Background: an optimization exercise with open tools, aiming at small area. Do not read the settings as production practice.
Where RTL was checked, it was by simulation tests only, not by an equivalence proof against the original.
The series may have gaps, and a smaller design here may also do less where the tests do not look.
Only the layout flow was run in run 3; the RTL was not checked for function there.
Power and IR drop assume default switching activity.

==> flow/design.v <==
`timescale 1ns / 1ps
module LZC
(
	input [31:0] i,
    output [5:0] o
);
wire [3:0] cnt1, cnt2, cnt3, cnt4;
cntlz8 u1 (i[ 7: 0],cnt1);
cntlz8 u2 (i[15: 8],cnt2);
cntlz8 u3 (i[23:16],cnt3);
cntlz8 u4 (i[31:24],cnt4);
assign o =
    !cnt4[3] ? cnt4 :
    !cnt3[3] ? cnt3 + 6'd8 :
    !cnt2[3] ? cnt2 + 6'd16 :
     cnt1 + 6'd24;
endmodule
module cntlz8(
input [7:0] i,
output reg [3:0] o
);
always @(i)
    case (i)
    8'b00000000:    o = 8;
    8'b00000001:    o = 7;
    8'b00000010:    o = 6;
    8'b00000011:    o = 6;
    8'b00000100:    o = 5;
    8'b00000101:    o = 5;
    8'b00000110:    o = 5;
    8'b00000111:    o = 5;
    8'b00001000:    o = 4;
    8'b00001001:    o = 4;
    8'b00001010:    o = 4;
    8'b00001011:    o = 4;
    8'b00001100:    o = 4;
    8'b00001101:    o = 4;
    8'b00001110:    o = 4;
    8'b00001111:    o = 4;
    8'b00010000:    o = 3;
    8'b00010001:    o = 3;
    8'b00010010:    o = 3;
    8'b00010011:    o = 3;
    8'b00010100:    o = 3;
    8'b00010101:    o = 3;
    8'b00010110:    o = 3;
    8'b00010111:    o = 3;
    8'b00011000:    o = 3;
    8'b00011001:    o = 3;
    8'b00011010:    o = 3;
    8'b00011011:    o = 3;
    8'b00011100:    o = 3;
    8'b00011101:    o = 3;
    8'b00011110:    o = 3;
    8'b00011111:    o = 3;
    8'b00100000:    o = 2;
    8'b00100001:    o = 2;
    8'b00100010:    o = 2;
    8'b00100011:    o = 2;
    8'b00100100:    o = 2;
    8'b00100101:    o = 2;
    8'b00100110:    o = 2;
    8'b00100111:    o = 2;
    8'b00101000:    o = 2;
    8'b00101001:    o = 2;
    8'b00101010:    o = 2;
    8'b00101011:    o = 2;
    8'b00101100:    o = 2;
    8'b00101101:    o = 2;
    8'b00101110:    o = 2;
    8'b00101111:    o = 2;
    8'b00110000:    o = 2;
    8'b00110001:    o = 2;
    8'b00110010:    o = 2;
    8'b00110011:    o = 2;
    8'b00110100:    o = 2;
    8'b00110101:    o = 2;
    8'b00110110:    o = 2;
    8'b00110111:    o = 2;
    8'b00111000:    o = 2;
    8'b00111001:    o = 2;
    8'b00111010:    o = 2;
    8'b00111011:    o = 2;
    8'b00111100:    o = 2;
    8'b00111101:    o = 2;
    8'b00111110:    o = 2;
    8'b00111111:    o = 2;
    8'b01000000:    o = 1;
    8'b01000001:    o = 1;
    8'b01000010:    o = 1;
    8'b01000011:    o = 1;
    8'b01000100:    o = 1;
    8'b01000101:    o = 1;
    8'b01000110:    o = 1;
    8'b01000111:    o = 1;
    8'b01001000:    o = 1;
    8'b01001001:    o = 1;
    8'b01001010:    o = 1;
    8'b01001011:    o = 1;
    8'b01001100:    o = 1;
    8'b01001101:    o = 1;
    8'b01001110:    o = 1;
    8'b01001111:    o = 1;
    8'b01010000:    o = 1;
    8'b01010001:    o = 1;
    8'b01010010:    o = 1;
    8'b01010011:    o = 1;
    8'b01010100:    o = 1;
    8'b01010101:    o = 1;
    8'b01010110:    o = 1;
    8'b01010111:    o = 1;
    8'b01011000:    o = 1;
    8'b01011001:    o = 1;
    8'b01011010:    o = 1;
    8'b01011011:    o = 1;
    8'b01011100:    o = 1;
    8'b01011101:    o = 1;
    8'b01011110:    o = 1;
    8'b01011111:    o = 1;
    8'b01100000:    o = 1;
    8'b01100001:    o = 1;
    8'b01100010:    o = 1;
    8'b01100011:    o = 1;
    8'b01100100:    o = 1;
    8'b01100101:    o = 1;
    8'b01100110:    o = 1;
    8'b01100111:    o = 1;
    8'b01101000:    o = 1;
    8'b01101001:    o = 1;
    8'b01101010:    o = 1;
    8'b01101011:    o = 1;
    8'b01101100:    o = 1;
    8'b01101101:    o = 1;
    8'b01101110:    o = 1;
    8'b01101111:    o = 1;
    8'b01110000:    o = 1;
    8'b01110001:    o = 1;
    8'b01110010:    o = 1;
    8'b01110011:    o = 1;
    8'b01110100:    o = 1;
    8'b01110101:    o = 1;
    8'b01110110:    o = 1;
    8'b01110111:    o = 1;
    8'b01111000:    o = 1;
    8'b01111001:    o = 1;
    8'b01111010:    o = 1;
    8'b01111011:    o = 1;
    8'b01111100:    o = 1;
    8'b01111101:    o = 1;
    8'b01111110:    o = 1;
    8'b01111111:    o = 1;
    8'b10000000:    o = 0;
    8'b10000001:    o = 0;
    8'b10000010:    o = 0;
    8'b10000011:    o = 0;
    8'b10000100:    o = 0;
    8'b10000101:    o = 0;
    8'b10000110:    o = 0;
    8'b10000111:    o = 0;
    8'b10001000:    o = 0;
    8'b10001001:    o = 0;
    8'b10001010:    o = 0;
    8'b10001011:    o = 0;
    8'b10001100:    o = 0;
    8'b10001101:    o = 0;
    8'b10001110:    o = 0;
    8'b10001111:    o = 0;
    8'b10010000:    o = 0;
    8'b10010001:    o = 0;
    8'b10010010:    o = 0;
    8'b10010011:    o = 0;
    8'b10010100:    o = 0;
    8'b10010101:    o = 0;
    8'b10010110:    o = 0;
    8'b10010111:    o = 0;
    8'b10011000:    o = 0;
    8'b10011001:    o = 0;
    8'b10011010:    o = 0;
    8'b10011011:    o = 0;
    8'b10011100:    o = 0;
    8'b10011101:    o = 0;
    8'b10011110:    o = 0;
    8'b10011111:    o = 0;
    8'b10100000:    o = 0;
    8'b10100001:    o = 0;
    8'b10100010:    o = 0;
    8'b10100011:    o = 0;
    8'b10100100:    o = 0;
    8'b10100101:    o = 0;
    8'b10100110:    o = 0;
    8'b10100111:    o = 0;
    8'b10101000:    o = 0;
    8'b10101001:    o = 0;
    8'b10101010:    o = 0;
    8'b10101011:    o = 0;
    8'b10101100:    o = 0;
    8'b10101101:    o = 0;
    8'b10101110:    o = 0;
    8'b10101111:    o = 0;
    8'b10110000:    o = 0;
    8'b10110001:    o = 0;
    8'b10110010:    o = 0;
    8'b10110011:    o = 0;
    8'b10110100:    o = 0;
    8'b10110101:    o = 0;
    8'b10110110:    o = 0;
    8'b10110111:    o = 0;
    8'b10111000:    o = 0;
    8'b10111001:    o = 0;
    8'b10111010:    o = 0;
    8'b10111011:    o = 0;
    8'b10111100:    o = 0;
    8'b10111101:    o = 0;
    8'b10111110:    o = 0;
    8'b10111111:    o = 0;
    8'b11000000:    o = 0;
    8'b11000001:    o = 0;
    8'b11000010:    o = 0;
    8'b11000011:    o = 0;
    8'b11000100:    o = 0;
    8'b11000101:    o = 0;
    8'b11000110:    o = 0;
    8'b11000111:    o = 0;
    8'b11001000:    o = 0;
    8'b11001001:    o = 0;
    8'b11001010:    o = 0;
    8'b11001011:    o = 0;
    8'b11001100:    o = 0;
    8'b11001101:    o = 0;
    8'b11001110:    o = 0;
    8'b11001111:    o = 0;
    8'b11010000:    o = 0;
    8'b11010001:    o = 0;
    8'b11010010:    o = 0;
    8'b11010011:    o = 0;
    8'b11010100:    o = 0;
    8'b11010101:    o = 0;
    8'b11010110:    o = 0;
    8'b11010111:    o = 0;
    8'b11011000:    o = 0;
    8'b11011001:    o = 0;
    8'b11011010:    o = 0;
    8'b11011011:    o = 0;
    8'b11011100:    o = 0;
    8'b11011101:    o = 0;
    8'b11011110:    o = 0;
    8'b11011111:    o = 0;
    8'b11100000:    o = 0;
    8'b11100001:    o = 0;
    8'b11100010:    o = 0;
    8'b11100011:    o = 0;
    8'b11100100:    o = 0;
    8'b11100101:    o = 0;
    8'b11100110:    o = 0;
    8'b11100111:    o = 0;
    8'b11101000:    o = 0;
    8'b11101001:    o = 0;
    8'b11101010:    o = 0;
    8'b11101011:    o = 0;
    8'b11101100:    o = 0;
    8'b11101101:    o = 0;
    8'b11101110:    o = 0;
    8'b11101111:    o = 0;
    8'b11110000:    o = 0;
    8'b11110001:    o = 0;
    8'b11110010:    o = 0;
    8'b11110011:    o = 0;
    8'b11110100:    o = 0;
    8'b11110101:    o = 0;
    8'b11110110:    o = 0;
    8'b11110111:    o = 0;
    8'b11111000:    o = 0;
    8'b11111001:    o = 0;
    8'b11111010:    o = 0;
    8'b11111011:    o = 0;
    8'b11111100:    o = 0;
    8'b11111101:    o = 0;
    8'b11111110:    o = 0;
    8'b11111111:    o = 0;
    endcase
endmodule
module FP_to_int
(
    input [63:0] INPUT,
    input SP_DP,
    input Signed_Unsigned,
    input [2:0] Rounding_Mode,
    output reg [31:0] OUTPUT,
    output reg INVALID,
    output reg OVERFLOW,                        
    output reg UNDERFLOW
);
wire [7:0] Zero_Exp_SP = {7{1'b1}};
wire [10:0] Zero_Exp_DP = {10{1'b1}};
wire sign;	
assign sign = SP_DP ? INPUT[63] : INPUT[31];
wire [7:0] exp_SP = INPUT[30:23];	
wire [10:0] exp_DP = INPUT[62:52];	
wire [23:0] man_SP = {exp_SP!=0,INPUT[22:0]};
wire [52:0] man_DP = {exp_DP!=0,INPUT[51:0]};	
wire INPUT_NaN = SP_DP ? ((&exp_DP) & (|INPUT[51:0])) : ((&exp_SP) & (|INPUT[22:0]));
wire [31:0] Max_Int_Signed  = (sign & ~INPUT_NaN) ? 32'b10000000000000000000000000000000 : 32'b01111111111111111111111111111111;
wire [31:0] Max_Int_Unsigned  = (sign & ~INPUT_NaN) ? 32'b00000000000000000000000000000000 : 32'b11111111111111111111111111111111;
wire INPUT_zero_SP = INPUT[30:0]==0;
wire INPUT_zero_DP = INPUT[62:0]==0;	
always @(*) begin
    if (INPUT_NaN == 1'b0) begin
        if(SP_DP==1) begin
            if(Signed_Unsigned==1) begin
                OVERFLOW  <= sign ?  1'b1 : exp_DP > (Zero_Exp_DP + 31);	
            end	
            else begin
                OVERFLOW  <= exp_DP > (Zero_Exp_DP + 30);
            end
            UNDERFLOW <= exp_DP < Zero_Exp_DP - 1;	
        end
        else begin
            if(Signed_Unsigned==1) begin
                OVERFLOW  <= sign ? 1'b1 : exp_SP > (Zero_Exp_SP + 31);	    
            end    
            else begin
                OVERFLOW  <= exp_SP > (Zero_Exp_SP + 30);	
            end	
            UNDERFLOW <= exp_SP < Zero_Exp_SP - 1;   
        end
    end
    else begin
        OVERFLOW  <= 1'b0;
        UNDERFLOW <= 1'b0;
    end
end				
always @(*) begin
    if ((INPUT_NaN == 1'b1) || (OVERFLOW == 1'b1) || (UNDERFLOW == 1'b1)) begin
        INVALID <= 1'b1;
    end
    else begin
        INVALID <= 1'b0;
    end
end
reg Add_Rounding_Bit;
wire [5:0] shift_SP = (31 - (exp_SP - Zero_Exp_SP));
wire [6:0] shift_DP = (63 - (exp_DP - Zero_Exp_DP));
wire [34:0] o1_SP = {man_SP,{8{1'b0}},3'b0} >> shift_SP;	
wire [31:0] o2_SP = o1_SP[34:3] + Add_Rounding_Bit;	
wire [34:0] o1_DP = {man_DP,{11{1'b0}},3'b0} >> shift_DP;	
wire [31:0] o2_DP = o1_DP[34:3] + Add_Rounding_Bit;	
wire LSB = o1_DP[3];
wire Guard = o1_DP[2];          
wire Round = o1_DP[1];
wire Sticky = o1_DP[0];
always @(*) begin
    case(Rounding_Mode)
        3'b000 : begin
                Add_Rounding_Bit <= Guard & (LSB | Round | Sticky);
                end
        3'b001  : begin
                Add_Rounding_Bit <= 1'b0;
                end
        3'b010 : begin
                Add_Rounding_Bit <= Signed_Unsigned ? 1'b0 : (sign & (Guard | Round | Sticky));
                end
        3'b011 : begin
                Add_Rounding_Bit <= Signed_Unsigned ? 1'b0 : ((~sign) & (Guard | Round | Sticky));
                end
        3'b100 : begin
                Add_Rounding_Bit <= Guard;
                end
        default: begin
                Add_Rounding_Bit <= 1'b0;
                end        
    endcase;
end
always @(*) begin
    if (SP_DP == 1) begin
        if (UNDERFLOW | INPUT_zero_DP)
            OUTPUT <= 0;
        else if (OVERFLOW | INPUT_NaN)
            if(Signed_Unsigned == 1)
                OUTPUT <= Max_Int_Unsigned;
            else
                OUTPUT <= Max_Int_Signed;
        else if (exp_DP==Zero_Exp_DP-1)
            OUTPUT <= 0;
        else
            if(Signed_Unsigned==1) begin
                OUTPUT <= o2_DP; 
            end    
            else begin
                OUTPUT <= sign ? -o2_DP : o2_DP;
            end
    end
    else begin
        if (UNDERFLOW | INPUT_zero_SP)
            OUTPUT <= 0;
        else if (OVERFLOW | INPUT_NaN)
            if(Signed_Unsigned == 1)
                OUTPUT <= Max_Int_Unsigned;
            else
                OUTPUT <= Max_Int_Signed;
        else if (exp_SP==Zero_Exp_SP-1)
            OUTPUT <= 0;
        else
            if(Signed_Unsigned==1) begin
                OUTPUT <= o2_SP; 
            end    
            else begin
                OUTPUT <= sign ? -o2_SP : o2_SP;
            end
    end
end
endmodule
`timescale 1ns / 1ps
module int_to_FP
(
    input [31:0] INPUT,
    input [2:0] Rounding_Mode,
    input SP_DP,
    input Signed_Unsigned,
    output reg [63:0] OUTPUT,
    output reg INEXACT
);
wire [7:0] Zero_Exp_SP = {7{1'b1}};
wire [10:0] Zero_Exp_DP = {10{1'b1}};
wire INPUT_zero = INPUT==0;
wire [31:0] INPUT_mag = Signed_Unsigned ? INPUT : INPUT[31] ? -INPUT : INPUT;
wire sign = Signed_Unsigned ? 1'b0 : INPUT[31];
wire [5:0] Leading_Zero_Count;
LZC  LZC (.i(INPUT_mag), .o(Leading_Zero_Count) );
wire [7:0] EXP_SP = INPUT_zero ? 0 : (Zero_Exp_SP + 31 - Leading_Zero_Count);
wire [10:0] EXP_DP = INPUT_zero ? 0 : (Zero_Exp_DP + 31 - Leading_Zero_Count);
wire [31:0] Sig_mag = INPUT_mag << Leading_Zero_Count;
wire LSB = Sig_mag[8];
wire Guard = Sig_mag[7];          
wire Round = Sig_mag[6];
wire Sticky = |Sig_mag[5:0];
reg Add_Rounding_Bit;
always @(*) begin
    case(Rounding_Mode)
        3'b000 : begin
                Add_Rounding_Bit <= Guard & (LSB | Round | Sticky);
                end
        3'b001  : begin
                Add_Rounding_Bit <= 1'b0;
                end
        3'b010 : begin
                Add_Rounding_Bit <= Signed_Unsigned ? 1'b0 : (sign & (Guard | Round | Sticky));
                end
        3'b011 : begin
                Add_Rounding_Bit <= Signed_Unsigned ? 1'b0 : ((~sign) & (Guard | Round | Sticky));
                end
        3'b100 : begin
                Add_Rounding_Bit <= Guard;
                end
        default: begin
                Add_Rounding_Bit <= 1'b0;
                end        
    endcase;
end
wire [22:0] Mantissa_SP = Sig_mag[30:8];
wire [51:0] Mantissa_DP = {Sig_mag[30:0] ,{21{1'b0}}};
always @(*) begin
    if(SP_DP==1) begin
        OUTPUT <= {sign,EXP_DP,Mantissa_DP};
        INEXACT <= 1'b0;
    end
    else begin
        OUTPUT <= {{32{1'b0}},sign,EXP_SP,Mantissa_SP} + Add_Rounding_Bit;
        INEXACT <= Add_Rounding_Bit;
    end   
end
endmodule
`timescale 1ns / 1ps
module FP_to_FP
(
    input [63:0] INPUT,
    input [2:0] Rounding_Mode,
    input SP_DP,
    output reg [63:0] OUTPUT,
    output reg OVERFLOW,                        
    output reg UNDERFLOW,
    output reg INEXACT
);
wire [10:0] Zero_Exp_DP = {10{1'b1}};
wire sign = SP_DP ? INPUT[63] : INPUT[31];
wire [7:0] exp_INPUT_SP = INPUT[30:23];	
wire [10:0] exp_INPUT_DP = INPUT[62:52];
wire [22:0] man_INPUT_SP = INPUT[22:0];
wire [51:0] man_INPUT_DP = INPUT[51:0];
wire INPUT_NaN = SP_DP ? ((&exp_INPUT_DP) & (|man_INPUT_DP)) : ((&exp_INPUT_SP) & (|man_INPUT_SP));
always @(*) begin
    if(INPUT_NaN == 1'b1) begin
       OVERFLOW  <= 1'b0;
       UNDERFLOW <= 1'b0;
    end
    else if(SP_DP==1) begin
       OVERFLOW  <= exp_INPUT_DP > (Zero_Exp_DP + 127);
       UNDERFLOW <= exp_INPUT_DP < (Zero_Exp_DP - 128);	
    end
    else begin
       OVERFLOW  <= (exp_INPUT_SP == 8'hFF);
       UNDERFLOW <= (exp_INPUT_SP == 8'h00);
    end
end	
wire [7:0] exp_SP = OVERFLOW ? {8{1'b1}} : UNDERFLOW ? {8{1'b0}} : (exp_INPUT_DP - 896);
wire [22:0] man_SP = OVERFLOW ? {23{1'b0}} : UNDERFLOW ? {23{1'b0}} : man_INPUT_DP[51:29];
wire [10:0] exp_DP = OVERFLOW ? {11{1'b1}} : UNDERFLOW ? {11{1'b0}} : ({3'b000,exp_INPUT_SP} + 896);
wire [51:0] man_DP = OVERFLOW ? {23{1'b0}} : UNDERFLOW ? {23{1'b0}} : {man_INPUT_SP,{29{1'b0}}};
wire LSB = man_INPUT_DP[29];
wire Guard = man_INPUT_DP[28];          
wire Round = man_INPUT_DP[27];
wire Sticky = |man_INPUT_DP[26:0];
reg Add_Rounding_Bit;
always @(*) begin
    case(Rounding_Mode)
        3'b000 : begin
                Add_Rounding_Bit <= Guard & (LSB | Round | Sticky);
                end
        3'b001  : begin
                Add_Rounding_Bit <= 1'b0;
                end
        3'b010 : begin
                Add_Rounding_Bit <= (sign & (Guard | Round | Sticky));
                end
        3'b011 : begin
                Add_Rounding_Bit <= ((~sign) & (Guard | Round | Sticky));
                end
        3'b100 : begin
                Add_Rounding_Bit <= Guard;
                end
        default: begin
                Add_Rounding_Bit <= 1'b0;
                end        
    endcase;
end
always @(*) begin
    if(SP_DP == 1) begin
        if(INPUT_NaN == 1'b1) begin
            OUTPUT <= {{32{1'b0}},32'h7FC00000};
            INEXACT <= 1'b0;
        end
        else begin
            OUTPUT <= {{32{1'b0}},sign,exp_SP,man_SP} + Add_Rounding_Bit;
            INEXACT <= Add_Rounding_Bit;
        end
    end
    else begin
        if(INPUT_NaN == 1'b1) begin
            OUTPUT <= 64'h7FF8000000000000;
            INEXACT <= 1'b0;
        end
        else begin
            OUTPUT <= {sign,exp_DP,man_DP};   
            INEXACT <= 1'b0;
        end
    end
end
endmodule
`timescale 1ns / 1ps
module SIGN_INJECTION
(
    input [63:0] INPUT_1,
    input [63:0] INPUT_2,
    input SP_DP,
    input [2:0] OPERATION,
    output reg [63:0] OUTPUT
);
wire sign_INPUT_1 = SP_DP ? INPUT_1[63] : INPUT_1[31];
wire sign_INPUT_2 = SP_DP ? INPUT_2[63] : INPUT_2[31];
wire sign = OPERATION[0] ? sign_INPUT_2 : OPERATION[1] ? ~sign_INPUT_2 : OPERATION[2] ? sign_INPUT_1 ^ sign_INPUT_2 : 1'b0;
always @(*) begin
    if(SP_DP == 1) begin
        OUTPUT <= {sign,INPUT_1[62:0]};
    end
    else begin
        OUTPUT <= {{32{1'b0}},sign,INPUT_1[30:0]};
    end
end
endmodule
`timescale 1ns / 1ps
module CONVERT
(
    input [63:0] INPUT_1,
    input [63:0] INPUT_2,
    input [2:0] Rounding_Mode,
    input SP_DP,
    input [2:0] OPERATION,
    output reg [63:0] OUTPUT,
    output reg INVALID,
    output reg OVERFLOW,                        
    output reg UNDERFLOW,
    output reg INEXACT
);
wire Signed_Unsigned = (OPERATION == 3'b001) || (OPERATION == 3'b011);
wire [63:0] INPUT_FP_to_int = ((OPERATION == 3'b000) || (OPERATION == 3'b001)) ? INPUT_1 : {64{1'b0}};
wire [31:0] INPUT_int_to_FP = ((OPERATION == 3'b010) || (OPERATION == 3'b011)) ? INPUT_1[31:0] : {32{1'b0}};
wire [63:0] INPUT_1_SIGN_INJECTION = ((OPERATION == 3'b100) || (OPERATION == 3'b101) || (OPERATION == 3'b110)) ? INPUT_1 : {64{1'b0}};  
wire [63:0] INPUT_2_SIGN_INJECTION = ((OPERATION == 3'b100) || (OPERATION == 3'b101) || (OPERATION == 3'b110)) ? INPUT_2 : {64{1'b0}};                     
wire [63:0] INPUT_FP_to_FP = (OPERATION == 3'b111) ? INPUT_1 : {64{1'b0}};
wire [2:0] OPERATION_SIGN_INJECTION = (OPERATION == 3'b100) ? 3'b001 : (OPERATION == 3'b101) ? 3'b010 : (OPERATION == 3'b110) ? 3'b100 : 3'b000;
wire [31:0] OUTPUT_FP_to_int;
wire [63:0] OUTPUT_int_to_FP;
wire [63:0] OUTPUT_SIGN_INJECTION;
wire [63:0] OUTPUT_FP_to_FP;
wire INVALID_FP_to_int;
wire OVERFLOW_FP_to_int;
wire OVERFLOW_FP_to_FP;
wire UNDERFLOW_FP_to_int;
wire UNDERFLOW_FP_to_FP;
wire INEXACT_int_to_FP;
wire INEXACT_FP_to_FP;
FP_to_int FP_TO_INT( .INPUT(INPUT_FP_to_int), .SP_DP(SP_DP), .Signed_Unsigned(Signed_Unsigned), .Rounding_Mode(Rounding_Mode), .OUTPUT(OUTPUT_FP_to_int), .INVALID(INVALID_FP_to_int), .OVERFLOW(OVERFLOW_FP_to_int), .UNDERFLOW(UNDERFLOW_FP_to_int));
int_to_FP INT_TO_FP( .INPUT(INPUT_int_to_FP), .Rounding_Mode(Rounding_Mode), .SP_DP(SP_DP), .Signed_Unsigned(Signed_Unsigned), .OUTPUT(OUTPUT_int_to_FP), .INEXACT(INEXACT_int_to_FP));
SIGN_INJECTION SGNJ( .INPUT_1(INPUT_1_SIGN_INJECTION), .INPUT_2(INPUT_2_SIGN_INJECTION), .SP_DP(SP_DP), .OPERATION(OPERATION_SIGN_INJECTION), .OUTPUT(OUTPUT_SIGN_INJECTION));
FP_to_FP FP_TO_FP( .INPUT(INPUT_FP_to_FP), .Rounding_Mode(Rounding_Mode), .SP_DP(~SP_DP), .OUTPUT(OUTPUT_FP_to_FP), .OVERFLOW(OVERFLOW_FP_to_FP), .UNDERFLOW(UNDERFLOW_FP_to_FP), .INEXACT(INEXACT_FP_to_FP));
always @(*) begin
    if((OPERATION == 3'b000) || (OPERATION == 3'b001)) begin
        OUTPUT <= {{32{1'b0}}, OUTPUT_FP_to_int};
        INVALID <= INVALID_FP_to_int;
        OVERFLOW <= OVERFLOW_FP_to_int;
        UNDERFLOW <= UNDERFLOW_FP_to_int;
        INEXACT <= 1'b0;
    end
    else if((OPERATION == 3'b010) || (OPERATION == 3'b011)) begin
        OUTPUT <= OUTPUT_int_to_FP;
        INVALID <= 1'b0;
        OVERFLOW <= 1'b0;
        UNDERFLOW <= 1'b0;
        INEXACT <= INEXACT_int_to_FP;
    end
    else if((OPERATION == 3'b100) || (OPERATION == 3'b101) || (OPERATION == 3'b110)) begin
        OUTPUT <= OUTPUT_SIGN_INJECTION;
        INVALID <= 1'b0;
        OVERFLOW <= 1'b0;
        UNDERFLOW <= 1'b0;
        INEXACT <= 1'b0;
    end
    else if(OPERATION == 3'b111) begin
        OUTPUT <= OUTPUT_FP_to_FP;
        INVALID <= 1'b0;
        OVERFLOW <= OVERFLOW_FP_to_FP;
        UNDERFLOW <= UNDERFLOW_FP_to_FP;
        INEXACT <= INEXACT_FP_to_FP;
    end
    else begin
        OUTPUT <= {64{1'b0}};
        INVALID <= 1'b0;
        OVERFLOW <= 1'b0;
        UNDERFLOW <= 1'b0;
        INEXACT <= 1'b0;
    end 
end
endmodule
`timescale 1ns / 1ps
module fp_convert_unit
(
    input             clk,
    input      [63:0] in1,
    input      [63:0] in2,
    input      [2:0]  rounding_mode,
    input             sp_dp,
    input      [2:0]  operation,
    output reg [63:0] result,
    output reg        invalid,
    output reg        overflow,
    output reg        underflow,
    output reg        inexact
);
reg [63:0] r_in1, r_in2;
reg [2:0]  r_rm, r_op;
reg        r_sp_dp;
wire [63:0] c_out;
wire        c_invalid, c_overflow, c_underflow, c_inexact;
CONVERT u_convert
(
    .INPUT_1       (r_in1),
    .INPUT_2       (r_in2),
    .Rounding_Mode (r_rm),
    .SP_DP         (r_sp_dp),
    .OPERATION     (r_op),
    .OUTPUT        (c_out),
    .INVALID       (c_invalid),
    .OVERFLOW      (c_overflow),
    .UNDERFLOW     (c_underflow),
    .INEXACT       (c_inexact)
);
always @(posedge clk) begin
    r_in1     <= in1;
    r_in2     <= in2;
    r_rm      <= rounding_mode;
    r_op      <= operation;
    r_sp_dp   <= sp_dp;
    result    <= c_out;
    invalid   <= c_invalid;
    overflow  <= c_overflow;
    underflow <= c_underflow;
    inexact   <= c_inexact;
end
endmodule
==> flow/run.sh <==
#!/bin/bash
# synth_recipe.tcl (not shown) runs the flow's synth.tcl, then flattens the netlist and writes it again
# the make line also repeats each setting of config.mk as NAME=value (left out here)
make -C /OpenROAD-flow-scripts/flow DESIGN_CONFIG=/design/flow/config.mk WORK_HOME=/design/flow/orfs CLKGATE_MAP_FILE= SYNTH_SCRIPT=/design/flow/synth_recipe.tcl finish
==> flow/config.mk <==
export PLATFORM = sky130hd
export DESIGN_NAME = fp_convert_unit
export DESIGN_NICKNAME = fp_convert_unit
export VERILOG_FILES = /design/flow/design.v
export SDC_FILE = /design/flow/constraint.sdc
export NUM_CORES = 4
export LEC_CHECK = 0
export CAP_MARGIN = 20
export CORE_MARGIN = 2
export CORE_UTILIZATION = 40
export PLACE_DENSITY = 0.6
export SLEW_MARGIN = 20
==> flow/constraint.sdc <==
create_clock -name core_clock -period 10.0 [get_ports {clk}]
set_input_delay 2.0000 -clock core_clock [delete_from_list [all_inputs] [get_ports {clk}]]
set_output_delay 2.0000 -clock core_clock [all_outputs]
set_load 0.01 [all_outputs]
==> summary.txt, run 1 <==
Finish
  – Clk tree area frac: 0.0251
  – Fillers: 5088
  – Post-route cell area: around 0.023 mm^2
  – Biggest regs: r_in1 (64), result (64)
  – Non-clk invs: 36
  – Footprint of the multi-input gates: about 0.016 mm^2
  – Ant. Diodes: 3
  – Multi-In Gates: roughly 2300
  – Most frequent cells in the layout: 267 x nand2_1, 251 x nor2_1, 170 x o21ai_0, 141 x clkdlybuf4s50_1, 139 x dfxtp_1
  – Non-Filler Instances: 3458
  – Area growth syn-to-layout: 12.4%
  – Biggest Area Class: multi-input gates
  – FF/Latch Area: about 0.0028 mm^2
  – Layout cell share with drive strength beyond 1: 0.122
  – Layout non-clock buf frac: 0.0965
  – Sequential portion of the cell area: 0.123
  – Commonest non-fill, non-tap cell in the layout: nand2_1
  – Final core utilization: 0.458
  – Final net count: a little under 3000
  – Multi-input logic portion of the cell area: 0.713
  – Signal buffers: roughly 250

Pwr
  – Sequential power share: 0.247
  – Clk pwr share: 0.245
  – Pwr/cell area: 117 mW/mm^2
  – Pleak: 8.07 nW
  – Psw: about 0.0013 W
  – Design Power: between 0.002 and 0.003 W
  – Switching share of total power: 0.474
  – P_comb: 0.00136 W
  – Logic pwr share: 0.508
  – Cell-internal power: between 0.001 and 0.0015 W
  – Seq. pwr: roughly 0.00066 W
  – Top power group: combinational logic
  – Clock net power: 0.000657 W

STA
  – Final Hold Viols: 0
  – Minimum clock period after layout: ~9 ns
  – # setup viols final: 0
  – Crit share post-route: 0.905
  – Setup_tns: 0 ns
  – RSZ-0062 raised after global routing: no
  – Hold WS: approximately 0.6 ns
  – Slew Limit Headroom: 0.190
  – Tightest Pin Transition: 1.21 ns
  – Slew Limit Fails: 0
  – Max Clock Freq: about 0.11 GHz
  – Setup ws final: 0.949 ns

Floorplanning
  – Die area: approximately 0.053 mm^2
  – Rows: 82
  – Starting Density: 0.407
  – Tap cells: roughly 670

Global route
  – Vias in the first global route: about 23000
  – First-pass GRT wire length: 151 mm
  – Total grt overflow: 0
  – Total Routing Usage GR: 0.378
  – Initial antenna violation count: 10
  – Met3 global-route usage: 0.0867
  – Routing usage on met1: 0.491
  – Largest net degree at the start of global routing: 63
  – Gr busiest metal: met2

Setup path
  – Top Family by Delay on Critical Path: simple AND/OR/NAND/NOR gates
  – Critical Path AT: a little over 9 ns
  – CP endpoint: result[25]
  – Critical Path Source Type: flip-flop
  – WS Path Type: reg2reg
  – CP peak stage delay: 0.58 ns
  – Reg-to-reg endpoint: result[25]
  – Critical Path RT: roughly 10 ns
  – Crit-path slowest cell: a211oi_1
  – Worst-path fanout max: 24
  – CP Depth: 26
  – First element of the critical path: r_op[2]
  – CP Capture Type: flip-flop
  – Buf/Inv on CP: 1
  – Worst reg2reg setup slack: around 0.95 ns
  – Origin of the critical flop-to-flop path: r_op[2]
  – Cell depth of the worst flop-to-flop path: 26

Job
  – MaxCap Viol Count: 0

Clocking
  – Clock Latency Late Sink: around 0.52 ns
  – CTS buffer count: 17
  – Max clock buf depth: 2
  – Root buffer cell: clkbuf_16
  – Post-CTS Setup Bufs: 0
  – Post-CTS sizing: 0
  – Hold-fix buffers at CTS: 0
  – CTS tree: done
  – CTS HTree Levels: 4
  – Clk slew on worst S/H paths: roughly 0.09 ns

Route
  – # DRC: 0
  – Routed vias/inst: a little over 7
  – Pre-antenna DRT Iters: 9
  – Starting DRT DRC Count: 4230
  – Met2 wire length: approximately 44 mm
  – Wire per inst: about 30 um
  – Met3 wire len: about 12 mm
  – Post-DRT Antenna Nets: 0
  – Max Used Layer: met4
  – M1 WL: 40.6 mm

Logic synthesis
  – Synthesized flop and latch total: between 100 and 150
  – Syn Inst Count: 2752
  – EDFF count, synth: 0
  – Cell with the most instances after synthesis: nand2_1
  – Post-synth top flop: dfxtp_1
  – XOR/XNOR Fraction of Synth Area: 0.0793
  – Synth Area in Compound Gates: 0.298
  – Commonest cells in the netlist: 267 x nand2_1, 253 x nor2_1, 171 x o21ai_0
  – Post-synthesis mux area share: 0.150
  – Syn Nets: a little under 3000
  – Post-Syn Area per Cell: 7.45 um^2
  – Post-Synth Simple-Gate Area: 0.258
  – Warnings, synthesis: 7
  – Netlist cell types: 120
  – Post-synthesis async set-or-reset flop share: 0
  – Largest family of logic cells by synthesized area: compound AO/OA/AOI/OAI gates
  – Area contributors post-synth: dfxtp_1 14%, mux2i_1 6.3%, mux4_2 6.0%, nand2_1 4.9%, nor2_1 4.6%
  – Area share of fa/ha/maj cells after synthesis: 0.0134
  – Post-synth top area cell: dfxtp_1
  – Top cell type's share of synthesized area: 0.138
  – Mapped Area: slightly above 0.02 mm^2
  – Post-synthesis sequential area ratio: 0.138

Min path
  – Hold path cells: 2
  – Hold wc startpoint: r_in1[61]
  – HP Class: reg2reg
  – Worst Hold End: result[61]

Placement
  – Final HPWL DP: between 70 and 80 mm
  – # placed instances: about 3400
  – Placed Area: 0.0224 mm^2
  – Post-placement setup slack: about 1.2 ns
  – Gpl congestion: 1.09

Run status
  – Status: complete, no violations
Figure 1. Port wiring (run 1).
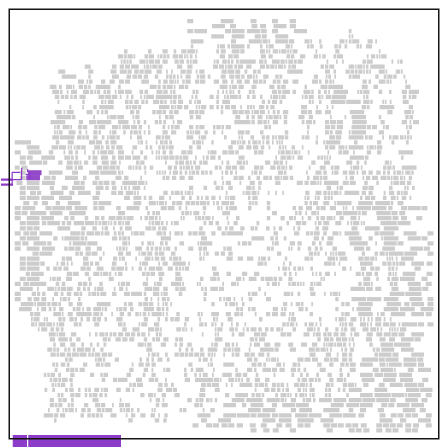
- in2: purple (bits 64; direction input; end cells 2; wire 31.7 um)
IO Port Bufs: 141
I/O pin count: 204

Figure 2. Floorplan with the power grid (run 1).
Pins as bars on the die edge.
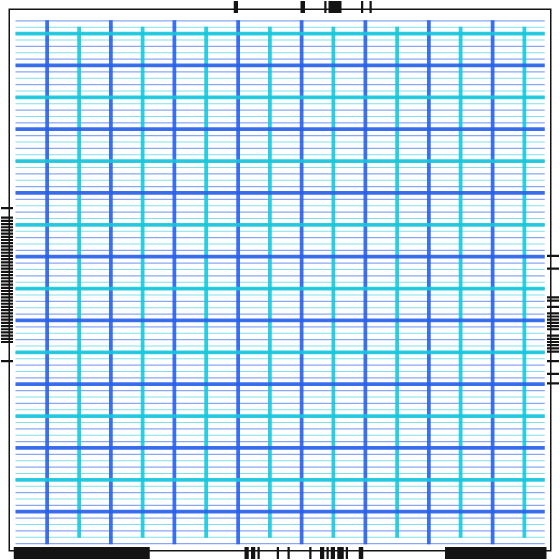
- VDD: cyan
- VSS: blue
- rows: 82
- met5 straps: 16
die height: 230 um
Worst VDD drop: 146 uV
core region area: 0.0504 mm^2
Die Span X: 230 um

Figure 3. Signal wires on met2 (run 1).
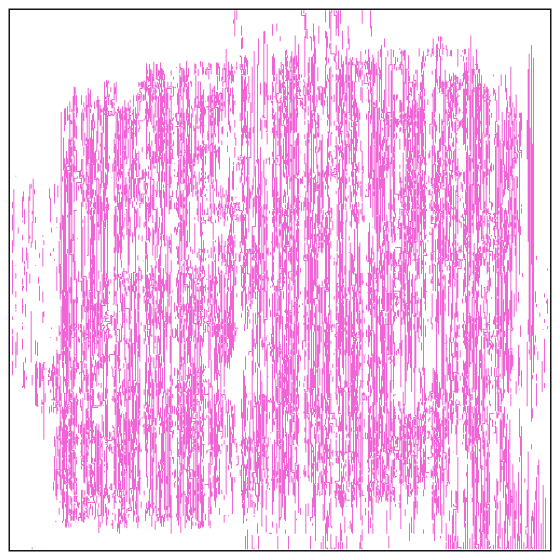
- main direction: vertical
- longest straight run: 134 um
- share of all routed wire: 42%
routed wire length: 104 mm
met2 usage: 0.568
DR vias: 24538

Figure 4. Clock routing (run 1).
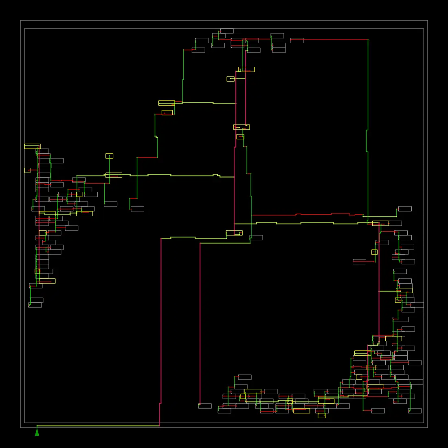
FFs & Latches: 141
clock sink count: 141
clock buf count: 18
clk_skew: 0.0436 ns

Figure 5. Routing congestion (run 1).
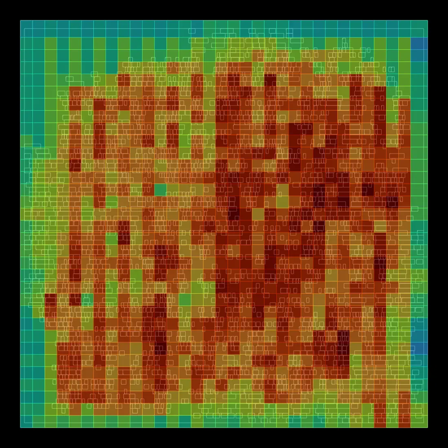

## Run 2: files that changed since run 1, shown whole
==> flow/design.v <==
`timescale 1ns / 1ps
module fp_convert_unit
(
    input             clk,
    input      [63:0] in1,
    input      [63:0] in2,
    input      [2:0]  rounding_mode,
    input             sp_dp,
    input      [2:0]  operation,
    output reg [63:0] result,
    output reg        invalid,
    output reg        overflow,
    output reg        underflow,
    output reg        inexact
);
wire [63:0] s0_d;
wire [1:0]  s0_rc;
reg  [63:0] r_d;
reg  [2:0]  r_op;
reg         r_dp;
reg  [1:0]  r_rc;
wire [63:0] s1_res;
wire        s1_inv, s1_ovf, s1_unf, s1_inx;
cvt_pre u_pre
(
    .in1 (in1),
    .in2 (in2),
    .rm  (rounding_mode),
    .dp  (sp_dp),
    .op  (operation),
    .d   (s0_d),
    .rc  (s0_rc)
);
cvt_core u_core
(
    .d   (r_d),
    .op  (r_op),
    .dp  (r_dp),
    .rc  (r_rc),
    .res (s1_res),
    .inv (s1_inv),
    .ovf (s1_ovf),
    .unf (s1_unf),
    .inx (s1_inx)
);
always @(posedge clk) begin
    r_d       <= s0_d;
    r_op      <= operation;
    r_dp      <= sp_dp;
    r_rc      <= s0_rc;
    result    <= s1_res;
    invalid   <= s1_inv;
    overflow  <= s1_ovf;
    underflow <= s1_unf;
    inexact   <= s1_inx;
end
endmodule
module cvt_arb
(
    input  [1:0] rc,
    input        l, g, r, s,
    output       inc
);
assign inc = rc[1] ? (g | (~rc[0] & (r | s))) : (rc[0] & g & (l | r | s));
endmodule
module cvt_pre
(
    input  [63:0] in1,
    input  [63:0] in2,
    input  [2:0]  rm,
    input         dp,
    input  [2:0]  op,
    output [63:0] d,
    output [1:0]  rc
);
wire is_f2i  = ~op[2] & ~op[1];
wire is_i2f  = ~op[2] &  op[1];
wire is_f2f  = &op;
wire is_sgnj = op[2] & ~(op[1] & op[0]);
wire su      = ~op[2] & op[0];
wire sgn = is_i2f ? (~su & in1[31]) : ((dp ^ is_f2f) ? in1[63] : in1[31]);
assign rc = (rm == 3'd0) ? 2'b01 :
            (rm == 3'd2) ? {~su &  sgn, 1'b0} :
            (rm == 3'd3) ? {~su & ~sgn, 1'b0} :
            (rm == 3'd4) ? 2'b11 : 2'b00;
wire [6:0]  ws  = 7'd62 - in1[58:52];
wire [66:0] wx  = {(|in1[62:52]), in1[51:0], 14'b0};
wire [66:0] w6  = ws[6] ? {64'b0, wx[66:64]} : wx;
wire [34:0] w5  = ws[5] ? w6[66:32] : w6[34:0];
wire [18:0] w4  = ws[4] ? w5[34:16] : w5[18:0];
wire [10:0] w3  = ws[3] ? w4[18:8]  : w4[10:0];
wire [6:0]  w2  = ws[2] ? w3[10:4]  : w3[6:0];
wire [4:0]  w1  = ws[1] ? w2[6:2]   : w2[4:0];
wire [3:0]  w0  = ws[0] ? w1[4:1]   : w1[3:0];
wire arb_sp;
cvt_arb u_arb (.rc(rc), .l(w0[3]), .g(w0[2]), .r(w0[1]), .s(w0[0]), .inc(arb_sp));
wire ineg = is_i2f & ~su & in1[31];
wire [31:0] mag = (in1[31:0] ^ {32{ineg}}) + {31'b0, ineg};
wire s1 = dp ? in1[63] : in1[31];
wire s2 = dp ? in2[63] : in2[31];
wire nsign = s2 ^ op[0] ^ (op[1] & s1);
assign d[63] = (is_sgnj & dp)  ? nsign :
               (is_f2i & ~dp)  ? arb_sp :
               is_i2f          ? ineg : in1[63];
assign d[62:32] = in1[62:32];
assign d[31] = (is_sgnj & ~dp) ? nsign : mag[31];
assign d[30:0] = mag[30:0];
endmodule
module cvt_core
(
    input  [63:0] d,
    input  [2:0]  op,
    input         dp,
    input  [1:0]  rc,
    output [63:0] res,
    output        inv,
    output        ovf,
    output        unf,
    output        inx
);
wire is_f2i  = ~op[2] & ~op[1];
wire is_i2f  = ~op[2] &  op[1];
wire is_f2f  = &op;
wire is_sgnj = op[2] & ~(op[1] & op[0]);
wire su      = ~op[2] & op[0];
wire f2f_up  = is_f2f &  dp;    
wire f2f_dn  = is_f2f & ~dp;    
wire [10:0] ed = d[62:52];
wire [7:0]  es = d[30:23];
wire fsign = dp ? d[63] : d[31];
wire fnan  = dp ? ((&ed) & (|d[51:0])) : ((&es) & (|d[22:0]));
wire fbig  = su ? (fsign | (dp ? (ed > 11'd1054) : (es > 8'd158)))
                : (dp ? (ed > 11'd1053) : (es > 8'd157));
wire f_ovf = ~fnan & fbig;
wire f_unf = ~fnan & (dp ? (ed < 11'd1022) : (es < 8'd126));
wire f_half = dp ? (ed == 11'd1022) : (es == 8'd126);
wire f_max   = ~f_unf & (f_ovf | fnan);
wire f_shift = ~f_unf & ~f_ovf & ~fnan & ~f_half;
wire msel = fsign & ~fnan;
wire [31:0] fmaxv = su ? {32{~msel}} : {msel, {31{~msel}}};
wire fneg = ~su & fsign;
wire [34:0] fy = dp ? {1'b1, d[51:18]} : {1'b1, d[22:0], 11'b0};
wire [4:0] famt = 5'd30 - (dp ? d[56:52] : d[27:23]);
wire up_e1   = &es;
wire up_e0   = ~|es;
wire up_nan  = up_e1 & (|d[22:0]);
wire up_spec = up_e1 | up_e0;
wire [31:0] drev;
genvar gi;
generate
    for (gi = 0; gi < 32; gi = gi + 1) begin : g_rev
        assign drev[gi] = d[31-gi];
    end
endgenerate
wire [34:0] v0 = is_f2i ? fy : {3'b0, drev};
wire a4 = is_f2i ? famt[4] : is_i2f ? ~|v0[15:0] : up_spec;
wire [34:0] v1 = a4 ? {16'b0, v0[34:16]} : v0;
wire a3 = is_f2i ? famt[3] : is_i2f ? ~|v1[7:0] : 1'b1;
wire [34:0] v2 = a3 ? {8'b0, v1[34:8]} : v1;
wire a2 = is_f2i ? famt[2] : is_i2f ? ~|v2[3:0] : up_spec;
wire [34:0] v3 = a2 ? {4'b0, v2[34:4]} : v2;
wire a1 = is_f2i ? famt[1] : is_i2f ? ~|v3[1:0] : up_spec;
wire [34:0] v4 = a1 ? {2'b0, v3[34:2]} : v3;
wire a0 = is_f2i ? famt[0] : is_i2f ? ~v4[0] : up_spec;
wire [34:0] v5 = a0 ? {1'b0, v4[34:1]} : v4;
wire [4:0] lzc = {a4, a3, a2, a1, a0};
wire [31:0] sig;
generate
    for (gi = 0; gi < 32; gi = gi + 1) begin : g_sig
        assign sig[gi] = v5[31-gi];
    end
endgenerate
wire izero = ~|d[31:0];
wire [7:0]  iexp_sp = izero ? 8'd0  : (8'd158 - {3'b0, lzc});
wire [10:0] iexp_dp = izero ? 11'd0 : (11'd1054 - {6'b0, lzc});
wire dn_nan = (&ed) & (|d[51:0]);
wire dn_ovf = ~dn_nan & (ed > 11'd1150);
wire dn_unf = ~dn_nan & (ed < 11'd895);
wire [7:0]  dn_exp = dn_ovf ? 8'hFF : dn_unf ? 8'h00 : {~ed[7], ed[6:0]};
wire [22:0] dn_man = (dn_ovf | dn_unf) ? 23'd0 : d[51:29];
wire rl = is_f2i ? v5[3] : is_i2f ? sig[8] : d[29];
wire rg = is_f2i ? v5[2] : is_i2f ? sig[7] : d[28];
wire rr = is_f2i ? v5[1] : is_i2f ? sig[6] : d[27];
wire rs = is_f2i ? v5[0] : is_i2f ? (|sig[5:0]) : (|d[26:0]);
wire arb_c;
cvt_arb u_arb (.rc(rc), .l(rl), .g(rg), .r(rr), .s(rs), .inc(arb_c));
wire arb = (is_f2i & ~dp) ? d[63] : arb_c;
wire [31:0] inc_a = is_f2i ? (f_shift ? (v5[34:3] ^ {32{fneg}}) : f_max ? fmaxv : 32'd0) :
                    is_i2f ? {d[63], iexp_sp, sig[30:8]} :
                    dn_nan ? 32'h7FC00000 : {d[63], dn_exp, dn_man};
wire inc_b = is_f2i ? (f_shift & (arb ^ fneg)) : is_i2f ? arb : (~dn_nan & arb);
wire [32:0] inc = {1'b0, inc_a} + {32'b0, inc_b};
wire [10:0] up_exp = up_e1 ? 11'h7FF : up_e0 ? 11'h000 : {es[7], {3{~es[7]}}, es[6:0]};
wire        w_sign = is_i2f ? d[63] : (d[31] & ~up_nan);
wire [10:0] w_exp  = is_i2f ? iexp_dp : up_exp;
wire [63:0] wide   = {w_sign, w_exp, sig[30] | (f2f_up & up_nan), sig[29:0], 21'b0};
wire wide_sel = (is_i2f & dp) | f2f_up;
assign res[63:33] = (is_sgnj & dp) ? d[63:33] : wide_sel ? wide[63:33] : 31'd0;
assign res[32]    = (is_sgnj & dp) ? d[32] : wide_sel ? wide[32] : (f2f_dn & inc[32]);
assign res[31:0]  = is_sgnj ? d[31:0] : wide_sel ? wide[31:0] : inc[31:0];
assign inv = is_f2i & (fnan | f_ovf | f_unf);
assign ovf = is_f2i ? f_ovf : f2f_dn ? dn_ovf : f2f_up ? (up_e1 & ~up_nan) : 1'b0;
assign unf = is_f2i ? f_unf : f2f_dn ? dn_unf : f2f_up ? up_e0 : 1'b0;
assign inx = (is_i2f & ~dp & arb) | (f2f_dn & ~dn_nan & arb);
endmodule
==> flow/config.mk <==
export PLATFORM = sky130hd
export DESIGN_NAME = fp_convert_unit
export DESIGN_NICKNAME = fp_convert_unit
export VERILOG_FILES = /design/flow/design.v
export SDC_FILE = /design/flow/constraint.sdc
export NUM_CORES = 4
export LEC_CHECK = 0
export ABC_AREA = 1
export CAP_MARGIN = 20
export CORE_MARGIN = 2
export CORE_UTILIZATION = 40
export PLACE_DENSITY = 0.6
export SLEW_MARGIN = 20
Figure 6. Routing congestion (run 2).
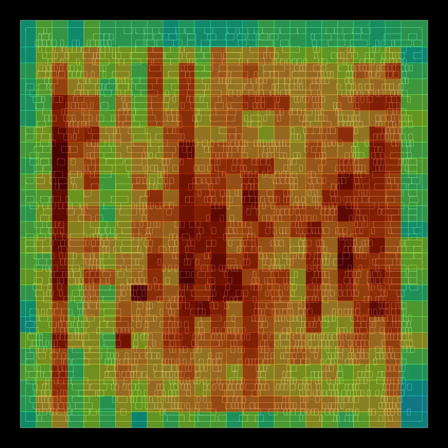
final core utilization: 0.480
met2 usage: 0.569
routing usage on met1: 0.457

Figure 7. Zoomed window (run 2).
Region (79, 43) to (99, 63) um. Cells in gray, sequential cells in the stronger gray; small squares are vias.
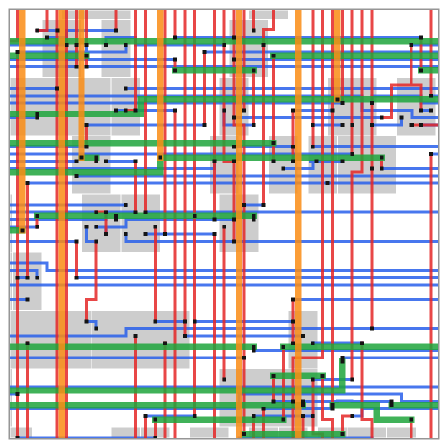
- metal 3: green
- metal 2: red
- metal 4: orange
- metal 1: blue
- cells with their middle in the window: 21
- sequential cells in the window: 0
- most frequent: nand2_1 (7), a21oi_1 (5)

Figure 8. Clock routing (run 2).
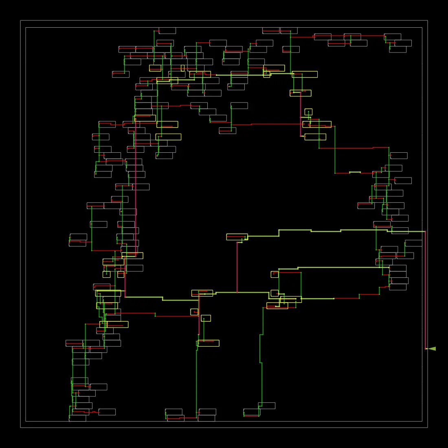
Clock Latency Late Sink: 0.45 ns
CTS buffer count: 17
FFs & Latches: 138
clk_skew: 0.0176 ns

Figure 9. Signal wires on met2 (run 2).
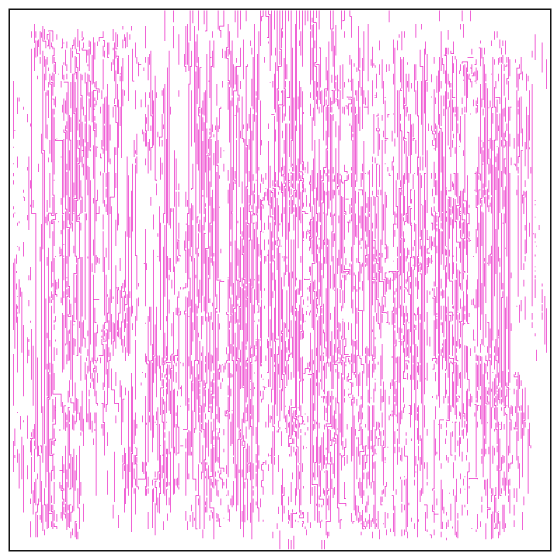
- nets with wire on the layer: 1774
- wire length on this layer: 25.0 mm
- main direction: vertical
- longest straight run: 96.2 um
- share of all routed wire: 44%

==> summary.txt, run 2 <==
Finish
  – Area growth syn-to-layout: 18.3%
  – Clk tree area frac: 0.0437
  – Multi-input logic portion of the cell area: 0.538
  – Biggest Area Class: multi-input gates
  – Final net count: 2312
  – Biggest regs: r_d (64), result (64), r_op (3)
  – Footprint of the multi-input gates: 0.00764 mm^2
  – Ant. Diodes: 0
  – Layout non-clock buf frac: 0.109
  – Layout cell share with drive strength beyond 1: 0.0606
  – Clock buf count: 19
  – Fillers: about 3300
  – FF/Latch Area: about 0.0028 mm^2
  – Most frequent cells in the layout: 563 x nand2_1, 279 x inv_1, 205 x nand3_1, 191 x nor2_1, 178 x o21ai_0
  – Commonest non-fill, non-tap cell in the layout: nand2_1
  – Signal buffers: between 150 and 200
  – Multi-In Gates: roughly 1600
  – Post-route cell area: roughly 0.014 mm^2
  – Sequential portion of the cell area: 0.195
  – Non-Filler Instances: between 2000 and 3000
  – Non-clk invs: between 200 and 300

Clocking
  – Hold-fix buffers at CTS: 0
  – Post-CTS sizing: 0
  – CTS tree: done
  – Post-CTS Setup Bufs: 0
  – CTS HTree Levels: 4
  – Max clock buf depth: 2
  – Clk slew on worst S/H paths: around 0.07 ns
  – Clock sink count: roughly 140
  – Root buffer cell: clkbuf_16

Route
  – Post-DRT Antenna Nets: 0
  – Max Used Layer: met5
  – Routed wire length: around 56 mm
  – Wire per inst: roughly 22 um
  – Met3 wire len: ~4.3 mm
  – DR vias: between 10000 and 15000
  – Starting DRT DRC Count: roughly 1900
  – Routed vias/inst: 5.62
  – Pre-antenna DRT Iters: 9
  – # DRC: 0
  – M1 WL: between 20 and 25 mm
  – Met2 wire length: roughly 25 mm

STA
  – Slew Limit Fails: 0
  – RSZ-0062 raised after global routing: no
  – Minimum clock period after layout: about 8.5 ns
  – Hold WS: between 0.5 and 0.6 ns
  – Crit share post-route: 0.846
  – Setup_tns: 0 ns
  – Slew Limit Headroom: 0.266
  – Tightest Pin Transition: roughly 1.1 ns
  – Final Hold Viols: 0
  – Max Clock Freq: between 0.1 and 0.15 GHz
  – Setup ws final: 1.54 ns
  – # setup viols final: 0

Setup path
  – CP endpoint: result[26]
  – WS Path Type: reg2reg
  – Critical Path RT: between 10 and 15 ns
  – Origin of the critical flop-to-flop path: r_op[2]
  – CP Depth: 50
  – First element of the critical path: r_op[2]
  – CP most frequent cell: nand2_1
  – Critical Path AT: just under 9 ns
  – Worst reg2reg setup slack: about 1.5 ns
  – Critical Path Source Type: flip-flop
  – Buf/Inv on CP: 4
  – CP Capture Type: flip-flop
  – CP peak stage delay: roughly 0.71 ns
  – Cell depth of the worst flop-to-flop path: 50
  – Reg-to-reg endpoint: result[26]
  – Top Family by Delay on Critical Path: simple AND/OR/NAND/NOR gates
  – Crit-path slowest cell: a2111oi_0
  – Worst-path fanout max: between 60 and 70

Logic synthesis
  – Netlist cell types: 53
  – Post-synthesis sequential area ratio: 0.230
  – Post-synth top flop: dfxtp_1
  – Synth Area in Compound Gates: 0.181
  – Post-synth top area cell: dfxtp_1
  – Post-synthesis async set-or-reset flop share: 0
  – Area contributors post-synth: dfxtp_1 23%, nand2_1 18%, inv_1 8.7%, nand3_1 8.6%, o21ai_0 7.4%
  – XOR/XNOR Fraction of Synth Area: 0.0467
  – Warnings, synthesis: 1
  – Largest family of logic cells by synthesized area: simple AND/OR/NAND/NOR gates
  – Syn Inst Count: about 2100
  – Post-synthesis mux area share: 0
  – Synthesized flop and latch total: about 140
  – Top cell type's share of synthesized area: 0.230
  – Area share of fa/ha/maj cells after synthesis: 0.00939
  – EDFF count, synth: 0
  – Cell with the most instances after synthesis: nand2_1
  – Post-Synth Simple-Gate Area: 0.399
  – Syn Nets: ~2200
  – Post-Syn Area per Cell: 5.77 um^2
  – Commonest cells in the netlist: 563 x nand2_1, 279 x inv_1, 205 x nand3_1
  – Mapped Area: between 0.01 and 0.015 mm^2

Floorplanning
  – Starting Density: 0.406
  – Die Span X: roughly 180 um
  – Rows: 63
  – Core region area: 0.0296 mm^2
  – Die area: between 0.03 and 0.04 mm^2
  – Tap cells: 390
  – I/O pin count: around 200
  – Die height: around 180 um

Pwr
  – Sequential power share: 0.300
  – Pwr/cell area: 152 mW/mm^2
  – Clock net power: between 0.0006 and 0.0007 W
  – Worst VDD drop: approximately 120 uV
  – Logic pwr share: 0.382
  – Psw: slightly below 0.0009 W
  – Top power group: combinational logic
  – Seq. pwr: 0.000647 W
  – Switching share of total power: 0.405
  – P_comb: about 0.0008 W
  – Design Power: around 0.0022 W
  – Clk pwr share: 0.318
  – Pleak: between 6 and 7 nW
  – Cell-internal power: roughly 0.0013 W

Placement
  – IO Port Bufs: ~140
  – Gpl congestion: 1.04
  – Final HPWL DP: between 40 and 50 mm
  – # placed instances: 2538
  – Post-placement setup slack: approximately 1.7 ns
  – Placed Area: between 0.01 and 0.015 mm^2

Global route
  – Vias in the first global route: between 10000 and 15000
  – First-pass GRT wire length: about 83 mm
  – Met3 global-route usage: 0.0473
  – Initial antenna violation count: 1
  – Largest net degree at the start of global routing: 66
  – Total Routing Usage GR: 0.357
  – Gr busiest metal: met2
  – Total grt overflow: 0

Min path
  – Worst Hold End: result[11]
  – Hold wc startpoint: r_d[11]
  – Hold path cells: 2
  – HP Class: reg2reg

Job
  – MaxCap Viol Count: 0

Run status
  – Status: complete, no violations
Figure 10. Floorplan with the power grid (run 2).
Pins as bars on the die edge.
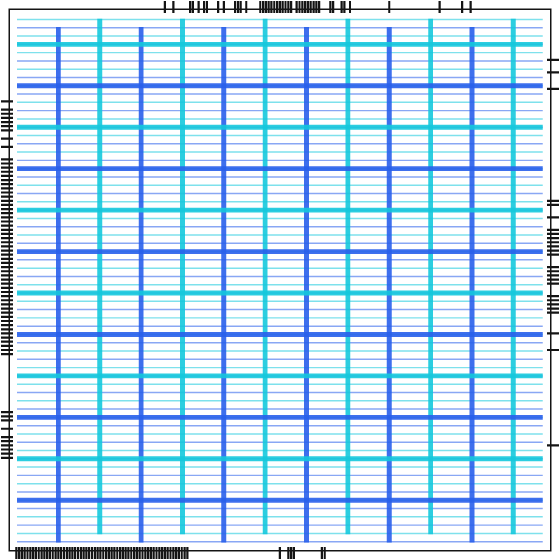

## Run 3: files that changed since run 2, shown whole
removed: flow/run.sh
==> flow/design.v <==
`timescale 1ns / 1ps
module fp_convert_unit
(
    input             clk,
    input      [63:0] in1,
    input      [63:0] in2,
    input      [2:0]  rounding_mode,
    input             sp_dp,
    input      [2:0]  operation,
    output     [63:0] result,
    output reg        invalid,
    output reg        overflow,
    output reg        underflow,
    output reg        inexact
);
wire [63:0] s0_d;
wire [1:0]  s0_rc;
reg  [63:0] r_d;
reg  [2:0]  r_op;
reg         r_dp;
reg  [1:0]  r_rc;
wire [63:0] s1_res;
wire        s1_inc, s1_cen;
wire        s1_inv, s1_ovf, s1_unf, s1_inx;
reg  [63:0] r_res;
reg         r_inc, r_cen;
cvt_pre u_pre
(
    .in1 (in1),
    .in2 (in2),
    .rm  (rounding_mode),
    .dp  (sp_dp),
    .op  (operation),
    .d   (s0_d),
    .rc  (s0_rc)
);
cvt_core u_core
(
    .d   (r_d),
    .op  (r_op),
    .dp  (r_dp),
    .rc  (r_rc),
    .res (s1_res),
    .inc (s1_inc),
    .cen (s1_cen),
    .inv (s1_inv),
    .ovf (s1_ovf),
    .unf (s1_unf),
    .inx (s1_inx)
);
always @(posedge clk) begin
    r_d       <= s0_d;
    r_op      <= operation;
    r_dp      <= sp_dp;
    r_rc      <= s0_rc;
    r_res     <= s1_res;
    r_inc     <= s1_inc;
    r_cen     <= s1_cen;
    invalid   <= s1_inv;
    overflow  <= s1_ovf;
    underflow <= s1_unf;
    inexact   <= s1_inx;
end
cvt_post u_post (.r(r_res), .inc(r_inc), .cen(r_cen), .res(result));
endmodule
module cvt_post
(
    input  [63:0] r,
    input         inc,
    input         cen,
    output [63:0] res
);
wire [32:0] sum;
cvt_inc #(32) u_inc (.a(r[31:0]), .b(inc), .y(sum));
assign res = {r[63:33], r[32] | (cen & sum[32]), sum[31:0]};
endmodule
module cvt_arb
(
    input  [1:0] rc,
    input        l, g, r, s,
    output       inc
);
assign inc = rc[1] ? (g | (~rc[0] & (r | s))) : (rc[0] & g & (l | r | s));
endmodule
module cvt_inc #(parameter N = 32)
(
    input  [N-1:0] a,
    input          b,
    output [N:0]   y
);
wire [N:0] c;
assign c[0] = b;
genvar i;
generate
    for (i = 0; i < N; i = i + 1) begin : g_bit
        assign y[i]   = a[i] ^ c[i];
        assign c[i+1] = a[i] & c[i];
    end
endgenerate
assign y[N] = c[N];
endmodule
module cvt_pre
(
    input  [63:0] in1,
    input  [63:0] in2,
    input  [2:0]  rm,
    input         dp,
    input  [2:0]  op,
    output [63:0] d,
    output [1:0]  rc
);
wire is_f2i  = ~op[2] & ~op[1];
wire is_i2f  = ~op[2] &  op[1];
wire is_f2f  = &op;
wire is_sgnj = op[2] & ~(op[1] & op[0]);
wire su      = ~op[2] & op[0];
wire sgn = is_i2f ? (~su & in1[31]) : ((dp ^ is_f2f) ? in1[63] : in1[31]);
assign rc = (rm == 3'd0) ? 2'b01 :
            (rm == 3'd2) ? {~su &  sgn, 1'b0} :
            (rm == 3'd3) ? {~su & ~sgn, 1'b0} :
            (rm == 3'd4) ? 2'b11 : 2'b00;
wire [6:0]  ws  = 7'd62 - in1[58:52];
wire [66:0] wx  = {(|in1[62:52]), in1[51:0], 14'b0};
wire [66:0] w6  = ws[6] ? {64'b0, wx[66:64]} : wx;
wire [34:0] w5  = ws[5] ? w6[66:32] : w6[34:0];
wire [18:0] w4  = ws[4] ? w5[34:16] : w5[18:0];
wire [10:0] w3  = ws[3] ? w4[18:8]  : w4[10:0];
wire [6:0]  w2  = ws[2] ? w3[10:4]  : w3[6:0];
wire [4:0]  w1  = ws[1] ? w2[6:2]   : w2[4:0];
wire [3:0]  w0  = ws[0] ? w1[4:1]   : w1[3:0];
wire arb_sp;
cvt_arb u_arb (.rc(rc), .l(w0[3]), .g(w0[2]), .r(w0[1]), .s(w0[0]), .inc(arb_sp));
wire ineg = is_i2f & ~su & in1[31];
wire [32:0] mag;
cvt_inc #(32) u_neg (.a(in1[31:0] ^ {32{ineg}}), .b(ineg), .y(mag));
wire s1 = dp ? in1[63] : in1[31];
wire s2 = dp ? in2[63] : in2[31];
wire nsign = s2 ^ op[0] ^ (op[1] & s1);
assign d[63] = (is_sgnj & dp)  ? nsign :
               (is_f2i & ~dp)  ? arb_sp :
               is_i2f          ? ineg : in1[63];
assign d[62:32] = in1[62:32];
assign d[31] = (is_sgnj & ~dp) ? nsign : mag[31];
assign d[30:0] = mag[30:0];
endmodule
module cvt_core
(
    input  [63:0] d,
    input  [2:0]  op,
    input         dp,
    input  [1:0]  rc,
    output [63:0] res,
    output        inc,
    output        cen,
    output        inv,
    output        ovf,
    output        unf,
    output        inx
);
wire is_f2i  = ~op[2] & ~op[1];
wire is_i2f  = ~op[2] &  op[1];
wire is_f2f  = &op;
wire is_sgnj = op[2] & ~(op[1] & op[0]);
wire su      = ~op[2] & op[0];
wire f2f_up  = is_f2f &  dp;    
wire f2f_dn  = is_f2f & ~dp;    
wire [10:0] ed = d[62:52];
wire [7:0]  es = d[30:23];
wire x_top  = dp ? ed[10] : es[7];
wire x_mid  = dp ? (|ed[9:5]) : (|es[6:5]);     
wire x_ones = dp ? (&ed[9:1]) : (&es[6:1]);
wire x_lo0  = dp ? ed[0] : es[0];
wire [4:0] x_lo = dp ? ed[4:0] : es[4:0];
wire x_gt31 = x_top & (x_mid | (&x_lo));         
wire x_gt30 = x_top & (x_mid | (&x_lo[4:1]));    
wire x_lt   = ~x_top & ~x_ones;                  
wire x_half = ~x_top & x_ones & ~x_lo0;          
wire man_nz_sp = |d[22:0];
wire man_nz_dp = man_nz_sp | (|d[51:23]);
wire fsign = dp ? d[63] : d[31];
wire fnan  = dp ? ((&ed) & man_nz_dp) : ((&es) & man_nz_sp);
wire f_ovf = ~fnan & (su ? (fsign | x_gt31) : x_gt30);
wire f_unf = ~fnan & x_lt;
wire f_max   = ~f_unf & (f_ovf | fnan);
wire f_shift = ~f_unf & ~f_ovf & ~fnan & ~x_half;
wire msel = fsign & ~fnan;
wire fneg = ~su & fsign;
wire [4:0] famt = {~x_lo[4] ^ (&x_lo[3:0]), ~x_lo[3] ^ (&x_lo[2:0]),
                   ~x_lo[2] ^ (&x_lo[1:0]), ~x_lo[1] ^ x_lo[0], x_lo[0]};
wire up_e1   = &es;
wire up_e0   = ~|es;
wire up_nan  = up_e1 & man_nz_sp;
wire up_spec = up_e1 | up_e0;
wire dn_nan = (&ed) & man_nz_dp;
wire dn_ovf = ~dn_nan & ed[10] & ((|ed[9:7]) | (&ed[6:0]));              
wire dn_unf = ~ed[10] & (~ed[9] | ~ed[8] | (~ed[7] & ~(&ed[6:0])));       
wire dn_spec = dn_nan | dn_ovf | dn_unf;
wire [31:0] drev;
genvar gi;
generate
    for (gi = 0; gi < 32; gi = gi + 1) begin : g_rev
        assign drev[gi] = d[31-gi];
    end
endgenerate
wire use_dpm = (is_f2i & dp) | f2f_dn;
wire hid = is_f2i & f_shift;
wire [34:0] fy = use_dpm ? {hid, d[51:18]} : {hid, d[22:0], 11'b0};
wire [34:0] v0 = (is_f2i | f2f_dn) ? fy : {3'b0, drev};
wire spec = dp ? up_spec : dn_spec;
wire fclr = ~f_shift;
wire a4 = is_f2i ? (famt[4] | fclr) : is_i2f ? ~|v0[15:0] : spec;
wire [34:0] v1 = a4 ? {16'b0, v0[34:16]} : v0;
wire a3 = is_f2i ? (famt[3] | fclr) : is_i2f ? ~|v1[7:0] : 1'b1;
wire [34:0] v2 = a3 ? {8'b0, v1[34:8]} : v1;
wire a2 = is_f2i ? (famt[2] | fclr) : is_i2f ? ~|v2[3:0] : spec;
wire [34:0] v3 = a2 ? {4'b0, v2[34:4]} : v2;
wire a1 = is_f2i ? (famt[1] | fclr) : is_i2f ? ~|v3[1:0] : spec;
wire [34:0] v4 = a1 ? {2'b0, v3[34:2]} : v3;
wire a0 = is_f2i ? (famt[0] | fclr) : is_i2f ? ~v4[0] : spec;
wire [34:0] v5 = a0 ? {1'b0, v4[34:1]} : v4;
wire [4:0] lzc = {a4, a3, a2, a1, a0};
wire [31:0] sig;
generate
    for (gi = 0; gi < 32; gi = gi + 1) begin : g_sig
        assign sig[gi] = v5[31-gi];
    end
endgenerate
wire izero = ~|d[31:0];
wire l31 = &lzc;
wire [4:0] t30 = {~lzc[4] ^ (&lzc[3:0]), ~lzc[3] ^ (&lzc[2:0]),
                  ~lzc[2] ^ (&lzc[1:0]), ~lzc[1] ^ lzc[0], lzc[0]};
wire [7:0]  iexp_sp = izero ? 8'd0  : {~l31, {2{l31}}, t30};    
wire [10:0] iexp_dp = izero ? 11'd0 : {~l31, {5{l31}}, t30};    
wire rl = is_i2f ? sig[8]       : is_f2f ? d[29]       : v5[3];
wire rg = is_i2f ? sig[7]       : is_f2f ? d[28]       : v5[2];
wire rr = is_i2f ? sig[6]       : is_f2f ? d[27]       : v5[1];
wire rs = is_i2f ? (|sig[5:0])  : is_f2f ? (|d[26:0])  : v5[0];
wire arb_c;
cvt_arb u_arb (.rc(rc), .l(rl), .g(rg), .r(rr), .s(rs), .inc(arb_c));
wire arb = (is_f2i & ~dp) ? d[63] : arb_c;
wire xt = is_f2i & (f_max ? (su ? ~msel : msel) : fneg);
wire xr = is_f2i & (f_max ? ~msel : fneg);
wire [7:0] dn_exp = (dn_nan | dn_ovf) ? 8'hFF : dn_unf ? 8'h00 : {~ed[7], ed[6:0]};
wire [31:0] inc_o = {(v5[34] ^ xt) | (f2f_dn & d[63] & ~dn_nan),
                     (v5[33:26] ^ {8{xr}}) | ({8{f2f_dn}} & dn_exp),
                     (v5[25] ^ xr) | (f2f_dn & dn_nan),
                     v5[24:3] ^ {22{xr}}};
wire [31:0] inc_a = is_i2f ? {d[63], iexp_sp, sig[30:8]} : inc_o;
assign inc = is_f2i ? (~f_max & ((f_shift & arb) ^ fneg)) : is_i2f ? (~dp & arb) : (f2f_dn & ~dn_nan & arb);
assign cen = f2f_dn;
wire [10:0] up_exp = up_e1 ? 11'h7FF : up_e0 ? 11'h000 : {es[7], {3{~es[7]}}, es[6:0]};
wire        w_sign = is_i2f ? d[63] : (d[31] & ~up_nan);
wire [10:0] w_exp  = is_i2f ? iexp_dp : up_exp;
wire [63:0] wide   = {w_sign, w_exp, sig[30] | (f2f_up & up_nan), sig[29:0], 21'b0};
wire wide_sel = (is_i2f & dp) | f2f_up;
assign res[63:32] = (is_sgnj & dp) ? d[63:32] : wide_sel ? wide[63:32] : 32'd0;
assign res[31:0]  = is_sgnj ? d[31:0] : wide_sel ? wide[31:0] : inc_a;
assign inv = is_f2i & (fnan | f_ovf | f_unf);
assign ovf = is_f2i ? f_ovf : f2f_dn ? dn_ovf : f2f_up ? (up_e1 & ~up_nan) : 1'b0;
assign unf = is_f2i ? f_unf : f2f_dn ? dn_unf : f2f_up ? up_e0 : 1'b0;
assign inx = (is_i2f & ~dp & arb) | (f2f_dn & ~dn_nan & arb);
endmodule
==> flow/flow/run.sh <==
#!/bin/bash
# Standard ORFS flow with two changes:
#  - synthesis maps with an area-oriented ABC script (flow/abc_area.script)
#    in place of ORFS's abc_area.script; the rest of synthesis is the standard flow's;
#  - port buffers use the smallest buffer cell.
set -u
W=$(pwd)
rm -rf "$W/scripts_local"
cp -r "$FLOW_HOME/scripts" "$W/scripts_local"
cp "$W/flow/abc_area.script" "$W/scripts_local/abc_area.script"
bash standard.sh SCRIPTS_DIR="$W/scripts_local" synth > "$W/synth.log" 2>&1 || { echo "synth failed"; exit 1; }
bash standard.sh BUFFER_PORTS_ARGS="-buffer_cell sky130_fd_sc_hd__buf_1" finish > "$W/layout.log" 2>&1 || { echo "layout failed"; exit 1; }
==> flow/flow/abc_area.script <==
strash
&get -n
&deepsyn -T 90
&put
dch -f
amap
topo
==> flow/standard.sh <==
#!/bin/bash
# synth_recipe.tcl (not shown) runs the flow's synth.tcl, then flattens the netlist and writes it again
# the make line also repeats each setting of config.mk as NAME=value (left out here)
make -C /OpenROAD-flow-scripts/flow DESIGN_CONFIG=/design/flow/config.mk WORK_HOME=/design/flow/orfs CLKGATE_MAP_FILE= SYNTH_SCRIPT=/design/flow/synth_recipe.tcl "${@:-finish}"
Figure 11. Floorplan with the power grid (run 3).
Pins as bars on the die edge.
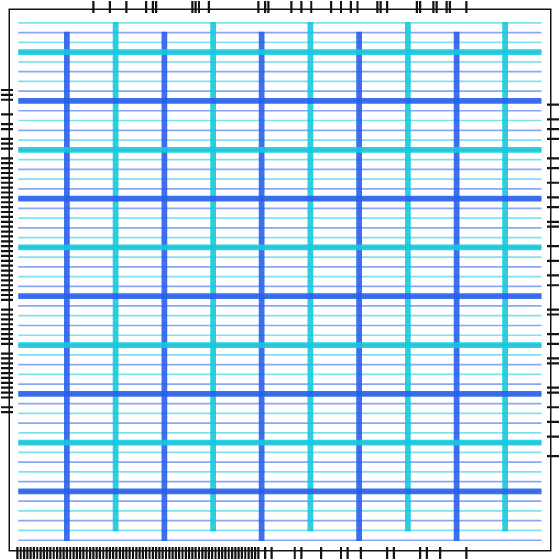
- VDD: cyan
- VSS: blue
- met4 straps: 10
- rows: 53
- signal pins: 204
- met5 straps: 10
die height: 150 um
Worst VDD drop: 65.2 uV
Die Span X: 150 um

Figure 12. Routing congestion (run 3).
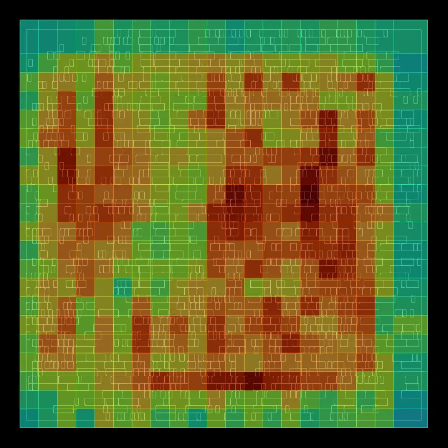
gr busiest metal: met2
met2 usage: 0.492

Figure 13. Port wiring (run 3).
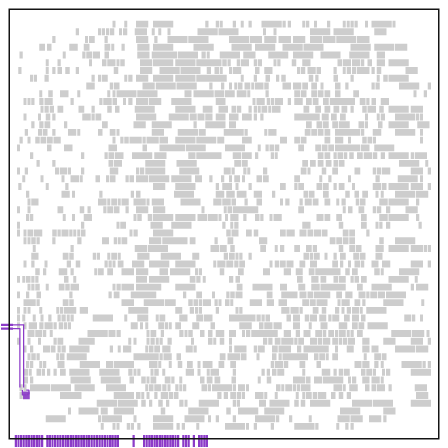

Figure 14. Zoomed window (run 3).
Region (65, 35) to (85, 55) um. Cells in gray, sequential cells in the stronger gray; small squares are vias.
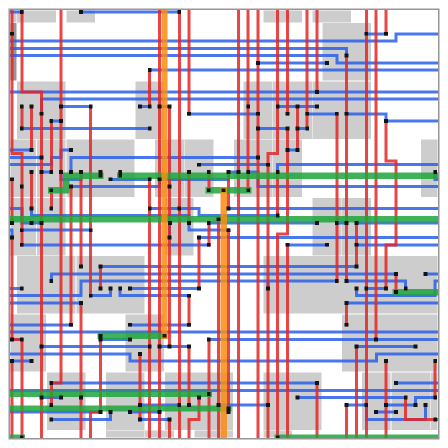

==> summary.txt, run 3 <==
Finish
  – Layout non-clock buf frac: 0.0955
  – Ant. Diodes: 0
  – Sequential portion of the cell area: 0.270
  – Final net count: 1515
  – FF/Latch Area: approximately 0.0028 mm^2
  – Layout cell share with drive strength beyond 1: 0.0825
  – Non-Filler Instances: around 1600
  – Area growth syn-to-layout: 21.0%
  – Biggest Area Class: multi-input gates
  – Non-clk invs: 130
  – Fillers: roughly 2200
  – Signal buffers: between 200 and 250
  – Final core utilization: 0.494
  – Multi-In Gates: between 800 and 900
  – Commonest non-fill, non-tap cell in the layout: o22ai_1
  – Clock buf count: 18
  – Multi-input logic portion of the cell area: 0.496

STA
  – Tightest Pin Transition: between 1 and 1.5 ns
  – Slew Limit Fails: 0
  – Setup ws final: between 0.6 and 0.7 ns
  – Final Hold Viols: 0
  – Hold WS: between 0.4 and 0.5 ns
  – Max Clock Freq: between 0.1 and 0.15 GHz
  – Clk_skew: about 0.014 ns
  – Slew Limit Headroom: 0.183
  – # setup viols final: 0
  – Crit share post-route: 0.933

Pwr
  – Seq. pwr: approximately 0.00066 W
  – Psw: approximately 0.00067 W
  – Top power group: registers
  – Clk pwr share: 0.342
  – Design Power: 0.00184 W
  – Switching share of total power: 0.366
  – Cell-internal power: 0.00116 W
  – Sequential power share: 0.357
  – P_comb: ~0.00055 W
  – Pleak: ~4.0 nW

Floorplanning
  – Rows: 53
  – Core region area: around 0.021 mm^2
  – Die area: approximately 0.023 mm^2
  – Starting Density: 0.408
  – I/O pin count: 204

Logic synthesis
  – Post-Syn Area per Cell: 7.67 um^2
  – Synth Area in Compound Gates: 0.321
  – Post-synthesis mux area share: 0
  – Top cell type's share of synthesized area: 0.327
  – Syn Nets: approximately 1300
  – XOR/XNOR Fraction of Synth Area: 0.00102
  – Post-synthesis async set-or-reset flop share: 0
  – Warnings, synthesis: 1
  – EDFF count, synth: 0
  – Post-synthesis sequential area ratio: 0.327
  – Mapped Area: between 0.008 and 0.009 mm^2
  – Syn Inst Count: between 1000 and 1500
  – Area share of fa/ha/maj cells after synthesis: 0.104
  – Commonest cells in the netlist: 142 x o22ai_1, 141 x nor2_1, 140 x dfxtp_1
  – Synthesized flop and latch total: 140
  – Area contributors post-synth: dfxtp_1 33%, ha_1 10%, o22ai_1 10%, nor2_1 6.2%, clkinv_1 5.7%

Setup path
  – Top Family by Delay on Critical Path: compound AO/OA/AOI/OAI gates
  – Buf/Inv on CP: 9
  – Worst reg2reg setup slack: 0.67 ns
  – Critical Path RT: between 10 and 15 ns
  – CP peak stage delay: 0.61 ns
  – CP most frequent cell: a21oi_1
  – Reg-to-reg endpoint: r_inc
  – Crit-path slowest cell: dfxtp_2
  – Critical Path Source Type: flip-flop
  – Worst-path fanout max: 19
  – CP Capture Type: flip-flop
  – CP Depth: 44

Placement
  – Gpl congestion: ~1.0
  – # placed instances: between 1500 and 2000
  – Placed Area: 0.00980 mm^2
  – Post-placement setup slack: between 0.6 and 0.7 ns

Global route
  – Vias in the first global route: roughly 9100
  – Met3 global-route usage: 0.0636
  – Initial antenna violation count: 0
  – Total grt overflow: 0
  – Largest net degree at the start of global routing: 38
  – First-pass GRT wire length: 53.7 mm
  – Routing usage on met1: 0.432

Clocking
  – Clk slew on worst S/H paths: ~0.070 ns
  – CTS buffer count: 17
  – CTS HTree Levels: 4
  – Post-CTS Setup Bufs: 0
  – Hold-fix buffers at CTS: 0
  – CTS tree: done

Route
  – Pre-antenna DRT Iters: 8
  – Max Used Layer: met4
  – Routed vias/inst: 6.12
  – # DRC: 0
  – Routed wire length: 35.6 mm
  – Wire per inst: roughly 22 um
  – Met2 wire length: approximately 16 mm
  – DR vias: a little under 10000
  – M1 WL: between 15 and 20 mm

Min path
  – Hold wc startpoint: r_d[61]
  – Worst Hold End: r_res[61]

Run status
  – Status: complete, no violations

Job
  – MaxCap Viol Count: 0
Figure 15. Clock routing (run 3).
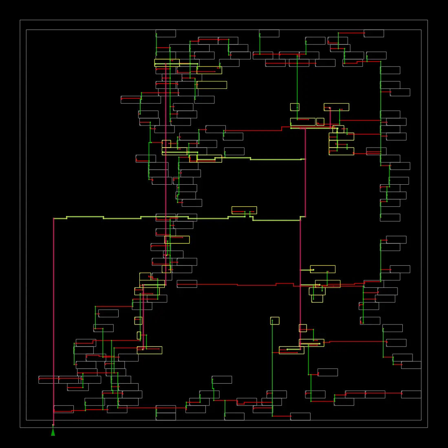

## Run 4: what changed since run 3
--- a/flow/design.v
+++ b/flow/design.v
@@ -128,8 +128,9 @@
 wire [6:0]  w2  = ws[2] ? w3[10:4]  : w3[6:0];
 wire [4:0]  w1  = ws[1] ? w2[6:2]   : w2[4:0];
 wire [3:0]  w0  = ws[0] ? w1[4:1]   : w1[3:0];
-wire arb_sp;
-cvt_arb u_arb (.rc(rc), .l(w0[3]), .g(w0[2]), .r(w0[1]), .s(w0[0]), .inc(arb_sp));
+wire arb_fi;
+cvt_arb u_arb (.rc(rc), .l(w0[3]), .g(w0[2]), .r(w0[1]), .s(w0[0]), .inc(arb_fi));
+wire f2i_dp = is_f2i & dp;
 wire ineg = is_i2f & ~su & in1[31];
 wire [32:0] mag;
 cvt_inc #(32) u_neg (.a(in1[31:0] ^ {32{ineg}}), .b(ineg), .y(mag));
@@ -137,11 +138,14 @@
 wire s2 = dp ? in2[63] : in2[31];
 wire nsign = s2 ^ op[0] ^ (op[1] & s1);
 assign d[63] = (is_sgnj & dp)  ? nsign :
-               (is_f2i & ~dp)  ? arb_sp :
+               (is_f2i & ~dp)  ? arb_fi :
                is_i2f          ? ineg : in1[63];
 assign d[62:32] = in1[62:32];
 assign d[31] = (is_sgnj & ~dp) ? nsign : mag[31];
-assign d[30:0] = mag[30:0];
+assign d[30:21] = mag[30:21];
+assign d[20] = f2i_dp ? arb_fi : mag[20];
+assign d[19] = mag[19] | (f2i_dp & in1[20]);
+assign d[18:0] = mag[18:0];
 endmodule
 module cvt_core
 (
@@ -176,9 +180,10 @@
 wire x_lt   = ~x_top & ~x_ones;                  
 wire x_half = ~x_top & x_ones & ~x_lo0;          
 wire man_nz_sp = |d[22:0];
-wire man_nz_dp = man_nz_sp | (|d[51:23]);
+wire man_nz_fd = (|d[19:0]) | (|d[51:21]);        
+wire man_nz_dp = man_nz_fd | d[20];
 wire fsign = dp ? d[63] : d[31];
-wire fnan  = dp ? ((&ed) & man_nz_dp) : ((&es) & man_nz_sp);
+wire fnan  = dp ? ((&ed) & man_nz_fd) : ((&es) & man_nz_sp);
 wire f_ovf = ~fnan & (su ? (fsign | x_gt31) : x_gt30);
 wire f_unf = ~fnan & x_lt;
 wire f_max   = ~f_unf & (f_ovf | fnan);
@@ -204,20 +209,20 @@
 endgenerate
 wire use_dpm = (is_f2i & dp) | f2f_dn;
 wire hid = is_f2i & f_shift;
-wire [34:0] fy = use_dpm ? {hid, d[51:18]} : {hid, d[22:0], 11'b0};
-wire [34:0] v0 = (is_f2i | f2f_dn) ? fy : {3'b0, drev};
+wire [31:0] fy = use_dpm ? {hid, d[51:21]} : {hid, d[22:0], 8'b0};
+wire [31:0] v0 = (is_f2i | f2f_dn) ? fy : drev;
 wire spec = dp ? up_spec : dn_spec;
 wire fclr = ~f_shift;
 wire a4 = is_f2i ? (famt[4] | fclr) : is_i2f ? ~|v0[15:0] : spec;
-wire [34:0] v1 = a4 ? {16'b0, v0[34:16]} : v0;
+wire [31:0] v1 = a4 ? {16'b0, v0[31:16]} : v0;
 wire a3 = is_f2i ? (famt[3] | fclr) : is_i2f ? ~|v1[7:0] : 1'b1;
-wire [34:0] v2 = a3 ? {8'b0, v1[34:8]} : v1;
+wire [31:0] v2 = a3 ? {8'b0, v1[31:8]} : v1;
 wire a2 = is_f2i ? (famt[2] | fclr) : is_i2f ? ~|v2[3:0] : spec;
-wire [34:0] v3 = a2 ? {4'b0, v2[34:4]} : v2;
+wire [31:0] v3 = a2 ? {4'b0, v2[31:4]} : v2;
 wire a1 = is_f2i ? (famt[1] | fclr) : is_i2f ? ~|v3[1:0] : spec;
-wire [34:0] v4 = a1 ? {2'b0, v3[34:2]} : v3;
+wire [31:0] v4 = a1 ? {2'b0, v3[31:2]} : v3;
 wire a0 = is_f2i ? (famt[0] | fclr) : is_i2f ? ~v4[0] : spec;
-wire [34:0] v5 = a0 ? {1'b0, v4[34:1]} : v4;
+wire [31:0] v5 = a0 ? {1'b0, v4[31:1]} : v4;
 wire [4:0] lzc = {a4, a3, a2, a1, a0};
 wire [31:0] sig;
 generate
@@ -231,20 +236,20 @@
                   ~lzc[2] ^ (&lzc[1:0]), ~lzc[1] ^ lzc[0], lzc[0]};
 wire [7:0]  iexp_sp = izero ? 8'd0  : {~l31, {2{l31}}, t30};    
 wire [10:0] iexp_dp = izero ? 11'd0 : {~l31, {5{l31}}, t30};    
-wire rl = is_i2f ? sig[8]       : is_f2f ? d[29]       : v5[3];
-wire rg = is_i2f ? sig[7]       : is_f2f ? d[28]       : v5[2];
-wire rr = is_i2f ? sig[6]       : is_f2f ? d[27]       : v5[1];
-wire rs = is_i2f ? (|sig[5:0])  : is_f2f ? (|d[26:0])  : v5[0];
+wire rl = is_i2f ? sig[8]       : d[29];
+wire rg = is_i2f ? sig[7]       : d[28];
+wire rr = is_i2f ? sig[6]       : d[27];
+wire rs = is_i2f ? (|sig[5:0])  : (|d[26:0]);
 wire arb_c;
 cvt_arb u_arb (.rc(rc), .l(rl), .g(rg), .r(rr), .s(rs), .inc(arb_c));
-wire arb = (is_f2i & ~dp) ? d[63] : arb_c;
+wire arb = is_f2i ? (dp ? d[20] : d[63]) : arb_c;
 wire xt = is_f2i & (f_max ? (su ? ~msel : msel) : fneg);
 wire xr = is_f2i & (f_max ? ~msel : fneg);
 wire [7:0] dn_exp = (dn_nan | dn_ovf) ? 8'hFF : dn_unf ? 8'h00 : {~ed[7], ed[6:0]};
-wire [31:0] inc_o = {(v5[34] ^ xt) | (f2f_dn & d[63] & ~dn_nan),
-                     (v5[33:26] ^ {8{xr}}) | ({8{f2f_dn}} & dn_exp),
-                     (v5[25] ^ xr) | (f2f_dn & dn_nan),
-                     v5[24:3] ^ {22{xr}}};
+wire [31:0] inc_o = {(v5[31] ^ xt) | (f2f_dn & d[63] & ~dn_nan),
+                     (v5[30:23] ^ {8{xr}}) | ({8{f2f_dn}} & dn_exp),
+                     (v5[22] ^ xr) | (f2f_dn & dn_nan),
+                     v5[21:0] ^ {22{xr}}};
 wire [31:0] inc_a = is_i2f ? {d[63], iexp_sp, sig[30:8]} : inc_o;
 assign inc = is_f2i ? (~f_max & ((f_shift & arb) ^ fneg)) : is_i2f ? (~dp & arb) : (f2f_dn & ~dn_nan & arb);
 assign cen = f2f_dn;
--- a/flow/config.mk
+++ b/flow/config.mk
@@ -8,6 +8,9 @@
 export ABC_AREA = 1
 export CAP_MARGIN = 20
 export CORE_MARGIN = 2
-export CORE_UTILIZATION = 40
-export PLACE_DENSITY = 0.6
+export CORE_UTILIZATION = 55
+export CTS_BUF_LIST = sky130_fd_sc_hd__clkbuf_8
+export CTS_CLUSTER_DIAMETER = 50
+export CTS_CLUSTER_SIZE = 24
+export PLACE_DENSITY = 0.7
 export SLEW_MARGIN = 20
Figure 16. Clock routing (run 4).
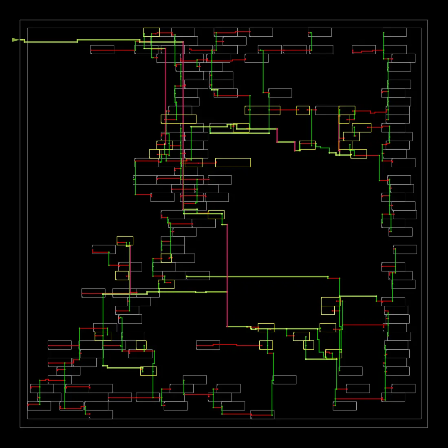
Clock Latency Late Sink: 0.48 ns
clock buf count: 17

Figure 17. Floorplan with the power grid (run 4).
Pins as bars on the die edge.
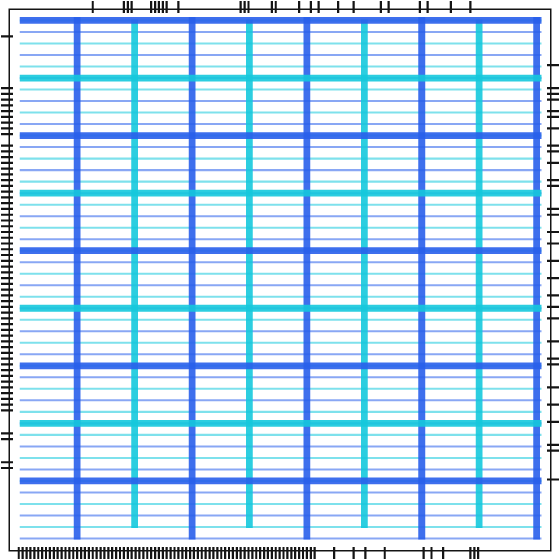
Worst VDD drop: 83.9 uV
die height: 128 um
core region area: 0.0151 mm^2
Die Span X: 128 um

Figure 18. Routing congestion (run 4).
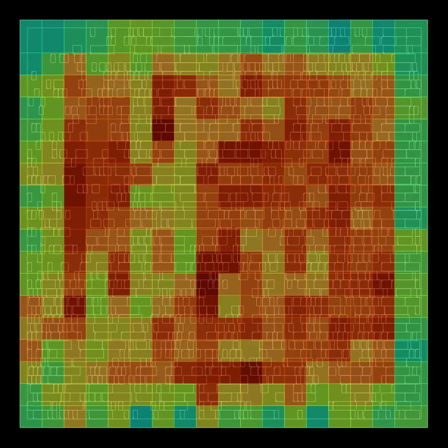
met3 global-route usage: 0.0863
routing usage on met1: 0.538
final core utilization: 0.649

Figure 19. Zoomed window (run 4).
Region (54, 28) to (74, 48) um. Cells in gray, sequential cells in the stronger gray; small squares are vias.
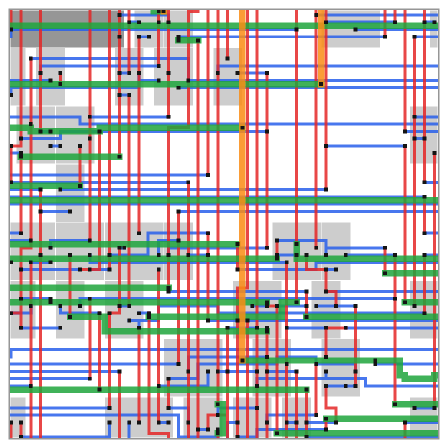

==> summary.txt, run 4 <==
STA
  – # setup viols final: 0
  – Crit share post-route: 0.934
  – Tightest Pin Transition: roughly 1.1 ns
  – Hold WS: ~0.49 ns
  – RSZ-0062 raised after global routing: no
  – Slew Limit Headroom: 0.248
  – Final Hold Viols: 0
  – Clk_skew: 0.0181 ns
  – Setup_tns: 0 ns
  – Max Clock Freq: approximately 0.11 GHz

Pwr
  – P_comb: between 0.0005 and 0.0006 W
  – Logic pwr share: 0.304
  – Seq. pwr: approximately 0.00066 W
  – Clock net power: 0.000522 W
  – Top power group: registers
  – Cell-internal power: roughly 0.0011 W
  – Pleak: 3.76 nW
  – Clk pwr share: 0.308
  – Sequential power share: 0.387
  – Switching share of total power: 0.372

Logic synthesis
  – Synthesized flop and latch total: 140
  – EDFF count, synth: 0
  – Syn Nets: around 1300
  – Area contributors post-synth: dfxtp_1 33%, ha_1 11%, o22ai_1 8.2%, nor2_1 6.1%, clkinv_1 4.8%
  – Warnings, synthesis: 1
  – Top cell type's share of synthesized area: 0.334
  – Commonest cells in the netlist: 140 x dfxtp_1, 137 x nor2_1, 110 x o22ai_1
  – Netlist cell types: 51
  – Cell with the most instances after synthesis: dfxtp_1
  – Largest family of logic cells by synthesized area: compound AO/OA/AOI/OAI gates
  – Synth Area in Compound Gates: 0.333
  – Syn Inst Count: approximately 1000
  – Post-Syn Area per Cell: ~8.0 um^2
  – Mapped Area: about 0.0084 mm^2
  – Post-Synth Simple-Gate Area: 0.151
  – Area share of fa/ha/maj cells after synthesis: 0.106

Global route
  – Gr busiest metal: met2
  – Met2 usage: 0.588
  – First-pass GRT wire length: 48.5 mm
  – Largest net degree at the start of global routing: 44

Placement
  – IO Port Bufs: about 140
  – Placed Area: approximately 0.0093 mm^2
  – Gpl congestion: around 1.0
  – # placed instances: between 1000 and 1500
  – Post-placement setup slack: approximately 0.22 ns

Setup path
  – Worst-path fanout max: 11
  – CP endpoint: r_d[31]
  – Worst reg2reg setup slack: around 1.2 ns
  – Critical Path Source Type: input port
  – CP Depth: 40
  – Buf/Inv on CP: 3
  – Top Family by Delay on Critical Path: adder cells
  – WS Path Type: in2reg
  – Cell depth of the worst flop-to-flop path: 40

Clocking
  – Hold-fix buffers at CTS: 0
  – Max clock buf depth: 2
  – Clock sink count: 140
  – CTS buffer count: 17

Finish
  – Non-Filler Instances: approximately 1400
  – Sequential portion of the cell area: 0.286
  – Most frequent cells in the layout: 141 x buf_1, 140 x dfxtp_1, 135 x nor2_1, 109 x o22ai_1, 103 x clkinv_1
  – FFs & Latches: 140
  – Commonest non-fill, non-tap cell in the layout: buf_1
  – Ant. Diodes: 0
  – Non-clk invs: 107
  – Area growth syn-to-layout: 16.6%
  – Biggest regs: r_d (64), r_res (64), r_op (3)
  – Fillers: between 1000 and 1500
  – Post-route cell area: between 0.009 and 0.01 mm^2
  – Clk tree area frac: 0.0466
  – Multi-In Gates: 768
  – Layout non-clock buf frac: 0.0911
  – Signal buffers: between 150 and 200
  – Footprint of the multi-input gates: 0.00500 mm^2
  – Multi-input logic portion of the cell area: 0.511

Route
  – Routed wire length: 32.2 mm
  – Starting DRT DRC Count: 1673
  – Max Used Layer: met4
  – Met2 wire length: about 14 mm
  – M1 WL: around 13 mm
  – Post-DRT Antenna Nets: 0
  – Met3 wire len: about 4.1 mm
  – DR vias: between 9000 and 10000
  – # DRC: 0

Job
  – MaxCap Viol Count: 0

Min path
  – HP Class: reg2reg
  – Hold path cells: 2
  – Worst Hold End: r_res[60]

Floorplanning
  – Starting Density: 0.557
  – Die area: roughly 0.016 mm^2

Run status
  – Status: complete, no violations
Figure 20. Port wiring (run 4).
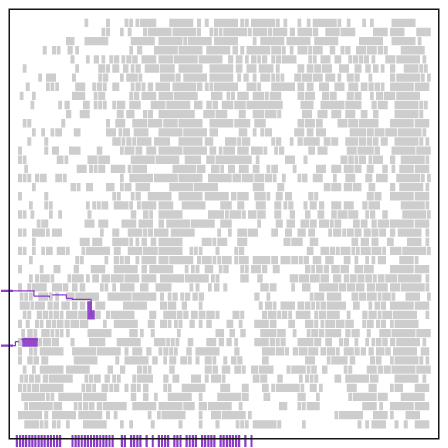

## Run 5: what changed since run 4
--- a/flow/config.mk
+++ b/flow/config.mk
@@ -8,9 +8,6 @@
 export ABC_AREA = 1
 export CAP_MARGIN = 20
 export CORE_MARGIN = 2
-export CORE_UTILIZATION = 55
-export CTS_BUF_LIST = sky130_fd_sc_hd__clkbuf_8
-export CTS_CLUSTER_DIAMETER = 50
-export CTS_CLUSTER_SIZE = 24
-export PLACE_DENSITY = 0.7
+export CORE_UTILIZATION = 40
+export PLACE_DENSITY = 0.6
 export SLEW_MARGIN = 20
Figure 21. Port wiring (run 5).
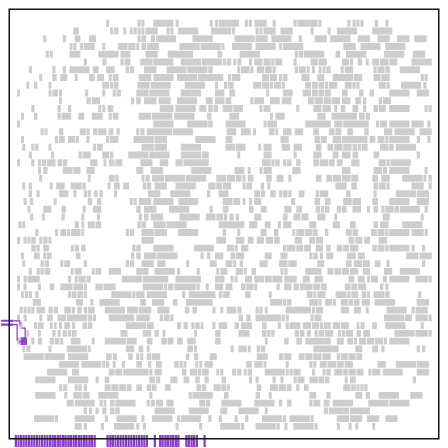
- in2: purple (bits 64; direction input; end cells 1; wire 19.6 um)

Figure 22. Routing congestion (run 5).
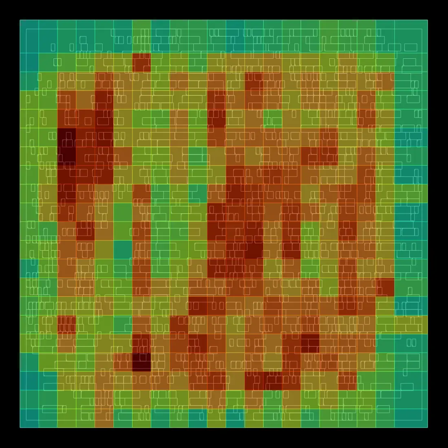
wire per inst: 22.3 um
met2 usage: 0.470
met3 global-route usage: 0.0618
routing usage on met1: 0.434

Figure 23. Signal wires on met2 (run 5).
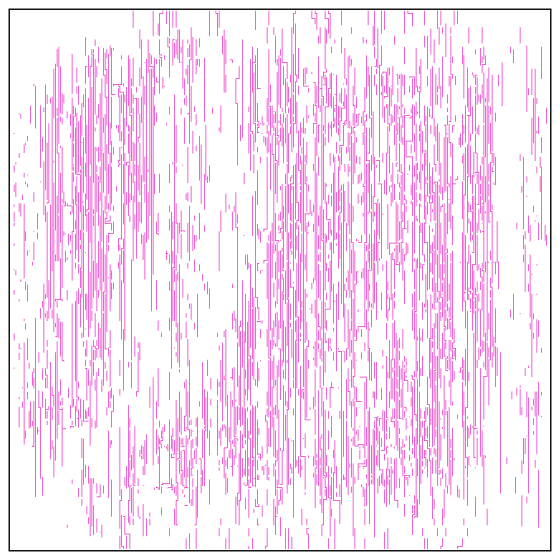
DR vias: 9656
routed wire length: 35.2 mm

Figure 24. Clock routing (run 5).
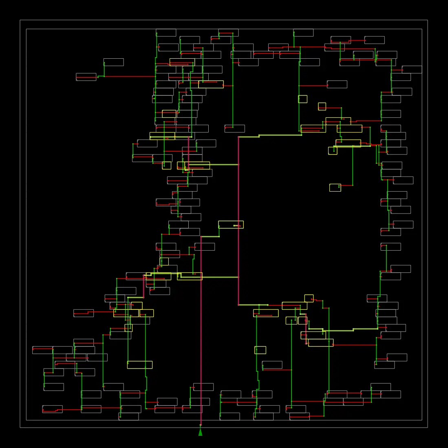
Clock Latency Late Sink: 0.43 ns
FFs & Latches: 140
Clock net power: 0.000616 W
clock buf count: 19

==> summary.txt, run 5 <==
Run status
  – Status: complete, no violations

Floorplanning
  – Rows: 53
  – Starting Density: 0.407
  – Die height: 150 um
  – Core region area: 0.0210 mm^2
  – I/O pin count: between 200 and 250
  – Die area: around 0.023 mm^2
  – Tap cells: between 200 and 300

Logic synthesis
  – Post-synth top flop: dfxtp_1
  – XOR/XNOR Fraction of Synth Area: 0.00102
  – Post-Syn Area per Cell: roughly 8 um^2
  – Synthesized flop and latch total: 140
  – Mapped Area: around 0.0085 mm^2
  – Synth Area in Compound Gates: 0.343
  – Post-synth top area cell: dfxtp_1
  – Post-Synth Simple-Gate Area: 0.135
  – EDFF count, synth: 0
  – Warnings, synthesis: 1
  – Commonest cells in the netlist: 141 x clkinv_1, 140 x dfxtp_1, 118 x nor2_1
  – Cell with the most instances after synthesis: clkinv_1
  – Syn Nets: around 1300

Route
  – Starting DRT DRC Count: 1139
  – Max Used Layer: met4
  – Pre-antenna DRT Iters: 10
  – # DRC: 0
  – Met3 wire len: 2.99 mm
  – Routed vias/inst: 6.12
  – Post-DRT Antenna Nets: 0
  – Met2 wire length: 15.4 mm

Finish
  – Footprint of the multi-input gates: about 0.0051 mm^2
  – Multi-input logic portion of the cell area: 0.481
  – Biggest regs: r_d (64), r_res (64), r_op (3)
  – Area growth syn-to-layout: 23.5%
  – Multi-In Gates: between 700 and 800
  – Final net count: approximately 1500
  – Final core utilization: 0.502
  – Most frequent cells in the layout: 141 x buf_1, 139 x dfxtp_1, 135 x clkinv_1, 114 x nor2_1, 95 x o22ai_1
  – Clk tree area frac: 0.0543
  – FF/Latch Area: 0.00280 mm^2
  – Commonest non-fill, non-tap cell in the layout: buf_1
  – Ant. Diodes: 0
  – Fillers: 2156
  – Biggest Area Class: multi-input gates

Pwr
  – Pleak: approximately 4.1 nW
  – Clk pwr share: 0.335
  – P_comb: around 0.00057 W
  – Seq. pwr: 0.000656 W
  – Switching share of total power: 0.361
  – Worst VDD drop: ~99 uV
  – Cell-internal power: about 0.0012 W
  – Pwr/cell area: 174 mW/mm^2
  – Top power group: registers
  – Design Power: between 0.0015 and 0.002 W
  – Psw: approximately 0.00066 W

Placement
  – IO Port Bufs: roughly 140
  – # placed instances: about 1500
  – Placed Area: ~0.010 mm^2
  – Post-placement setup slack: 0.614 ns
  – Final HPWL DP: 28.1 mm

Setup path
  – First element of the critical path: r_inc
  – Crit-path slowest cell: dfxtp_1
  – CP peak stage delay: approximately 0.32 ns
  – Buf/Inv on CP: 1
  – CP endpoint: result[32]
  – Critical Path AT: 7.04 ns
  – Worst reg2reg setup slack: 1.17 ns
  – Cell depth of the worst flop-to-flop path: between 40 and 50
  – WS Path Type: reg2out
  – CP Depth: 34
  – Origin of the critical flop-to-flop path: r_op[2]
  – Critical Path RT: 8.00 ns
  – Worst-path fanout max: 1

Global route
  – Gr busiest metal: met2
  – Vias in the first global route: around 9000
  – First-pass GRT wire length: 52.6 mm
  – Total Routing Usage GR: 0.309

Clocking
  – Hold-fix buffers at CTS: 0
  – Post-CTS Setup Bufs: 0
  – CTS buffer count: 17
  – Post-CTS sizing: 0
  – Clock sink count: 140
  – Clk slew on worst S/H paths: roughly 0.070 ns

STA
  – Setup_tns: 0 ns
  – Slew Limit Fails: 0
  – Final Hold Viols: 0
  – Tightest Pin Transition: roughly 0.96 ns
  – # setup viols final: 0
  – Minimum clock period after layout: ~9 ns

Min path
  – Worst Hold End: r_res[59]

Job
  – MaxCap Viol Count: 0
Figure 25. Zoomed window (run 5).
Region (65, 35) to (85, 55) um. Cells in gray, sequential cells in the stronger gray; small squares are vias.
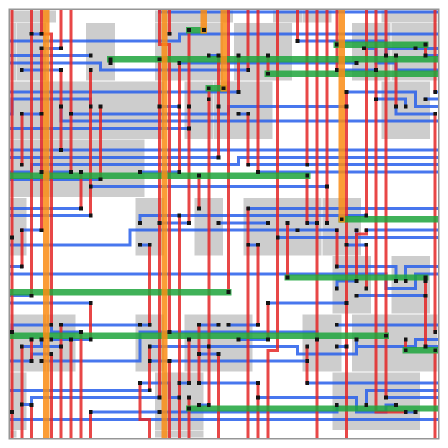

## Run 6: what changed since run 5
==> flow/flow/run.sh (replaced) <==
#!/bin/bash
# Standard ORFS flow with these changes:
#  - synthesis maps with an area-oriented ABC script (flow/abc_area.script)
#    in place of ORFS's abc_area.script; the rest of synthesis is the standard flow's;
#  - port buffers use the smallest buffer cell;
#  - clock tree: clkbuf_8 clusters, no dummy loads.
set -u
W=$(pwd)
rm -rf "$W/scripts_local"
cp -r "$FLOW_HOME/scripts" "$W/scripts_local"
cp "$W/flow/abc_area.script" "$W/scripts_local/abc_area.script"
CTS="-sink_clustering_enable -repair_clock_nets -dont_use_dummy_load -buf_list sky130_fd_sc_hd__clkbuf_8 -sink_clustering_size 20 -sink_clustering_max_diameter 50"
bash standard.sh SCRIPTS_DIR="$W/scripts_local" synth > "$W/synth.log" 2>&1 || { echo "synth failed"; exit 1; }
bash standard.sh BUFFER_PORTS_ARGS="-buffer_cell sky130_fd_sc_hd__buf_1" CTS_ARGS="$CTS" finish > "$W/layout.log" 2>&1 || { echo "layout failed"; exit 1; }
--- a/flow/config.mk
+++ b/flow/config.mk
@@ -6,8 +6,9 @@
 export NUM_CORES = 4
 export LEC_CHECK = 0
 export ABC_AREA = 1
-export CAP_MARGIN = 20
+export CAP_MARGIN = 10
 export CORE_MARGIN = 2
-export CORE_UTILIZATION = 40
-export PLACE_DENSITY = 0.6
-export SLEW_MARGIN = 20
+export CORE_UTILIZATION = 55
+export GPL_TIMING_DRIVEN = 0
+export PLACE_DENSITY = 0.7
+export SLEW_MARGIN = 10
Figure 26. Zoomed window (run 6).
Region (54, 28) to (74, 48) um. Cells in gray, sequential cells in the stronger gray; small squares are vias.
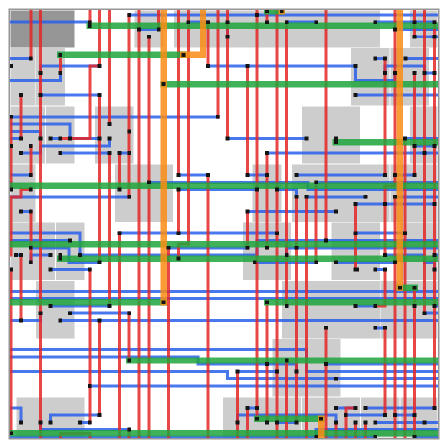
- metal 2: red
- metal 1: blue
- metal 4: orange
- metal 3: green
- sequential cells in the window: 0
- cells with their middle in the window: 29
- most frequent: clkinv_1 (3), nor2_1 (3), a21oi_1 (3)

Figure 27. Signal wires on met2 (run 6).
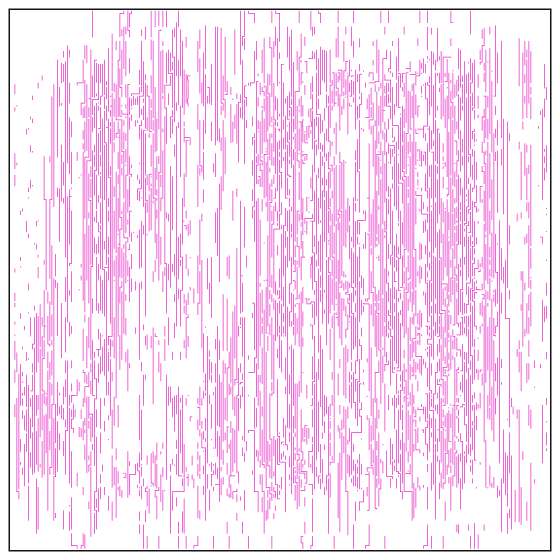
routed wire length: 33.0 mm
met2 usage: 0.593
DR vias: 9880

==> summary.txt, run 6 <==
Floorplanning
  – Core region area: 0.0151 mm^2
  – Die Span X: between 100 and 150 um
  – Die area: 0.0163 mm^2
  – Rows: 45
  – I/O pin count: about 200
  – Starting Density: 0.557
  – Die height: approximately 130 um
  – Tap cells: about 190

Setup path
  – CP Depth: 35
  – CP peak stage delay: approximately 0.5 ns
  – CP Capture Type: flip-flop
  – CP most frequent cell: a21oi_1
  – WS Path Type: reg2reg
  – Critical Path Source Type: flip-flop
  – Worst reg2reg setup slack: just over 0.4 ns
  – Critical Path RT: a little over 10 ns
  – First element of the critical path: r_op[2]
  – Crit-path slowest cell: a222oi_1
  – Top Family by Delay on Critical Path: compound AO/OA/AOI/OAI gates
  – CP endpoint: r_inc
  – Buf/Inv on CP: 5
  – Cell depth of the worst flop-to-flop path: 35
  – Reg-to-reg endpoint: r_inc
  – Origin of the critical flop-to-flop path: r_op[2]
  – Critical Path AT: slightly below 10 ns
  – Worst-path fanout max: 34

Finish
  – Layout non-clock buf frac: 0.0923
  – Multi-input logic portion of the cell area: 0.529
  – Post-route cell area: between 0.009 and 0.01 mm^2
  – Final net count: ~1400
  – Footprint of the multi-input gates: slightly above 0.005 mm^2
  – Clock buf count: 17
  – Non-Filler Instances: around 1400
  – Ant. Diodes: 0
  – Multi-In Gates: about 770
  – Clk tree area frac: 0.0239
  – Layout cell share with drive strength beyond 1: 0.0792
  – FF/Latch Area: 0.00281 mm^2
  – Biggest Area Class: multi-input gates
  – Biggest regs: r_d (64), r_res (64), r_op (3)
  – Sequential portion of the cell area: 0.287
  – Non-clk invs: roughly 110
  – Fillers: 1334
  – Commonest non-fill, non-tap cell in the layout: buf_1
  – FFs & Latches: 140
  – Area growth syn-to-layout: 16.5%
  – Most frequent cells in the layout: 140 x buf_1, 139 x dfxtp_1, 130 x nor2_1, 108 x o22ai_1, 100 x clkinv_1
  – Signal buffers: 187

Logic synthesis
  – Commonest cells in the netlist: 140 x dfxtp_1, 137 x nor2_1, 110 x o22ai_1
  – EDFF count, synth: 0
  – Post-synth top area cell: dfxtp_1
  – Syn Inst Count: around 1000
  – Largest family of logic cells by synthesized area: compound AO/OA/AOI/OAI gates
  – Post-synthesis sequential area ratio: 0.334
  – Area share of fa/ha/maj cells after synthesis: 0.106
  – Synthesized flop and latch total: 140
  – XOR/XNOR Fraction of Synth Area: 0.00104
  – Syn Nets: 1253
  – Post-Synth Simple-Gate Area: 0.151
  – Top cell type's share of synthesized area: 0.334
  – Post-synthesis async set-or-reset flop share: 0
  – Post-synthesis mux area share: 0
  – Cell with the most instances after synthesis: dfxtp_1
  – Netlist cell types: 51
  – Synth Area in Compound Gates: 0.333
  – Post-synth top flop: dfxtp_1
  – Warnings, synthesis: 1
  – Area contributors post-synth: dfxtp_1 33%, ha_1 11%, o22ai_1 8.2%, nor2_1 6.1%, clkinv_1 4.8%
  – Mapped Area: around 0.0084 mm^2
  – Post-Syn Area per Cell: approximately 8 um^2

Global route
  – First-pass GRT wire length: around 49 mm
  – Initial antenna violation count: 1
  – Total Routing Usage GR: 0.391
  – Largest net degree at the start of global routing: 54
  – Total grt overflow: 0
  – Met3 global-route usage: 0.113
  – Gr busiest metal: met2
  – Vias in the first global route: slightly below 9000

Clocking
  – Post-CTS Setup Bufs: 5
  – Clock sink count: 140
  – Hold-fix buffers at CTS: 0
  – CTS HTree Levels: 4
  – Clock Latency Late Sink: 0.47 ns
  – Root buffer cell: clkbuf_8
  – CTS buffer count: 17
  – Post-CTS sizing: 21
  – Clk slew on worst S/H paths: roughly 0.09 ns
  – CTS tree: done
  – Max clock buf depth: 2

Route
  – Routed vias/inst: roughly 7
  – Pre-antenna DRT Iters: 13
  – Post-DRT Antenna Nets: 0
  – Met3 wire len: 4.31 mm
  – M1 WL: 12.9 mm
  – Met2 wire length: around 14 mm
  – # DRC: 0
  – Wire per inst: around 23 um
  – Max Used Layer: met4
  – Starting DRT DRC Count: about 1900

Pwr
  – P_comb: between 0.0005 and 0.0006 W
  – Switching share of total power: 0.373
  – Pwr/cell area: between 150 and 200 mW/mm^2
  – Design Power: ~0.0015 W
  – Sequential power share: 0.434
  – Logic pwr share: 0.350
  – Cell-internal power: 0.000955 W
  – Pleak: 3.71 nW
  – Top power group: registers
  – Seq. pwr: ~0.00066 W
  – Clock net power: ~0.00033 W
  – Worst VDD drop: approximately 100 uV
  – Clk pwr share: 0.217
  – Psw: roughly 0.00057 W

STA
  – Setup ws final: 0.404 ns
  – Slew Limit Headroom: 0.225
  – Crit share post-route: 0.960
  – Max Clock Freq: around 0.10 GHz
  – Slew Limit Fails: 0
  – Final Hold Viols: 0
  – Setup_tns: 0 ns
  – Clk_skew: about 0.038 ns
  – Tightest Pin Transition: ~1.2 ns
  – RSZ-0062 raised after global routing: no
  – Minimum clock period after layout: 9.60 ns
  – # setup viols final: 0
  – Hold WS: around 0.46 ns

Min path
  – Worst Hold End: r_res[60]
  – Hold path cells: 2
  – Hold wc startpoint: r_d[60]
  – HP Class: reg2reg

Placement
  – Placed Area: approximately 0.009 mm^2
  – IO Port Bufs: ~140
  – Gpl congestion: between 1 and 1.5
  – # placed instances: roughly 1400
  – Final HPWL DP: 24.8 mm
  – Post-placement setup slack: -3.43 ns

Run status
  – Status: complete, no violations

Job
  – MaxCap Viol Count: 0
Figure 28. Port wiring (run 6).
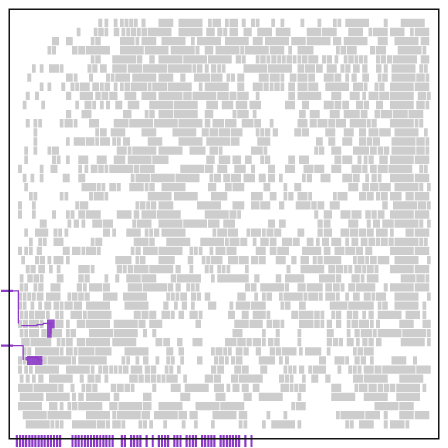
- in2: purple (bits 64; direction input; end cells 4; wire 38.7 um)

Figure 29. Routing congestion (run 6).
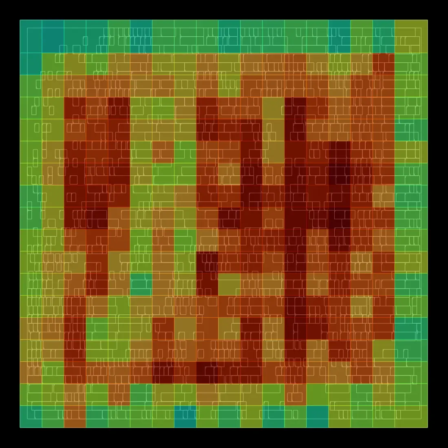
final core utilization: 0.648
routing usage on met1: 0.508

Figure 30. Clock routing (run 6).
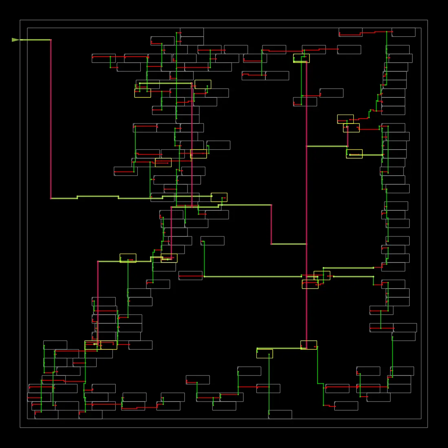

## Run 7: what changed since run 6
--- a/flow/flow/run.sh
+++ b/flow/flow/run.sh
@@ -9,6 +9,6 @@
 rm -rf "$W/scripts_local"
 cp -r "$FLOW_HOME/scripts" "$W/scripts_local"
 cp "$W/flow/abc_area.script" "$W/scripts_local/abc_area.script"
-CTS="-sink_clustering_enable -repair_clock_nets -dont_use_dummy_load -buf_list sky130_fd_sc_hd__clkbuf_8 -sink_clustering_size 20 -sink_clustering_max_diameter 50"
+CTS="-sink_clustering_enable -repair_clock_nets -dont_use_dummy_load -buf_list sky130_fd_sc_hd__clkbuf_8 -sink_clustering_size 30 -sink_clustering_max_diameter 60"
 bash standard.sh SCRIPTS_DIR="$W/scripts_local" synth > "$W/synth.log" 2>&1 || { echo "synth failed"; exit 1; }
 bash standard.sh BUFFER_PORTS_ARGS="-buffer_cell sky130_fd_sc_hd__buf_1" CTS_ARGS="$CTS" finish > "$W/layout.log" 2>&1 || { echo "layout failed"; exit 1; }
--- a/flow/config.mk
+++ b/flow/config.mk
@@ -9,6 +9,5 @@
 export CAP_MARGIN = 10
 export CORE_MARGIN = 2
 export CORE_UTILIZATION = 55
-export GPL_TIMING_DRIVEN = 0
 export PLACE_DENSITY = 0.7
 export SLEW_MARGIN = 10
Figure 31. Clock routing (run 7).
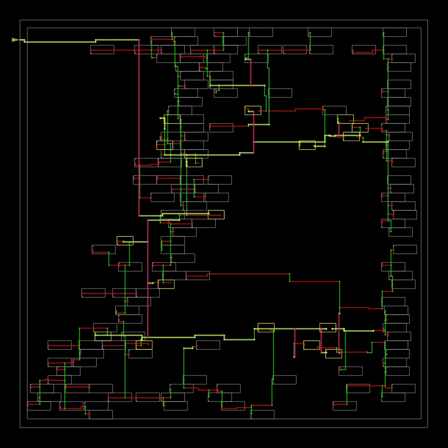
Clock net power: 0.000332 W
clock buf count: 17
Clock Latency Late Sink: 0.46 ns
clk_skew: 0.0426 ns

Figure 32. Signal wires on met2 (run 7).
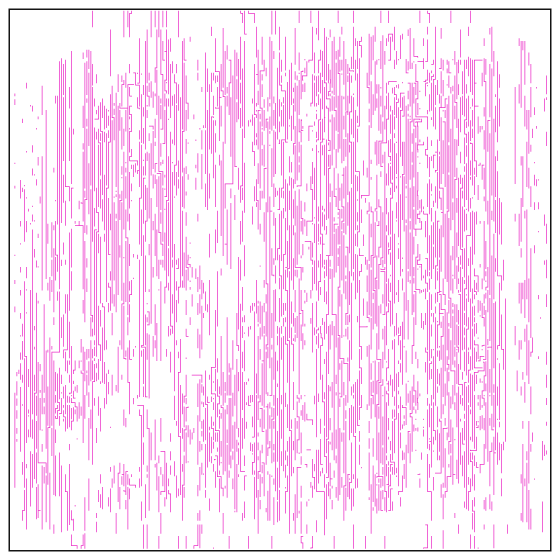
- share of all routed wire: 43%
- wire length on this layer: 13800 um
- main direction: vertical
- nets with wire on the layer: 1185
- longest straight run: 53.7 um

==> summary.txt, run 7 <==
Logic synthesis
  – Commonest cells in the netlist: 140 x dfxtp_1, 137 x nor2_1, 110 x o22ai_1
  – Mapped Area: approximately 0.0084 mm^2
  – XOR/XNOR Fraction of Synth Area: 0.00104
  – Syn Nets: 1253
  – Largest family of logic cells by synthesized area: compound AO/OA/AOI/OAI gates
  – Post-synthesis sequential area ratio: 0.334
  – Post-synth top area cell: dfxtp_1
  – Netlist cell types: roughly 50
  – Synthesized flop and latch total: between 100 and 150
  – Area contributors post-synth: dfxtp_1 33%, ha_1 11%, o22ai_1 8.2%, nor2_1 6.1%, clkinv_1 4.8%
  – Post-synthesis mux area share: 0
  – Synth Area in Compound Gates: 0.333
  – Warnings, synthesis: 1
  – Area share of fa/ha/maj cells after synthesis: 0.106
  – Post-Syn Area per Cell: approximately 8 um^2
  – Cell with the most instances after synthesis: dfxtp_1
  – Post-synthesis async set-or-reset flop share: 0
  – Post-Synth Simple-Gate Area: 0.151
  – Syn Inst Count: between 1000 and 1500

Pwr
  – Switching share of total power: 0.367
  – Top power group: registers
  – Pwr/cell area: around 160 mW/mm^2
  – Logic pwr share: 0.341
  – Seq. pwr: between 0.0006 and 0.0007 W
  – Clk pwr share: 0.221
  – P_comb: about 0.00051 W
  – Worst VDD drop: 88.5 uV
  – Psw: approximately 0.00055 W
  – Design Power: between 0.0015 and 0.002 W
  – Sequential power share: 0.437

Setup path
  – First element of the critical path: operation[1]
  – Critical Path Source Type: input port
  – Worst reg2reg setup slack: approximately 1.1 ns
  – Critical Path AT: 9.73 ns
  – CP most frequent cell: ha_1
  – WS Path Type: in2reg
  – Top Family by Delay on Critical Path: adder cells
  – CP endpoint: r_d[31]
  – CP peak stage delay: 0.29 ns
  – Crit-path slowest cell: nor2_1
  – CP Depth: 40
  – Origin of the critical flop-to-flop path: r_op[2]
  – Reg-to-reg endpoint: r_inc
  – Cell depth of the worst flop-to-flop path: 40

Placement
  – Gpl congestion: 1.04
  – IO Port Bufs: between 100 and 150
  – Final HPWL DP: around 25 mm
  – Post-placement setup slack: ~0.22 ns
  – Placed Area: between 0.009 and 0.01 mm^2
  – # placed instances: between 1000 and 1500

Finish
  – Multi-input logic portion of the cell area: 0.523
  – Ant. Diodes: 0
  – FFs & Latches: between 100 and 150
  – Post-route cell area: roughly 0.0096 mm^2
  – Commonest non-fill, non-tap cell in the layout: buf_1
  – Footprint of the multi-input gates: about 0.0050 mm^2
  – Layout cell share with drive strength beyond 1: 0.0615
  – Clk tree area frac: 0.0245
  – Final net count: 1429
  – Non-clk invs: around 110
  – Most frequent cells in the layout: 141 x buf_1, 140 x dfxtp_1, 135 x nor2_1, 109 x o22ai_1, 103 x clkinv_1
  – Multi-In Gates: between 700 and 800
  – Fillers: roughly 1400
  – Layout non-clock buf frac: 0.0923
  – Biggest Area Class: multi-input gates
  – Non-Filler Instances: roughly 1400
  – Signal buffers: around 190

Global route
  – Largest net degree at the start of global routing: 44
  – First-pass GRT wire length: approximately 48 mm
  – Met3 global-route usage: 0.0938
  – Gr busiest metal: met2
  – Total grt overflow: 0
  – Initial antenna violation count: 0

STA
  – Slew Limit Headroom: 0.214
  – Tightest Pin Transition: about 1.2 ns
  – Slew Limit Fails: 0
  – Minimum clock period after layout: between 9 and 10 ns
  – # setup viols final: 0
  – Final Hold Viols: 0
  – RSZ-0062 raised after global routing: no

Clocking
  – Post-CTS sizing: 0
  – Max clock buf depth: 2
  – CTS buffer count: 17
  – Root buffer cell: clkbuf_8
  – Clock sink count: between 100 and 150
  – Clk slew on worst S/H paths: 0.09 ns
  – Hold-fix buffers at CTS: 0
  – CTS HTree Levels: 4

Route
  – DR vias: just under 10000
  – Starting DRT DRC Count: about 1600
  – Max Used Layer: met4
  – Met3 wire len: between 4 and 5 mm
  – Routed vias/inst: ~6.9
  – # DRC: 0
  – Routed wire length: between 30 and 40 mm
  – Pre-antenna DRT Iters: 10

Floorplanning
  – Core region area: between 0.015 and 0.02 mm^2
  – Starting Density: 0.557
  – I/O pin count: between 200 and 250
  – Die Span X: about 130 um
  – Die area: ~0.016 mm^2
  – Rows: 45
  – Die height: between 100 and 150 um

Min path
  – Hold path cells: 2
  – Hold wc startpoint: r_d[60]
  – HP Class: reg2reg

Job
  – MaxCap Viol Count: 0

Run status
  – Status: complete, no violations
Figure 33. Routing congestion (run 7).
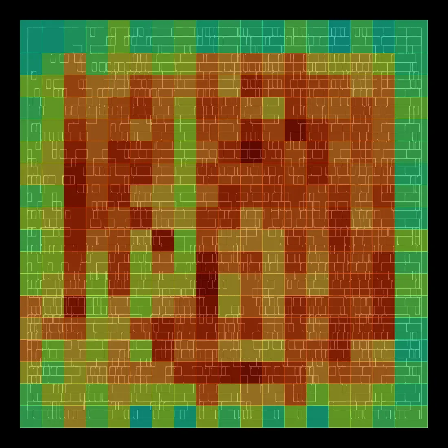
routing usage on met1: 0.528
final core utilization: 0.634
Total Routing Usage GR: 0.383
wire per inst: 22.7 um

Figure 34. Zoomed window (run 7).
Region (54, 28) to (74, 48) um. Cells in gray, sequential cells in the stronger gray; small squares are vias.
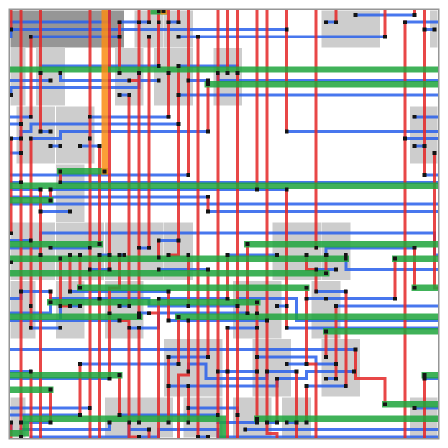
- metal 1: blue
- metal 4: orange
- metal 3: green
- metal 2: red
- most frequent: nor2_1 (6), clkinv_1 (4), a21oi_1 (4)
- netlist names of flops here include: r_d (1)
- sequential cells in the window: 1
- cells with their middle in the window: 31

Figure 35. Port wiring (run 7).
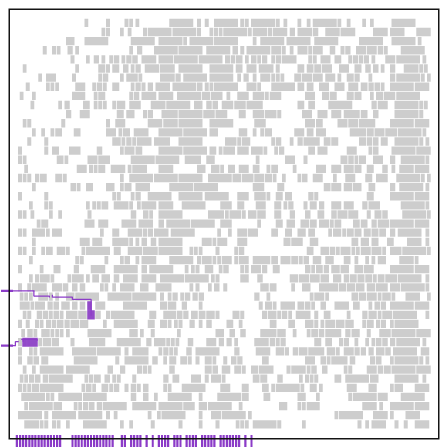

## Run 8: what changed since run 7
--- a/flow/design.v
+++ b/flow/design.v
@@ -20,10 +20,10 @@
 reg         r_dp;
 reg  [1:0]  r_rc;
 wire [63:0] s1_res;
-wire        s1_inc, s1_cen;
+wire        s1_inc;
 wire        s1_inv, s1_ovf, s1_unf, s1_inx;
 reg  [63:0] r_res;
-reg         r_inc, r_cen;
+reg         r_inc;
 cvt_pre u_pre
 (
     .in1 (in1),
@@ -42,7 +42,6 @@
     .rc  (r_rc),
     .res (s1_res),
     .inc (s1_inc),
-    .cen (s1_cen),
     .inv (s1_inv),
     .ovf (s1_ovf),
     .unf (s1_unf),
@@ -55,13 +54,12 @@
     r_rc      <= s0_rc;
     r_res     <= s1_res;
     r_inc     <= s1_inc;
-    r_cen     <= s1_cen;
     invalid   <= s1_inv;
     overflow  <= s1_ovf;
     underflow <= s1_unf;
     inexact   <= s1_inx;
 end
-cvt_post u_post (.r(r_res), .inc(r_inc), .cen(r_cen), .res(result));
+cvt_post u_post (.r(r_res), .inc(r_inc), .cen(inexact), .res(result));
 endmodule
 module cvt_post
 (
@@ -155,7 +153,6 @@
     input  [1:0]  rc,
     output [63:0] res,
     output        inc,
-    output        cen,
     output        inv,
     output        ovf,
     output        unf,
@@ -252,7 +249,6 @@
                      v5[21:0] ^ {22{xr}}};
 wire [31:0] inc_a = is_i2f ? {d[63], iexp_sp, sig[30:8]} : inc_o;
 assign inc = is_f2i ? (~f_max & ((f_shift & arb) ^ fneg)) : is_i2f ? (~dp & arb) : (f2f_dn & ~dn_nan & arb);
-assign cen = f2f_dn;
 wire [10:0] up_exp = up_e1 ? 11'h7FF : up_e0 ? 11'h000 : {es[7], {3{~es[7]}}, es[6:0]};
 wire        w_sign = is_i2f ? d[63] : (d[31] & ~up_nan);
 wire [10:0] w_exp  = is_i2f ? iexp_dp : up_exp;
==> flow/flow/abc_area.script (replaced) <==
strash
&get -n
&deepsyn -T 60
&put
dch -f
amap
strash
dch -f
amap
strash
dch -f
amap
strash
dch -f
amap
strash
dch -f
amap
strash
dch -f
amap
strash
dch -f
amap
strash
dch -f
amap
strash
dch -f
amap
topo
Figure 36. Port wiring (run 8).
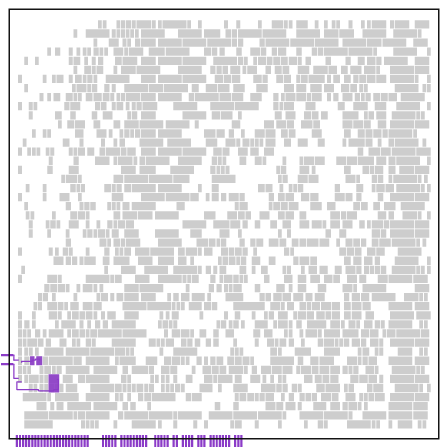
- in2: purple (bits 64; direction input; end cells 5; wire 37.2 um)

Figure 37. Clock routing (run 8).
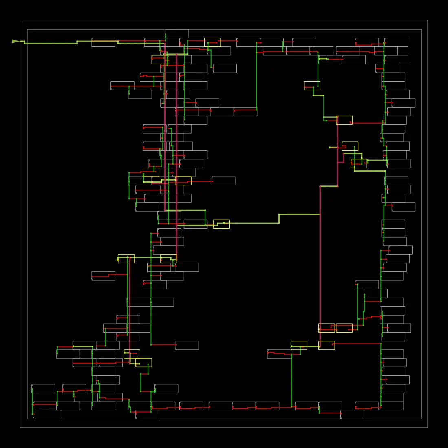
clock sink count: 139
Clock net power: 0.000326 W
FFs & Latches: 139

==> summary.txt, run 8 <==
Global route
  – Initial antenna violation count: 0
  – Total Routing Usage GR: 0.392
  – Largest net degree at the start of global routing: 40
  – Gr busiest metal: met2
  – Vias in the first global route: around 9000
  – Total grt overflow: 0
  – Met3 global-route usage: 0.104

Pwr
  – Sequential power share: 0.429
  – Clk pwr share: 0.213
  – Top power group: registers
  – Switching share of total power: 0.364

Placement
  – Gpl congestion: 1.10
  – IO Port Bufs: ~140
  – Final HPWL DP: ~26 mm
  – Placed Area: a little under 0.01 mm^2

Setup path
  – Worst-path fanout max: 32
  – CP endpoint: r_inc
  – Crit-path slowest cell: dfxtp_4
  – Critical Path Source Type: flip-flop
  – Top Family by Delay on Critical Path: compound AO/OA/AOI/OAI gates
  – First element of the critical path: r_dp
  – Buf/Inv on CP: 11
  – Reg-to-reg endpoint: r_inc
  – Cell depth of the worst flop-to-flop path: 43
  – Origin of the critical flop-to-flop path: r_dp

Route
  – Met2 wire length: 14.0 mm
  – Routed wire length: ~33 mm
  – Wire per inst: 22.6 um
  – Routed vias/inst: 6.82
  – # DRC: 0

Logic synthesis
  – Warnings, synthesis: 1
  – Top cell type's share of synthesized area: 0.329
  – Post-Synth Simple-Gate Area: 0.146
  – Post-synthesis mux area share: 0
  – Area contributors post-synth: dfxtp_1 33%, ha_1 10%, o22ai_1 8.6%, nor2_1 5.9%, o22a_1 5.4%
  – Post-synthesis async set-or-reset flop share: 0
  – Syn Nets: roughly 1300
  – Cell with the most instances after synthesis: dfxtp_1
  – EDFF count, synth: 0
  – Post-synth top area cell: dfxtp_1
  – Netlist cell types: 46
  – Largest family of logic cells by synthesized area: compound AO/OA/AOI/OAI gates
  – Post-synthesis sequential area ratio: 0.329
  – Area share of fa/ha/maj cells after synthesis: 0.105

Clocking
  – Post-CTS Setup Bufs: 0
  – Max clock buf depth: 2
  – CTS tree: done
  – CTS HTree Levels: 4

STA
  – Final Hold Viols: 0
  – Slew Limit Headroom: 0.216
  – RSZ-0062 raised after global routing: no
  – Setup_tns: 0 ns
  – Max Clock Freq: 0.110 GHz
  – # setup viols final: 0
  – Slew Limit Fails: 0

Min path
  – Worst Hold End: r_res[60]
  – Hold wc startpoint: r_d[60]
  – HP Class: reg2reg

Floorplanning
  – Die height: 128 um
  – Die Span X: between 100 and 150 um
  – Tap cells: roughly 190
  – I/O pin count: between 200 and 250
  – Starting Density: 0.559

Finish
  – Non-Filler Instances: roughly 1400
  – Layout cell share with drive strength beyond 1: 0.0827
  – Final core utilization: 0.651
  – Post-route cell area: between 0.009 and 0.01 mm^2
  – Biggest regs: r_d (64), r_res (64), r_op (3)
  – Sequential portion of the cell area: 0.282
  – Non-clk invs: about 110
  – Layout non-clock buf frac: 0.108
  – Area growth syn-to-layout: 16.5%
  – Most frequent cells in the layout: 141 x buf_1, 138 x dfxtp_1, 130 x nor2_1, 116 x o22ai_1, 108 x clkinv_1
  – Footprint of the multi-input gates: just over 0.005 mm^2

Run status
  – Status: complete, no violations

Job
  – MaxCap Viol Count: 0
Figure 38. Floorplan with the power grid (run 8).
Pins as bars on the die edge.
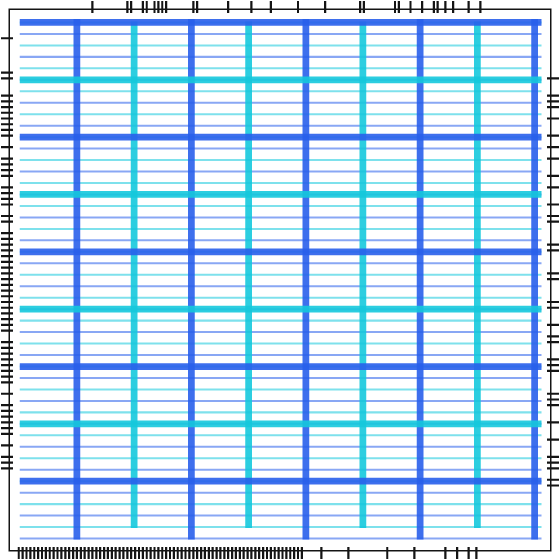
- VDD: cyan
- VSS: blue
- met4 straps: 9
- met1 rails: 46
- rows: 45
- signal pins: 204
- met5 straps: 9
core region area: 0.0151 mm^2
Worst VDD drop: 96.9 uV

Figure 39. Routing congestion (run 8).
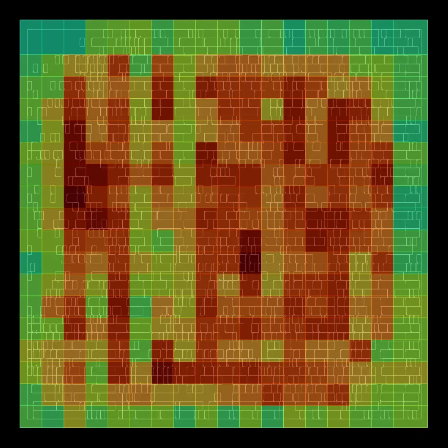
met2 usage: 0.601
routing usage on met1: 0.514

Figure 40. Signal wires on met2 (run 8).
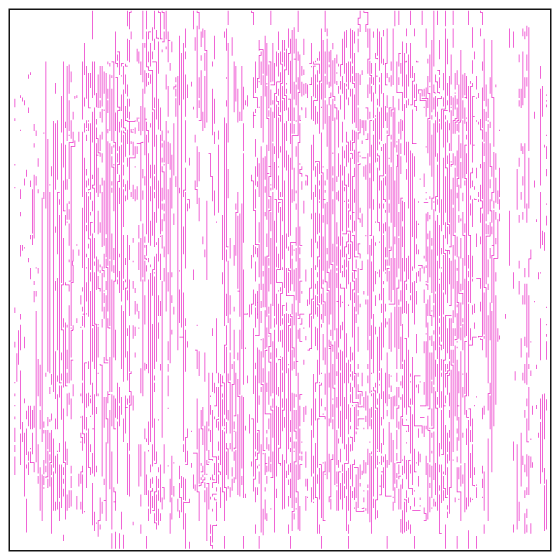

## Run 9: what changed since run 8
==> flow/flow/abc_area.script (replaced) <==
strash
&get -n
&deepsyn -T 90
&put
dch -f
amap
topo
Figure 41. Signal wires on met2 (run 9).
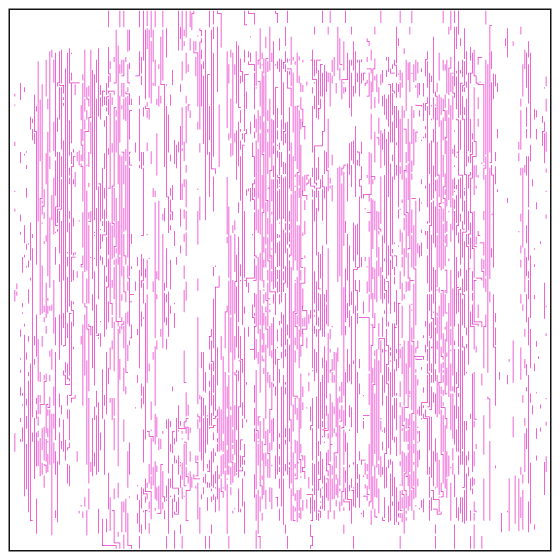
- share of all routed wire: 43%
- longest straight run: 72.8 um
- wire length on this layer: 13100 um
- main direction: vertical

Figure 42. Routing congestion (run 9).
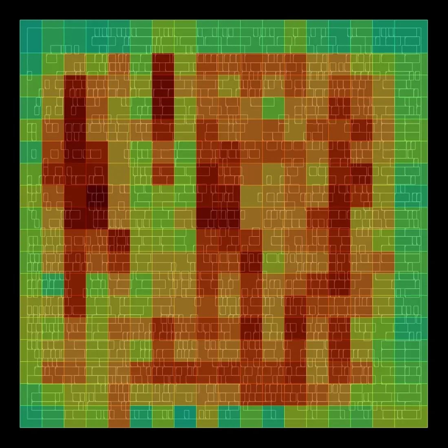
final core utilization: 0.625
wire per inst: 22.2 um

Figure 43. Floorplan with the power grid (run 9).
Pins as bars on the die edge.
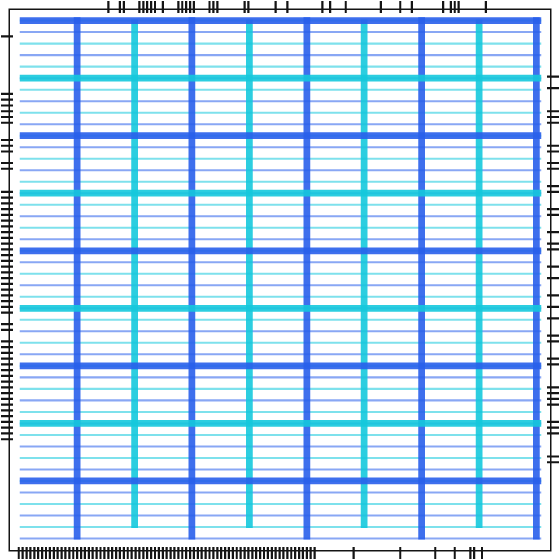
- VSS: blue
- VDD: cyan
- met4 straps: 9
- rows: 45
- signal pins: 204
die height: 128 um
Die Span X: 128 um

Figure 44. Zoomed window (run 9).
Region (54, 28) to (74, 48) um. Cells in gray, sequential cells in the stronger gray; small squares are vias.
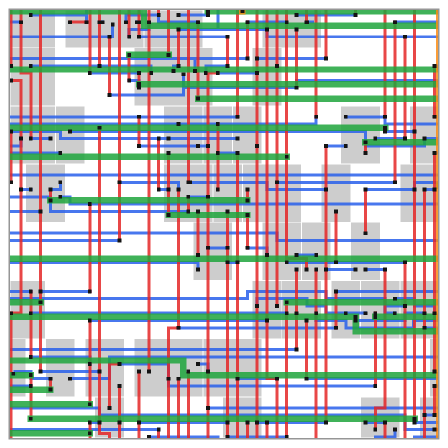
- metal 4: orange
- metal 3: green
- metal 1: blue
- metal 2: red
- sequential cells in the window: 0
- most frequent: clkinv_1 (10), o21ai_0 (5), buf_4 (5)
- cells with their middle in the window: 36

==> summary.txt, run 9 <==
Run status
  – Status: complete, no violations

Logic synthesis
  – Post-synth top area cell: dfxtp_1
  – Netlist cell types: 47
  – Syn Nets: about 1200
  – Top cell type's share of synthesized area: 0.331
  – Post-synthesis mux area share: 0
  – Synthesized flop and latch total: around 140
  – Mapped Area: ~0.0084 mm^2
  – Commonest cells in the netlist: 139 x dfxtp_1, 113 x nor2_1, 103 x clkinv_1
  – Synth Area in Compound Gates: 0.354
  – EDFF count, synth: 0
  – Largest family of logic cells by synthesized area: compound AO/OA/AOI/OAI gates
  – Area contributors post-synth: dfxtp_1 33%, ha_1 11%, o22ai_1 7.4%, o22a_1 5.7%, nor2_1 5.0%

Global route
  – Largest net degree at the start of global routing: 36
  – Gr busiest metal: met2
  – Vias in the first global route: 8420
  – Routing usage on met1: 0.497
  – Met3 global-route usage: 0.0951
  – Met2 usage: 0.561

Placement
  – Placed Area: around 0.0092 mm^2
  – Post-placement setup slack: around 0.55 ns
  – # placed instances: about 1400
  – Gpl congestion: between 1 and 1.5
  – IO Port Bufs: between 100 and 150
  – Final HPWL DP: between 20 and 25 mm

Finish
  – Post-route cell area: about 0.0094 mm^2
  – Commonest non-fill, non-tap cell in the layout: buf_1
  – Sequential portion of the cell area: 0.295
  – Footprint of the multi-input gates: 0.00505 mm^2
  – Most frequent cells in the layout: 141 x buf_1, 138 x dfxtp_1, 110 x nor2_1, 99 x clkinv_1, 98 x o22ai_1
  – Biggest regs: r_d (64), r_res (64), r_op (3)
  – Non-Filler Instances: about 1400
  – Clk tree area frac: 0.0248
  – Multi-input logic portion of the cell area: 0.535
  – FFs & Latches: 139
  – Final net count: 1390
  – Fillers: 1439
  – Multi-In Gates: 753
  – Layout cell share with drive strength beyond 1: 0.0483
  – Ant. Diodes: 0
  – FF/Latch Area: 0.00278 mm^2

Clocking
  – CTS HTree Levels: 4
  – CTS buffer count: 17
  – Post-CTS sizing: 0
  – Clock sink count: about 140
  – Max clock buf depth: 2
  – Clk slew on worst S/H paths: around 0.080 ns
  – Hold-fix buffers at CTS: 0

Pwr
  – Worst VDD drop: approximately 90 uV
  – Pleak: approximately 3.5 nW
  – Pwr/cell area: between 150 and 200 mW/mm^2
  – Clk pwr share: 0.226
  – Psw: between 0.0005 and 0.0006 W
  – Design Power: 0.00146 W
  – Cell-internal power: ~0.00093 W
  – Sequential power share: 0.446

Setup path
  – Top Family by Delay on Critical Path: adder cells
  – Crit-path slowest cell: dfxtp_1
  – Critical Path Source Type: flip-flop
  – CP endpoint: result[32]
  – CP Capture Type: output port
  – Critical Path RT: around 8.0 ns
  – CP Depth: 34
  – WS Path Type: reg2out
  – Worst reg2reg setup slack: 1.32 ns
  – CP peak stage delay: between 0.3 and 0.4 ns
  – CP most frequent cell: ha_1

Floorplanning
  – Rows: between 40 and 50
  – Core region area: between 0.015 and 0.02 mm^2
  – I/O pin count: between 200 and 250

Job
  – MaxCap Viol Count: 0

STA
  – Clk_skew: around 0.033 ns
  – Final Hold Viols: 0
  – Tightest Pin Transition: approximately 1.2 ns
  – Slew Limit Fails: 0
  – Hold WS: slightly below 0.5 ns
  – Setup ws final: slightly above 1 ns
  – Setup_tns: 0 ns

Route
  – Met2 wire length: 13.1 mm
  – M1 WL: between 10 and 15 mm
  – Starting DRT DRC Count: about 1300
  – Routed vias/inst: 6.77
  – Post-DRT Antenna Nets: 0
  – DR vias: roughly 9300

Min path
  – Hold wc startpoint: r_d[60]

Check on run 9: ideal ports give 1.008 ns setup slack; a clkbuf_16 on the clock port and buf_2 on the inputs give 0.967 ns; moving port delays by the midpoint clock arrival (0.482 ns) as well gives 0.581 ns.
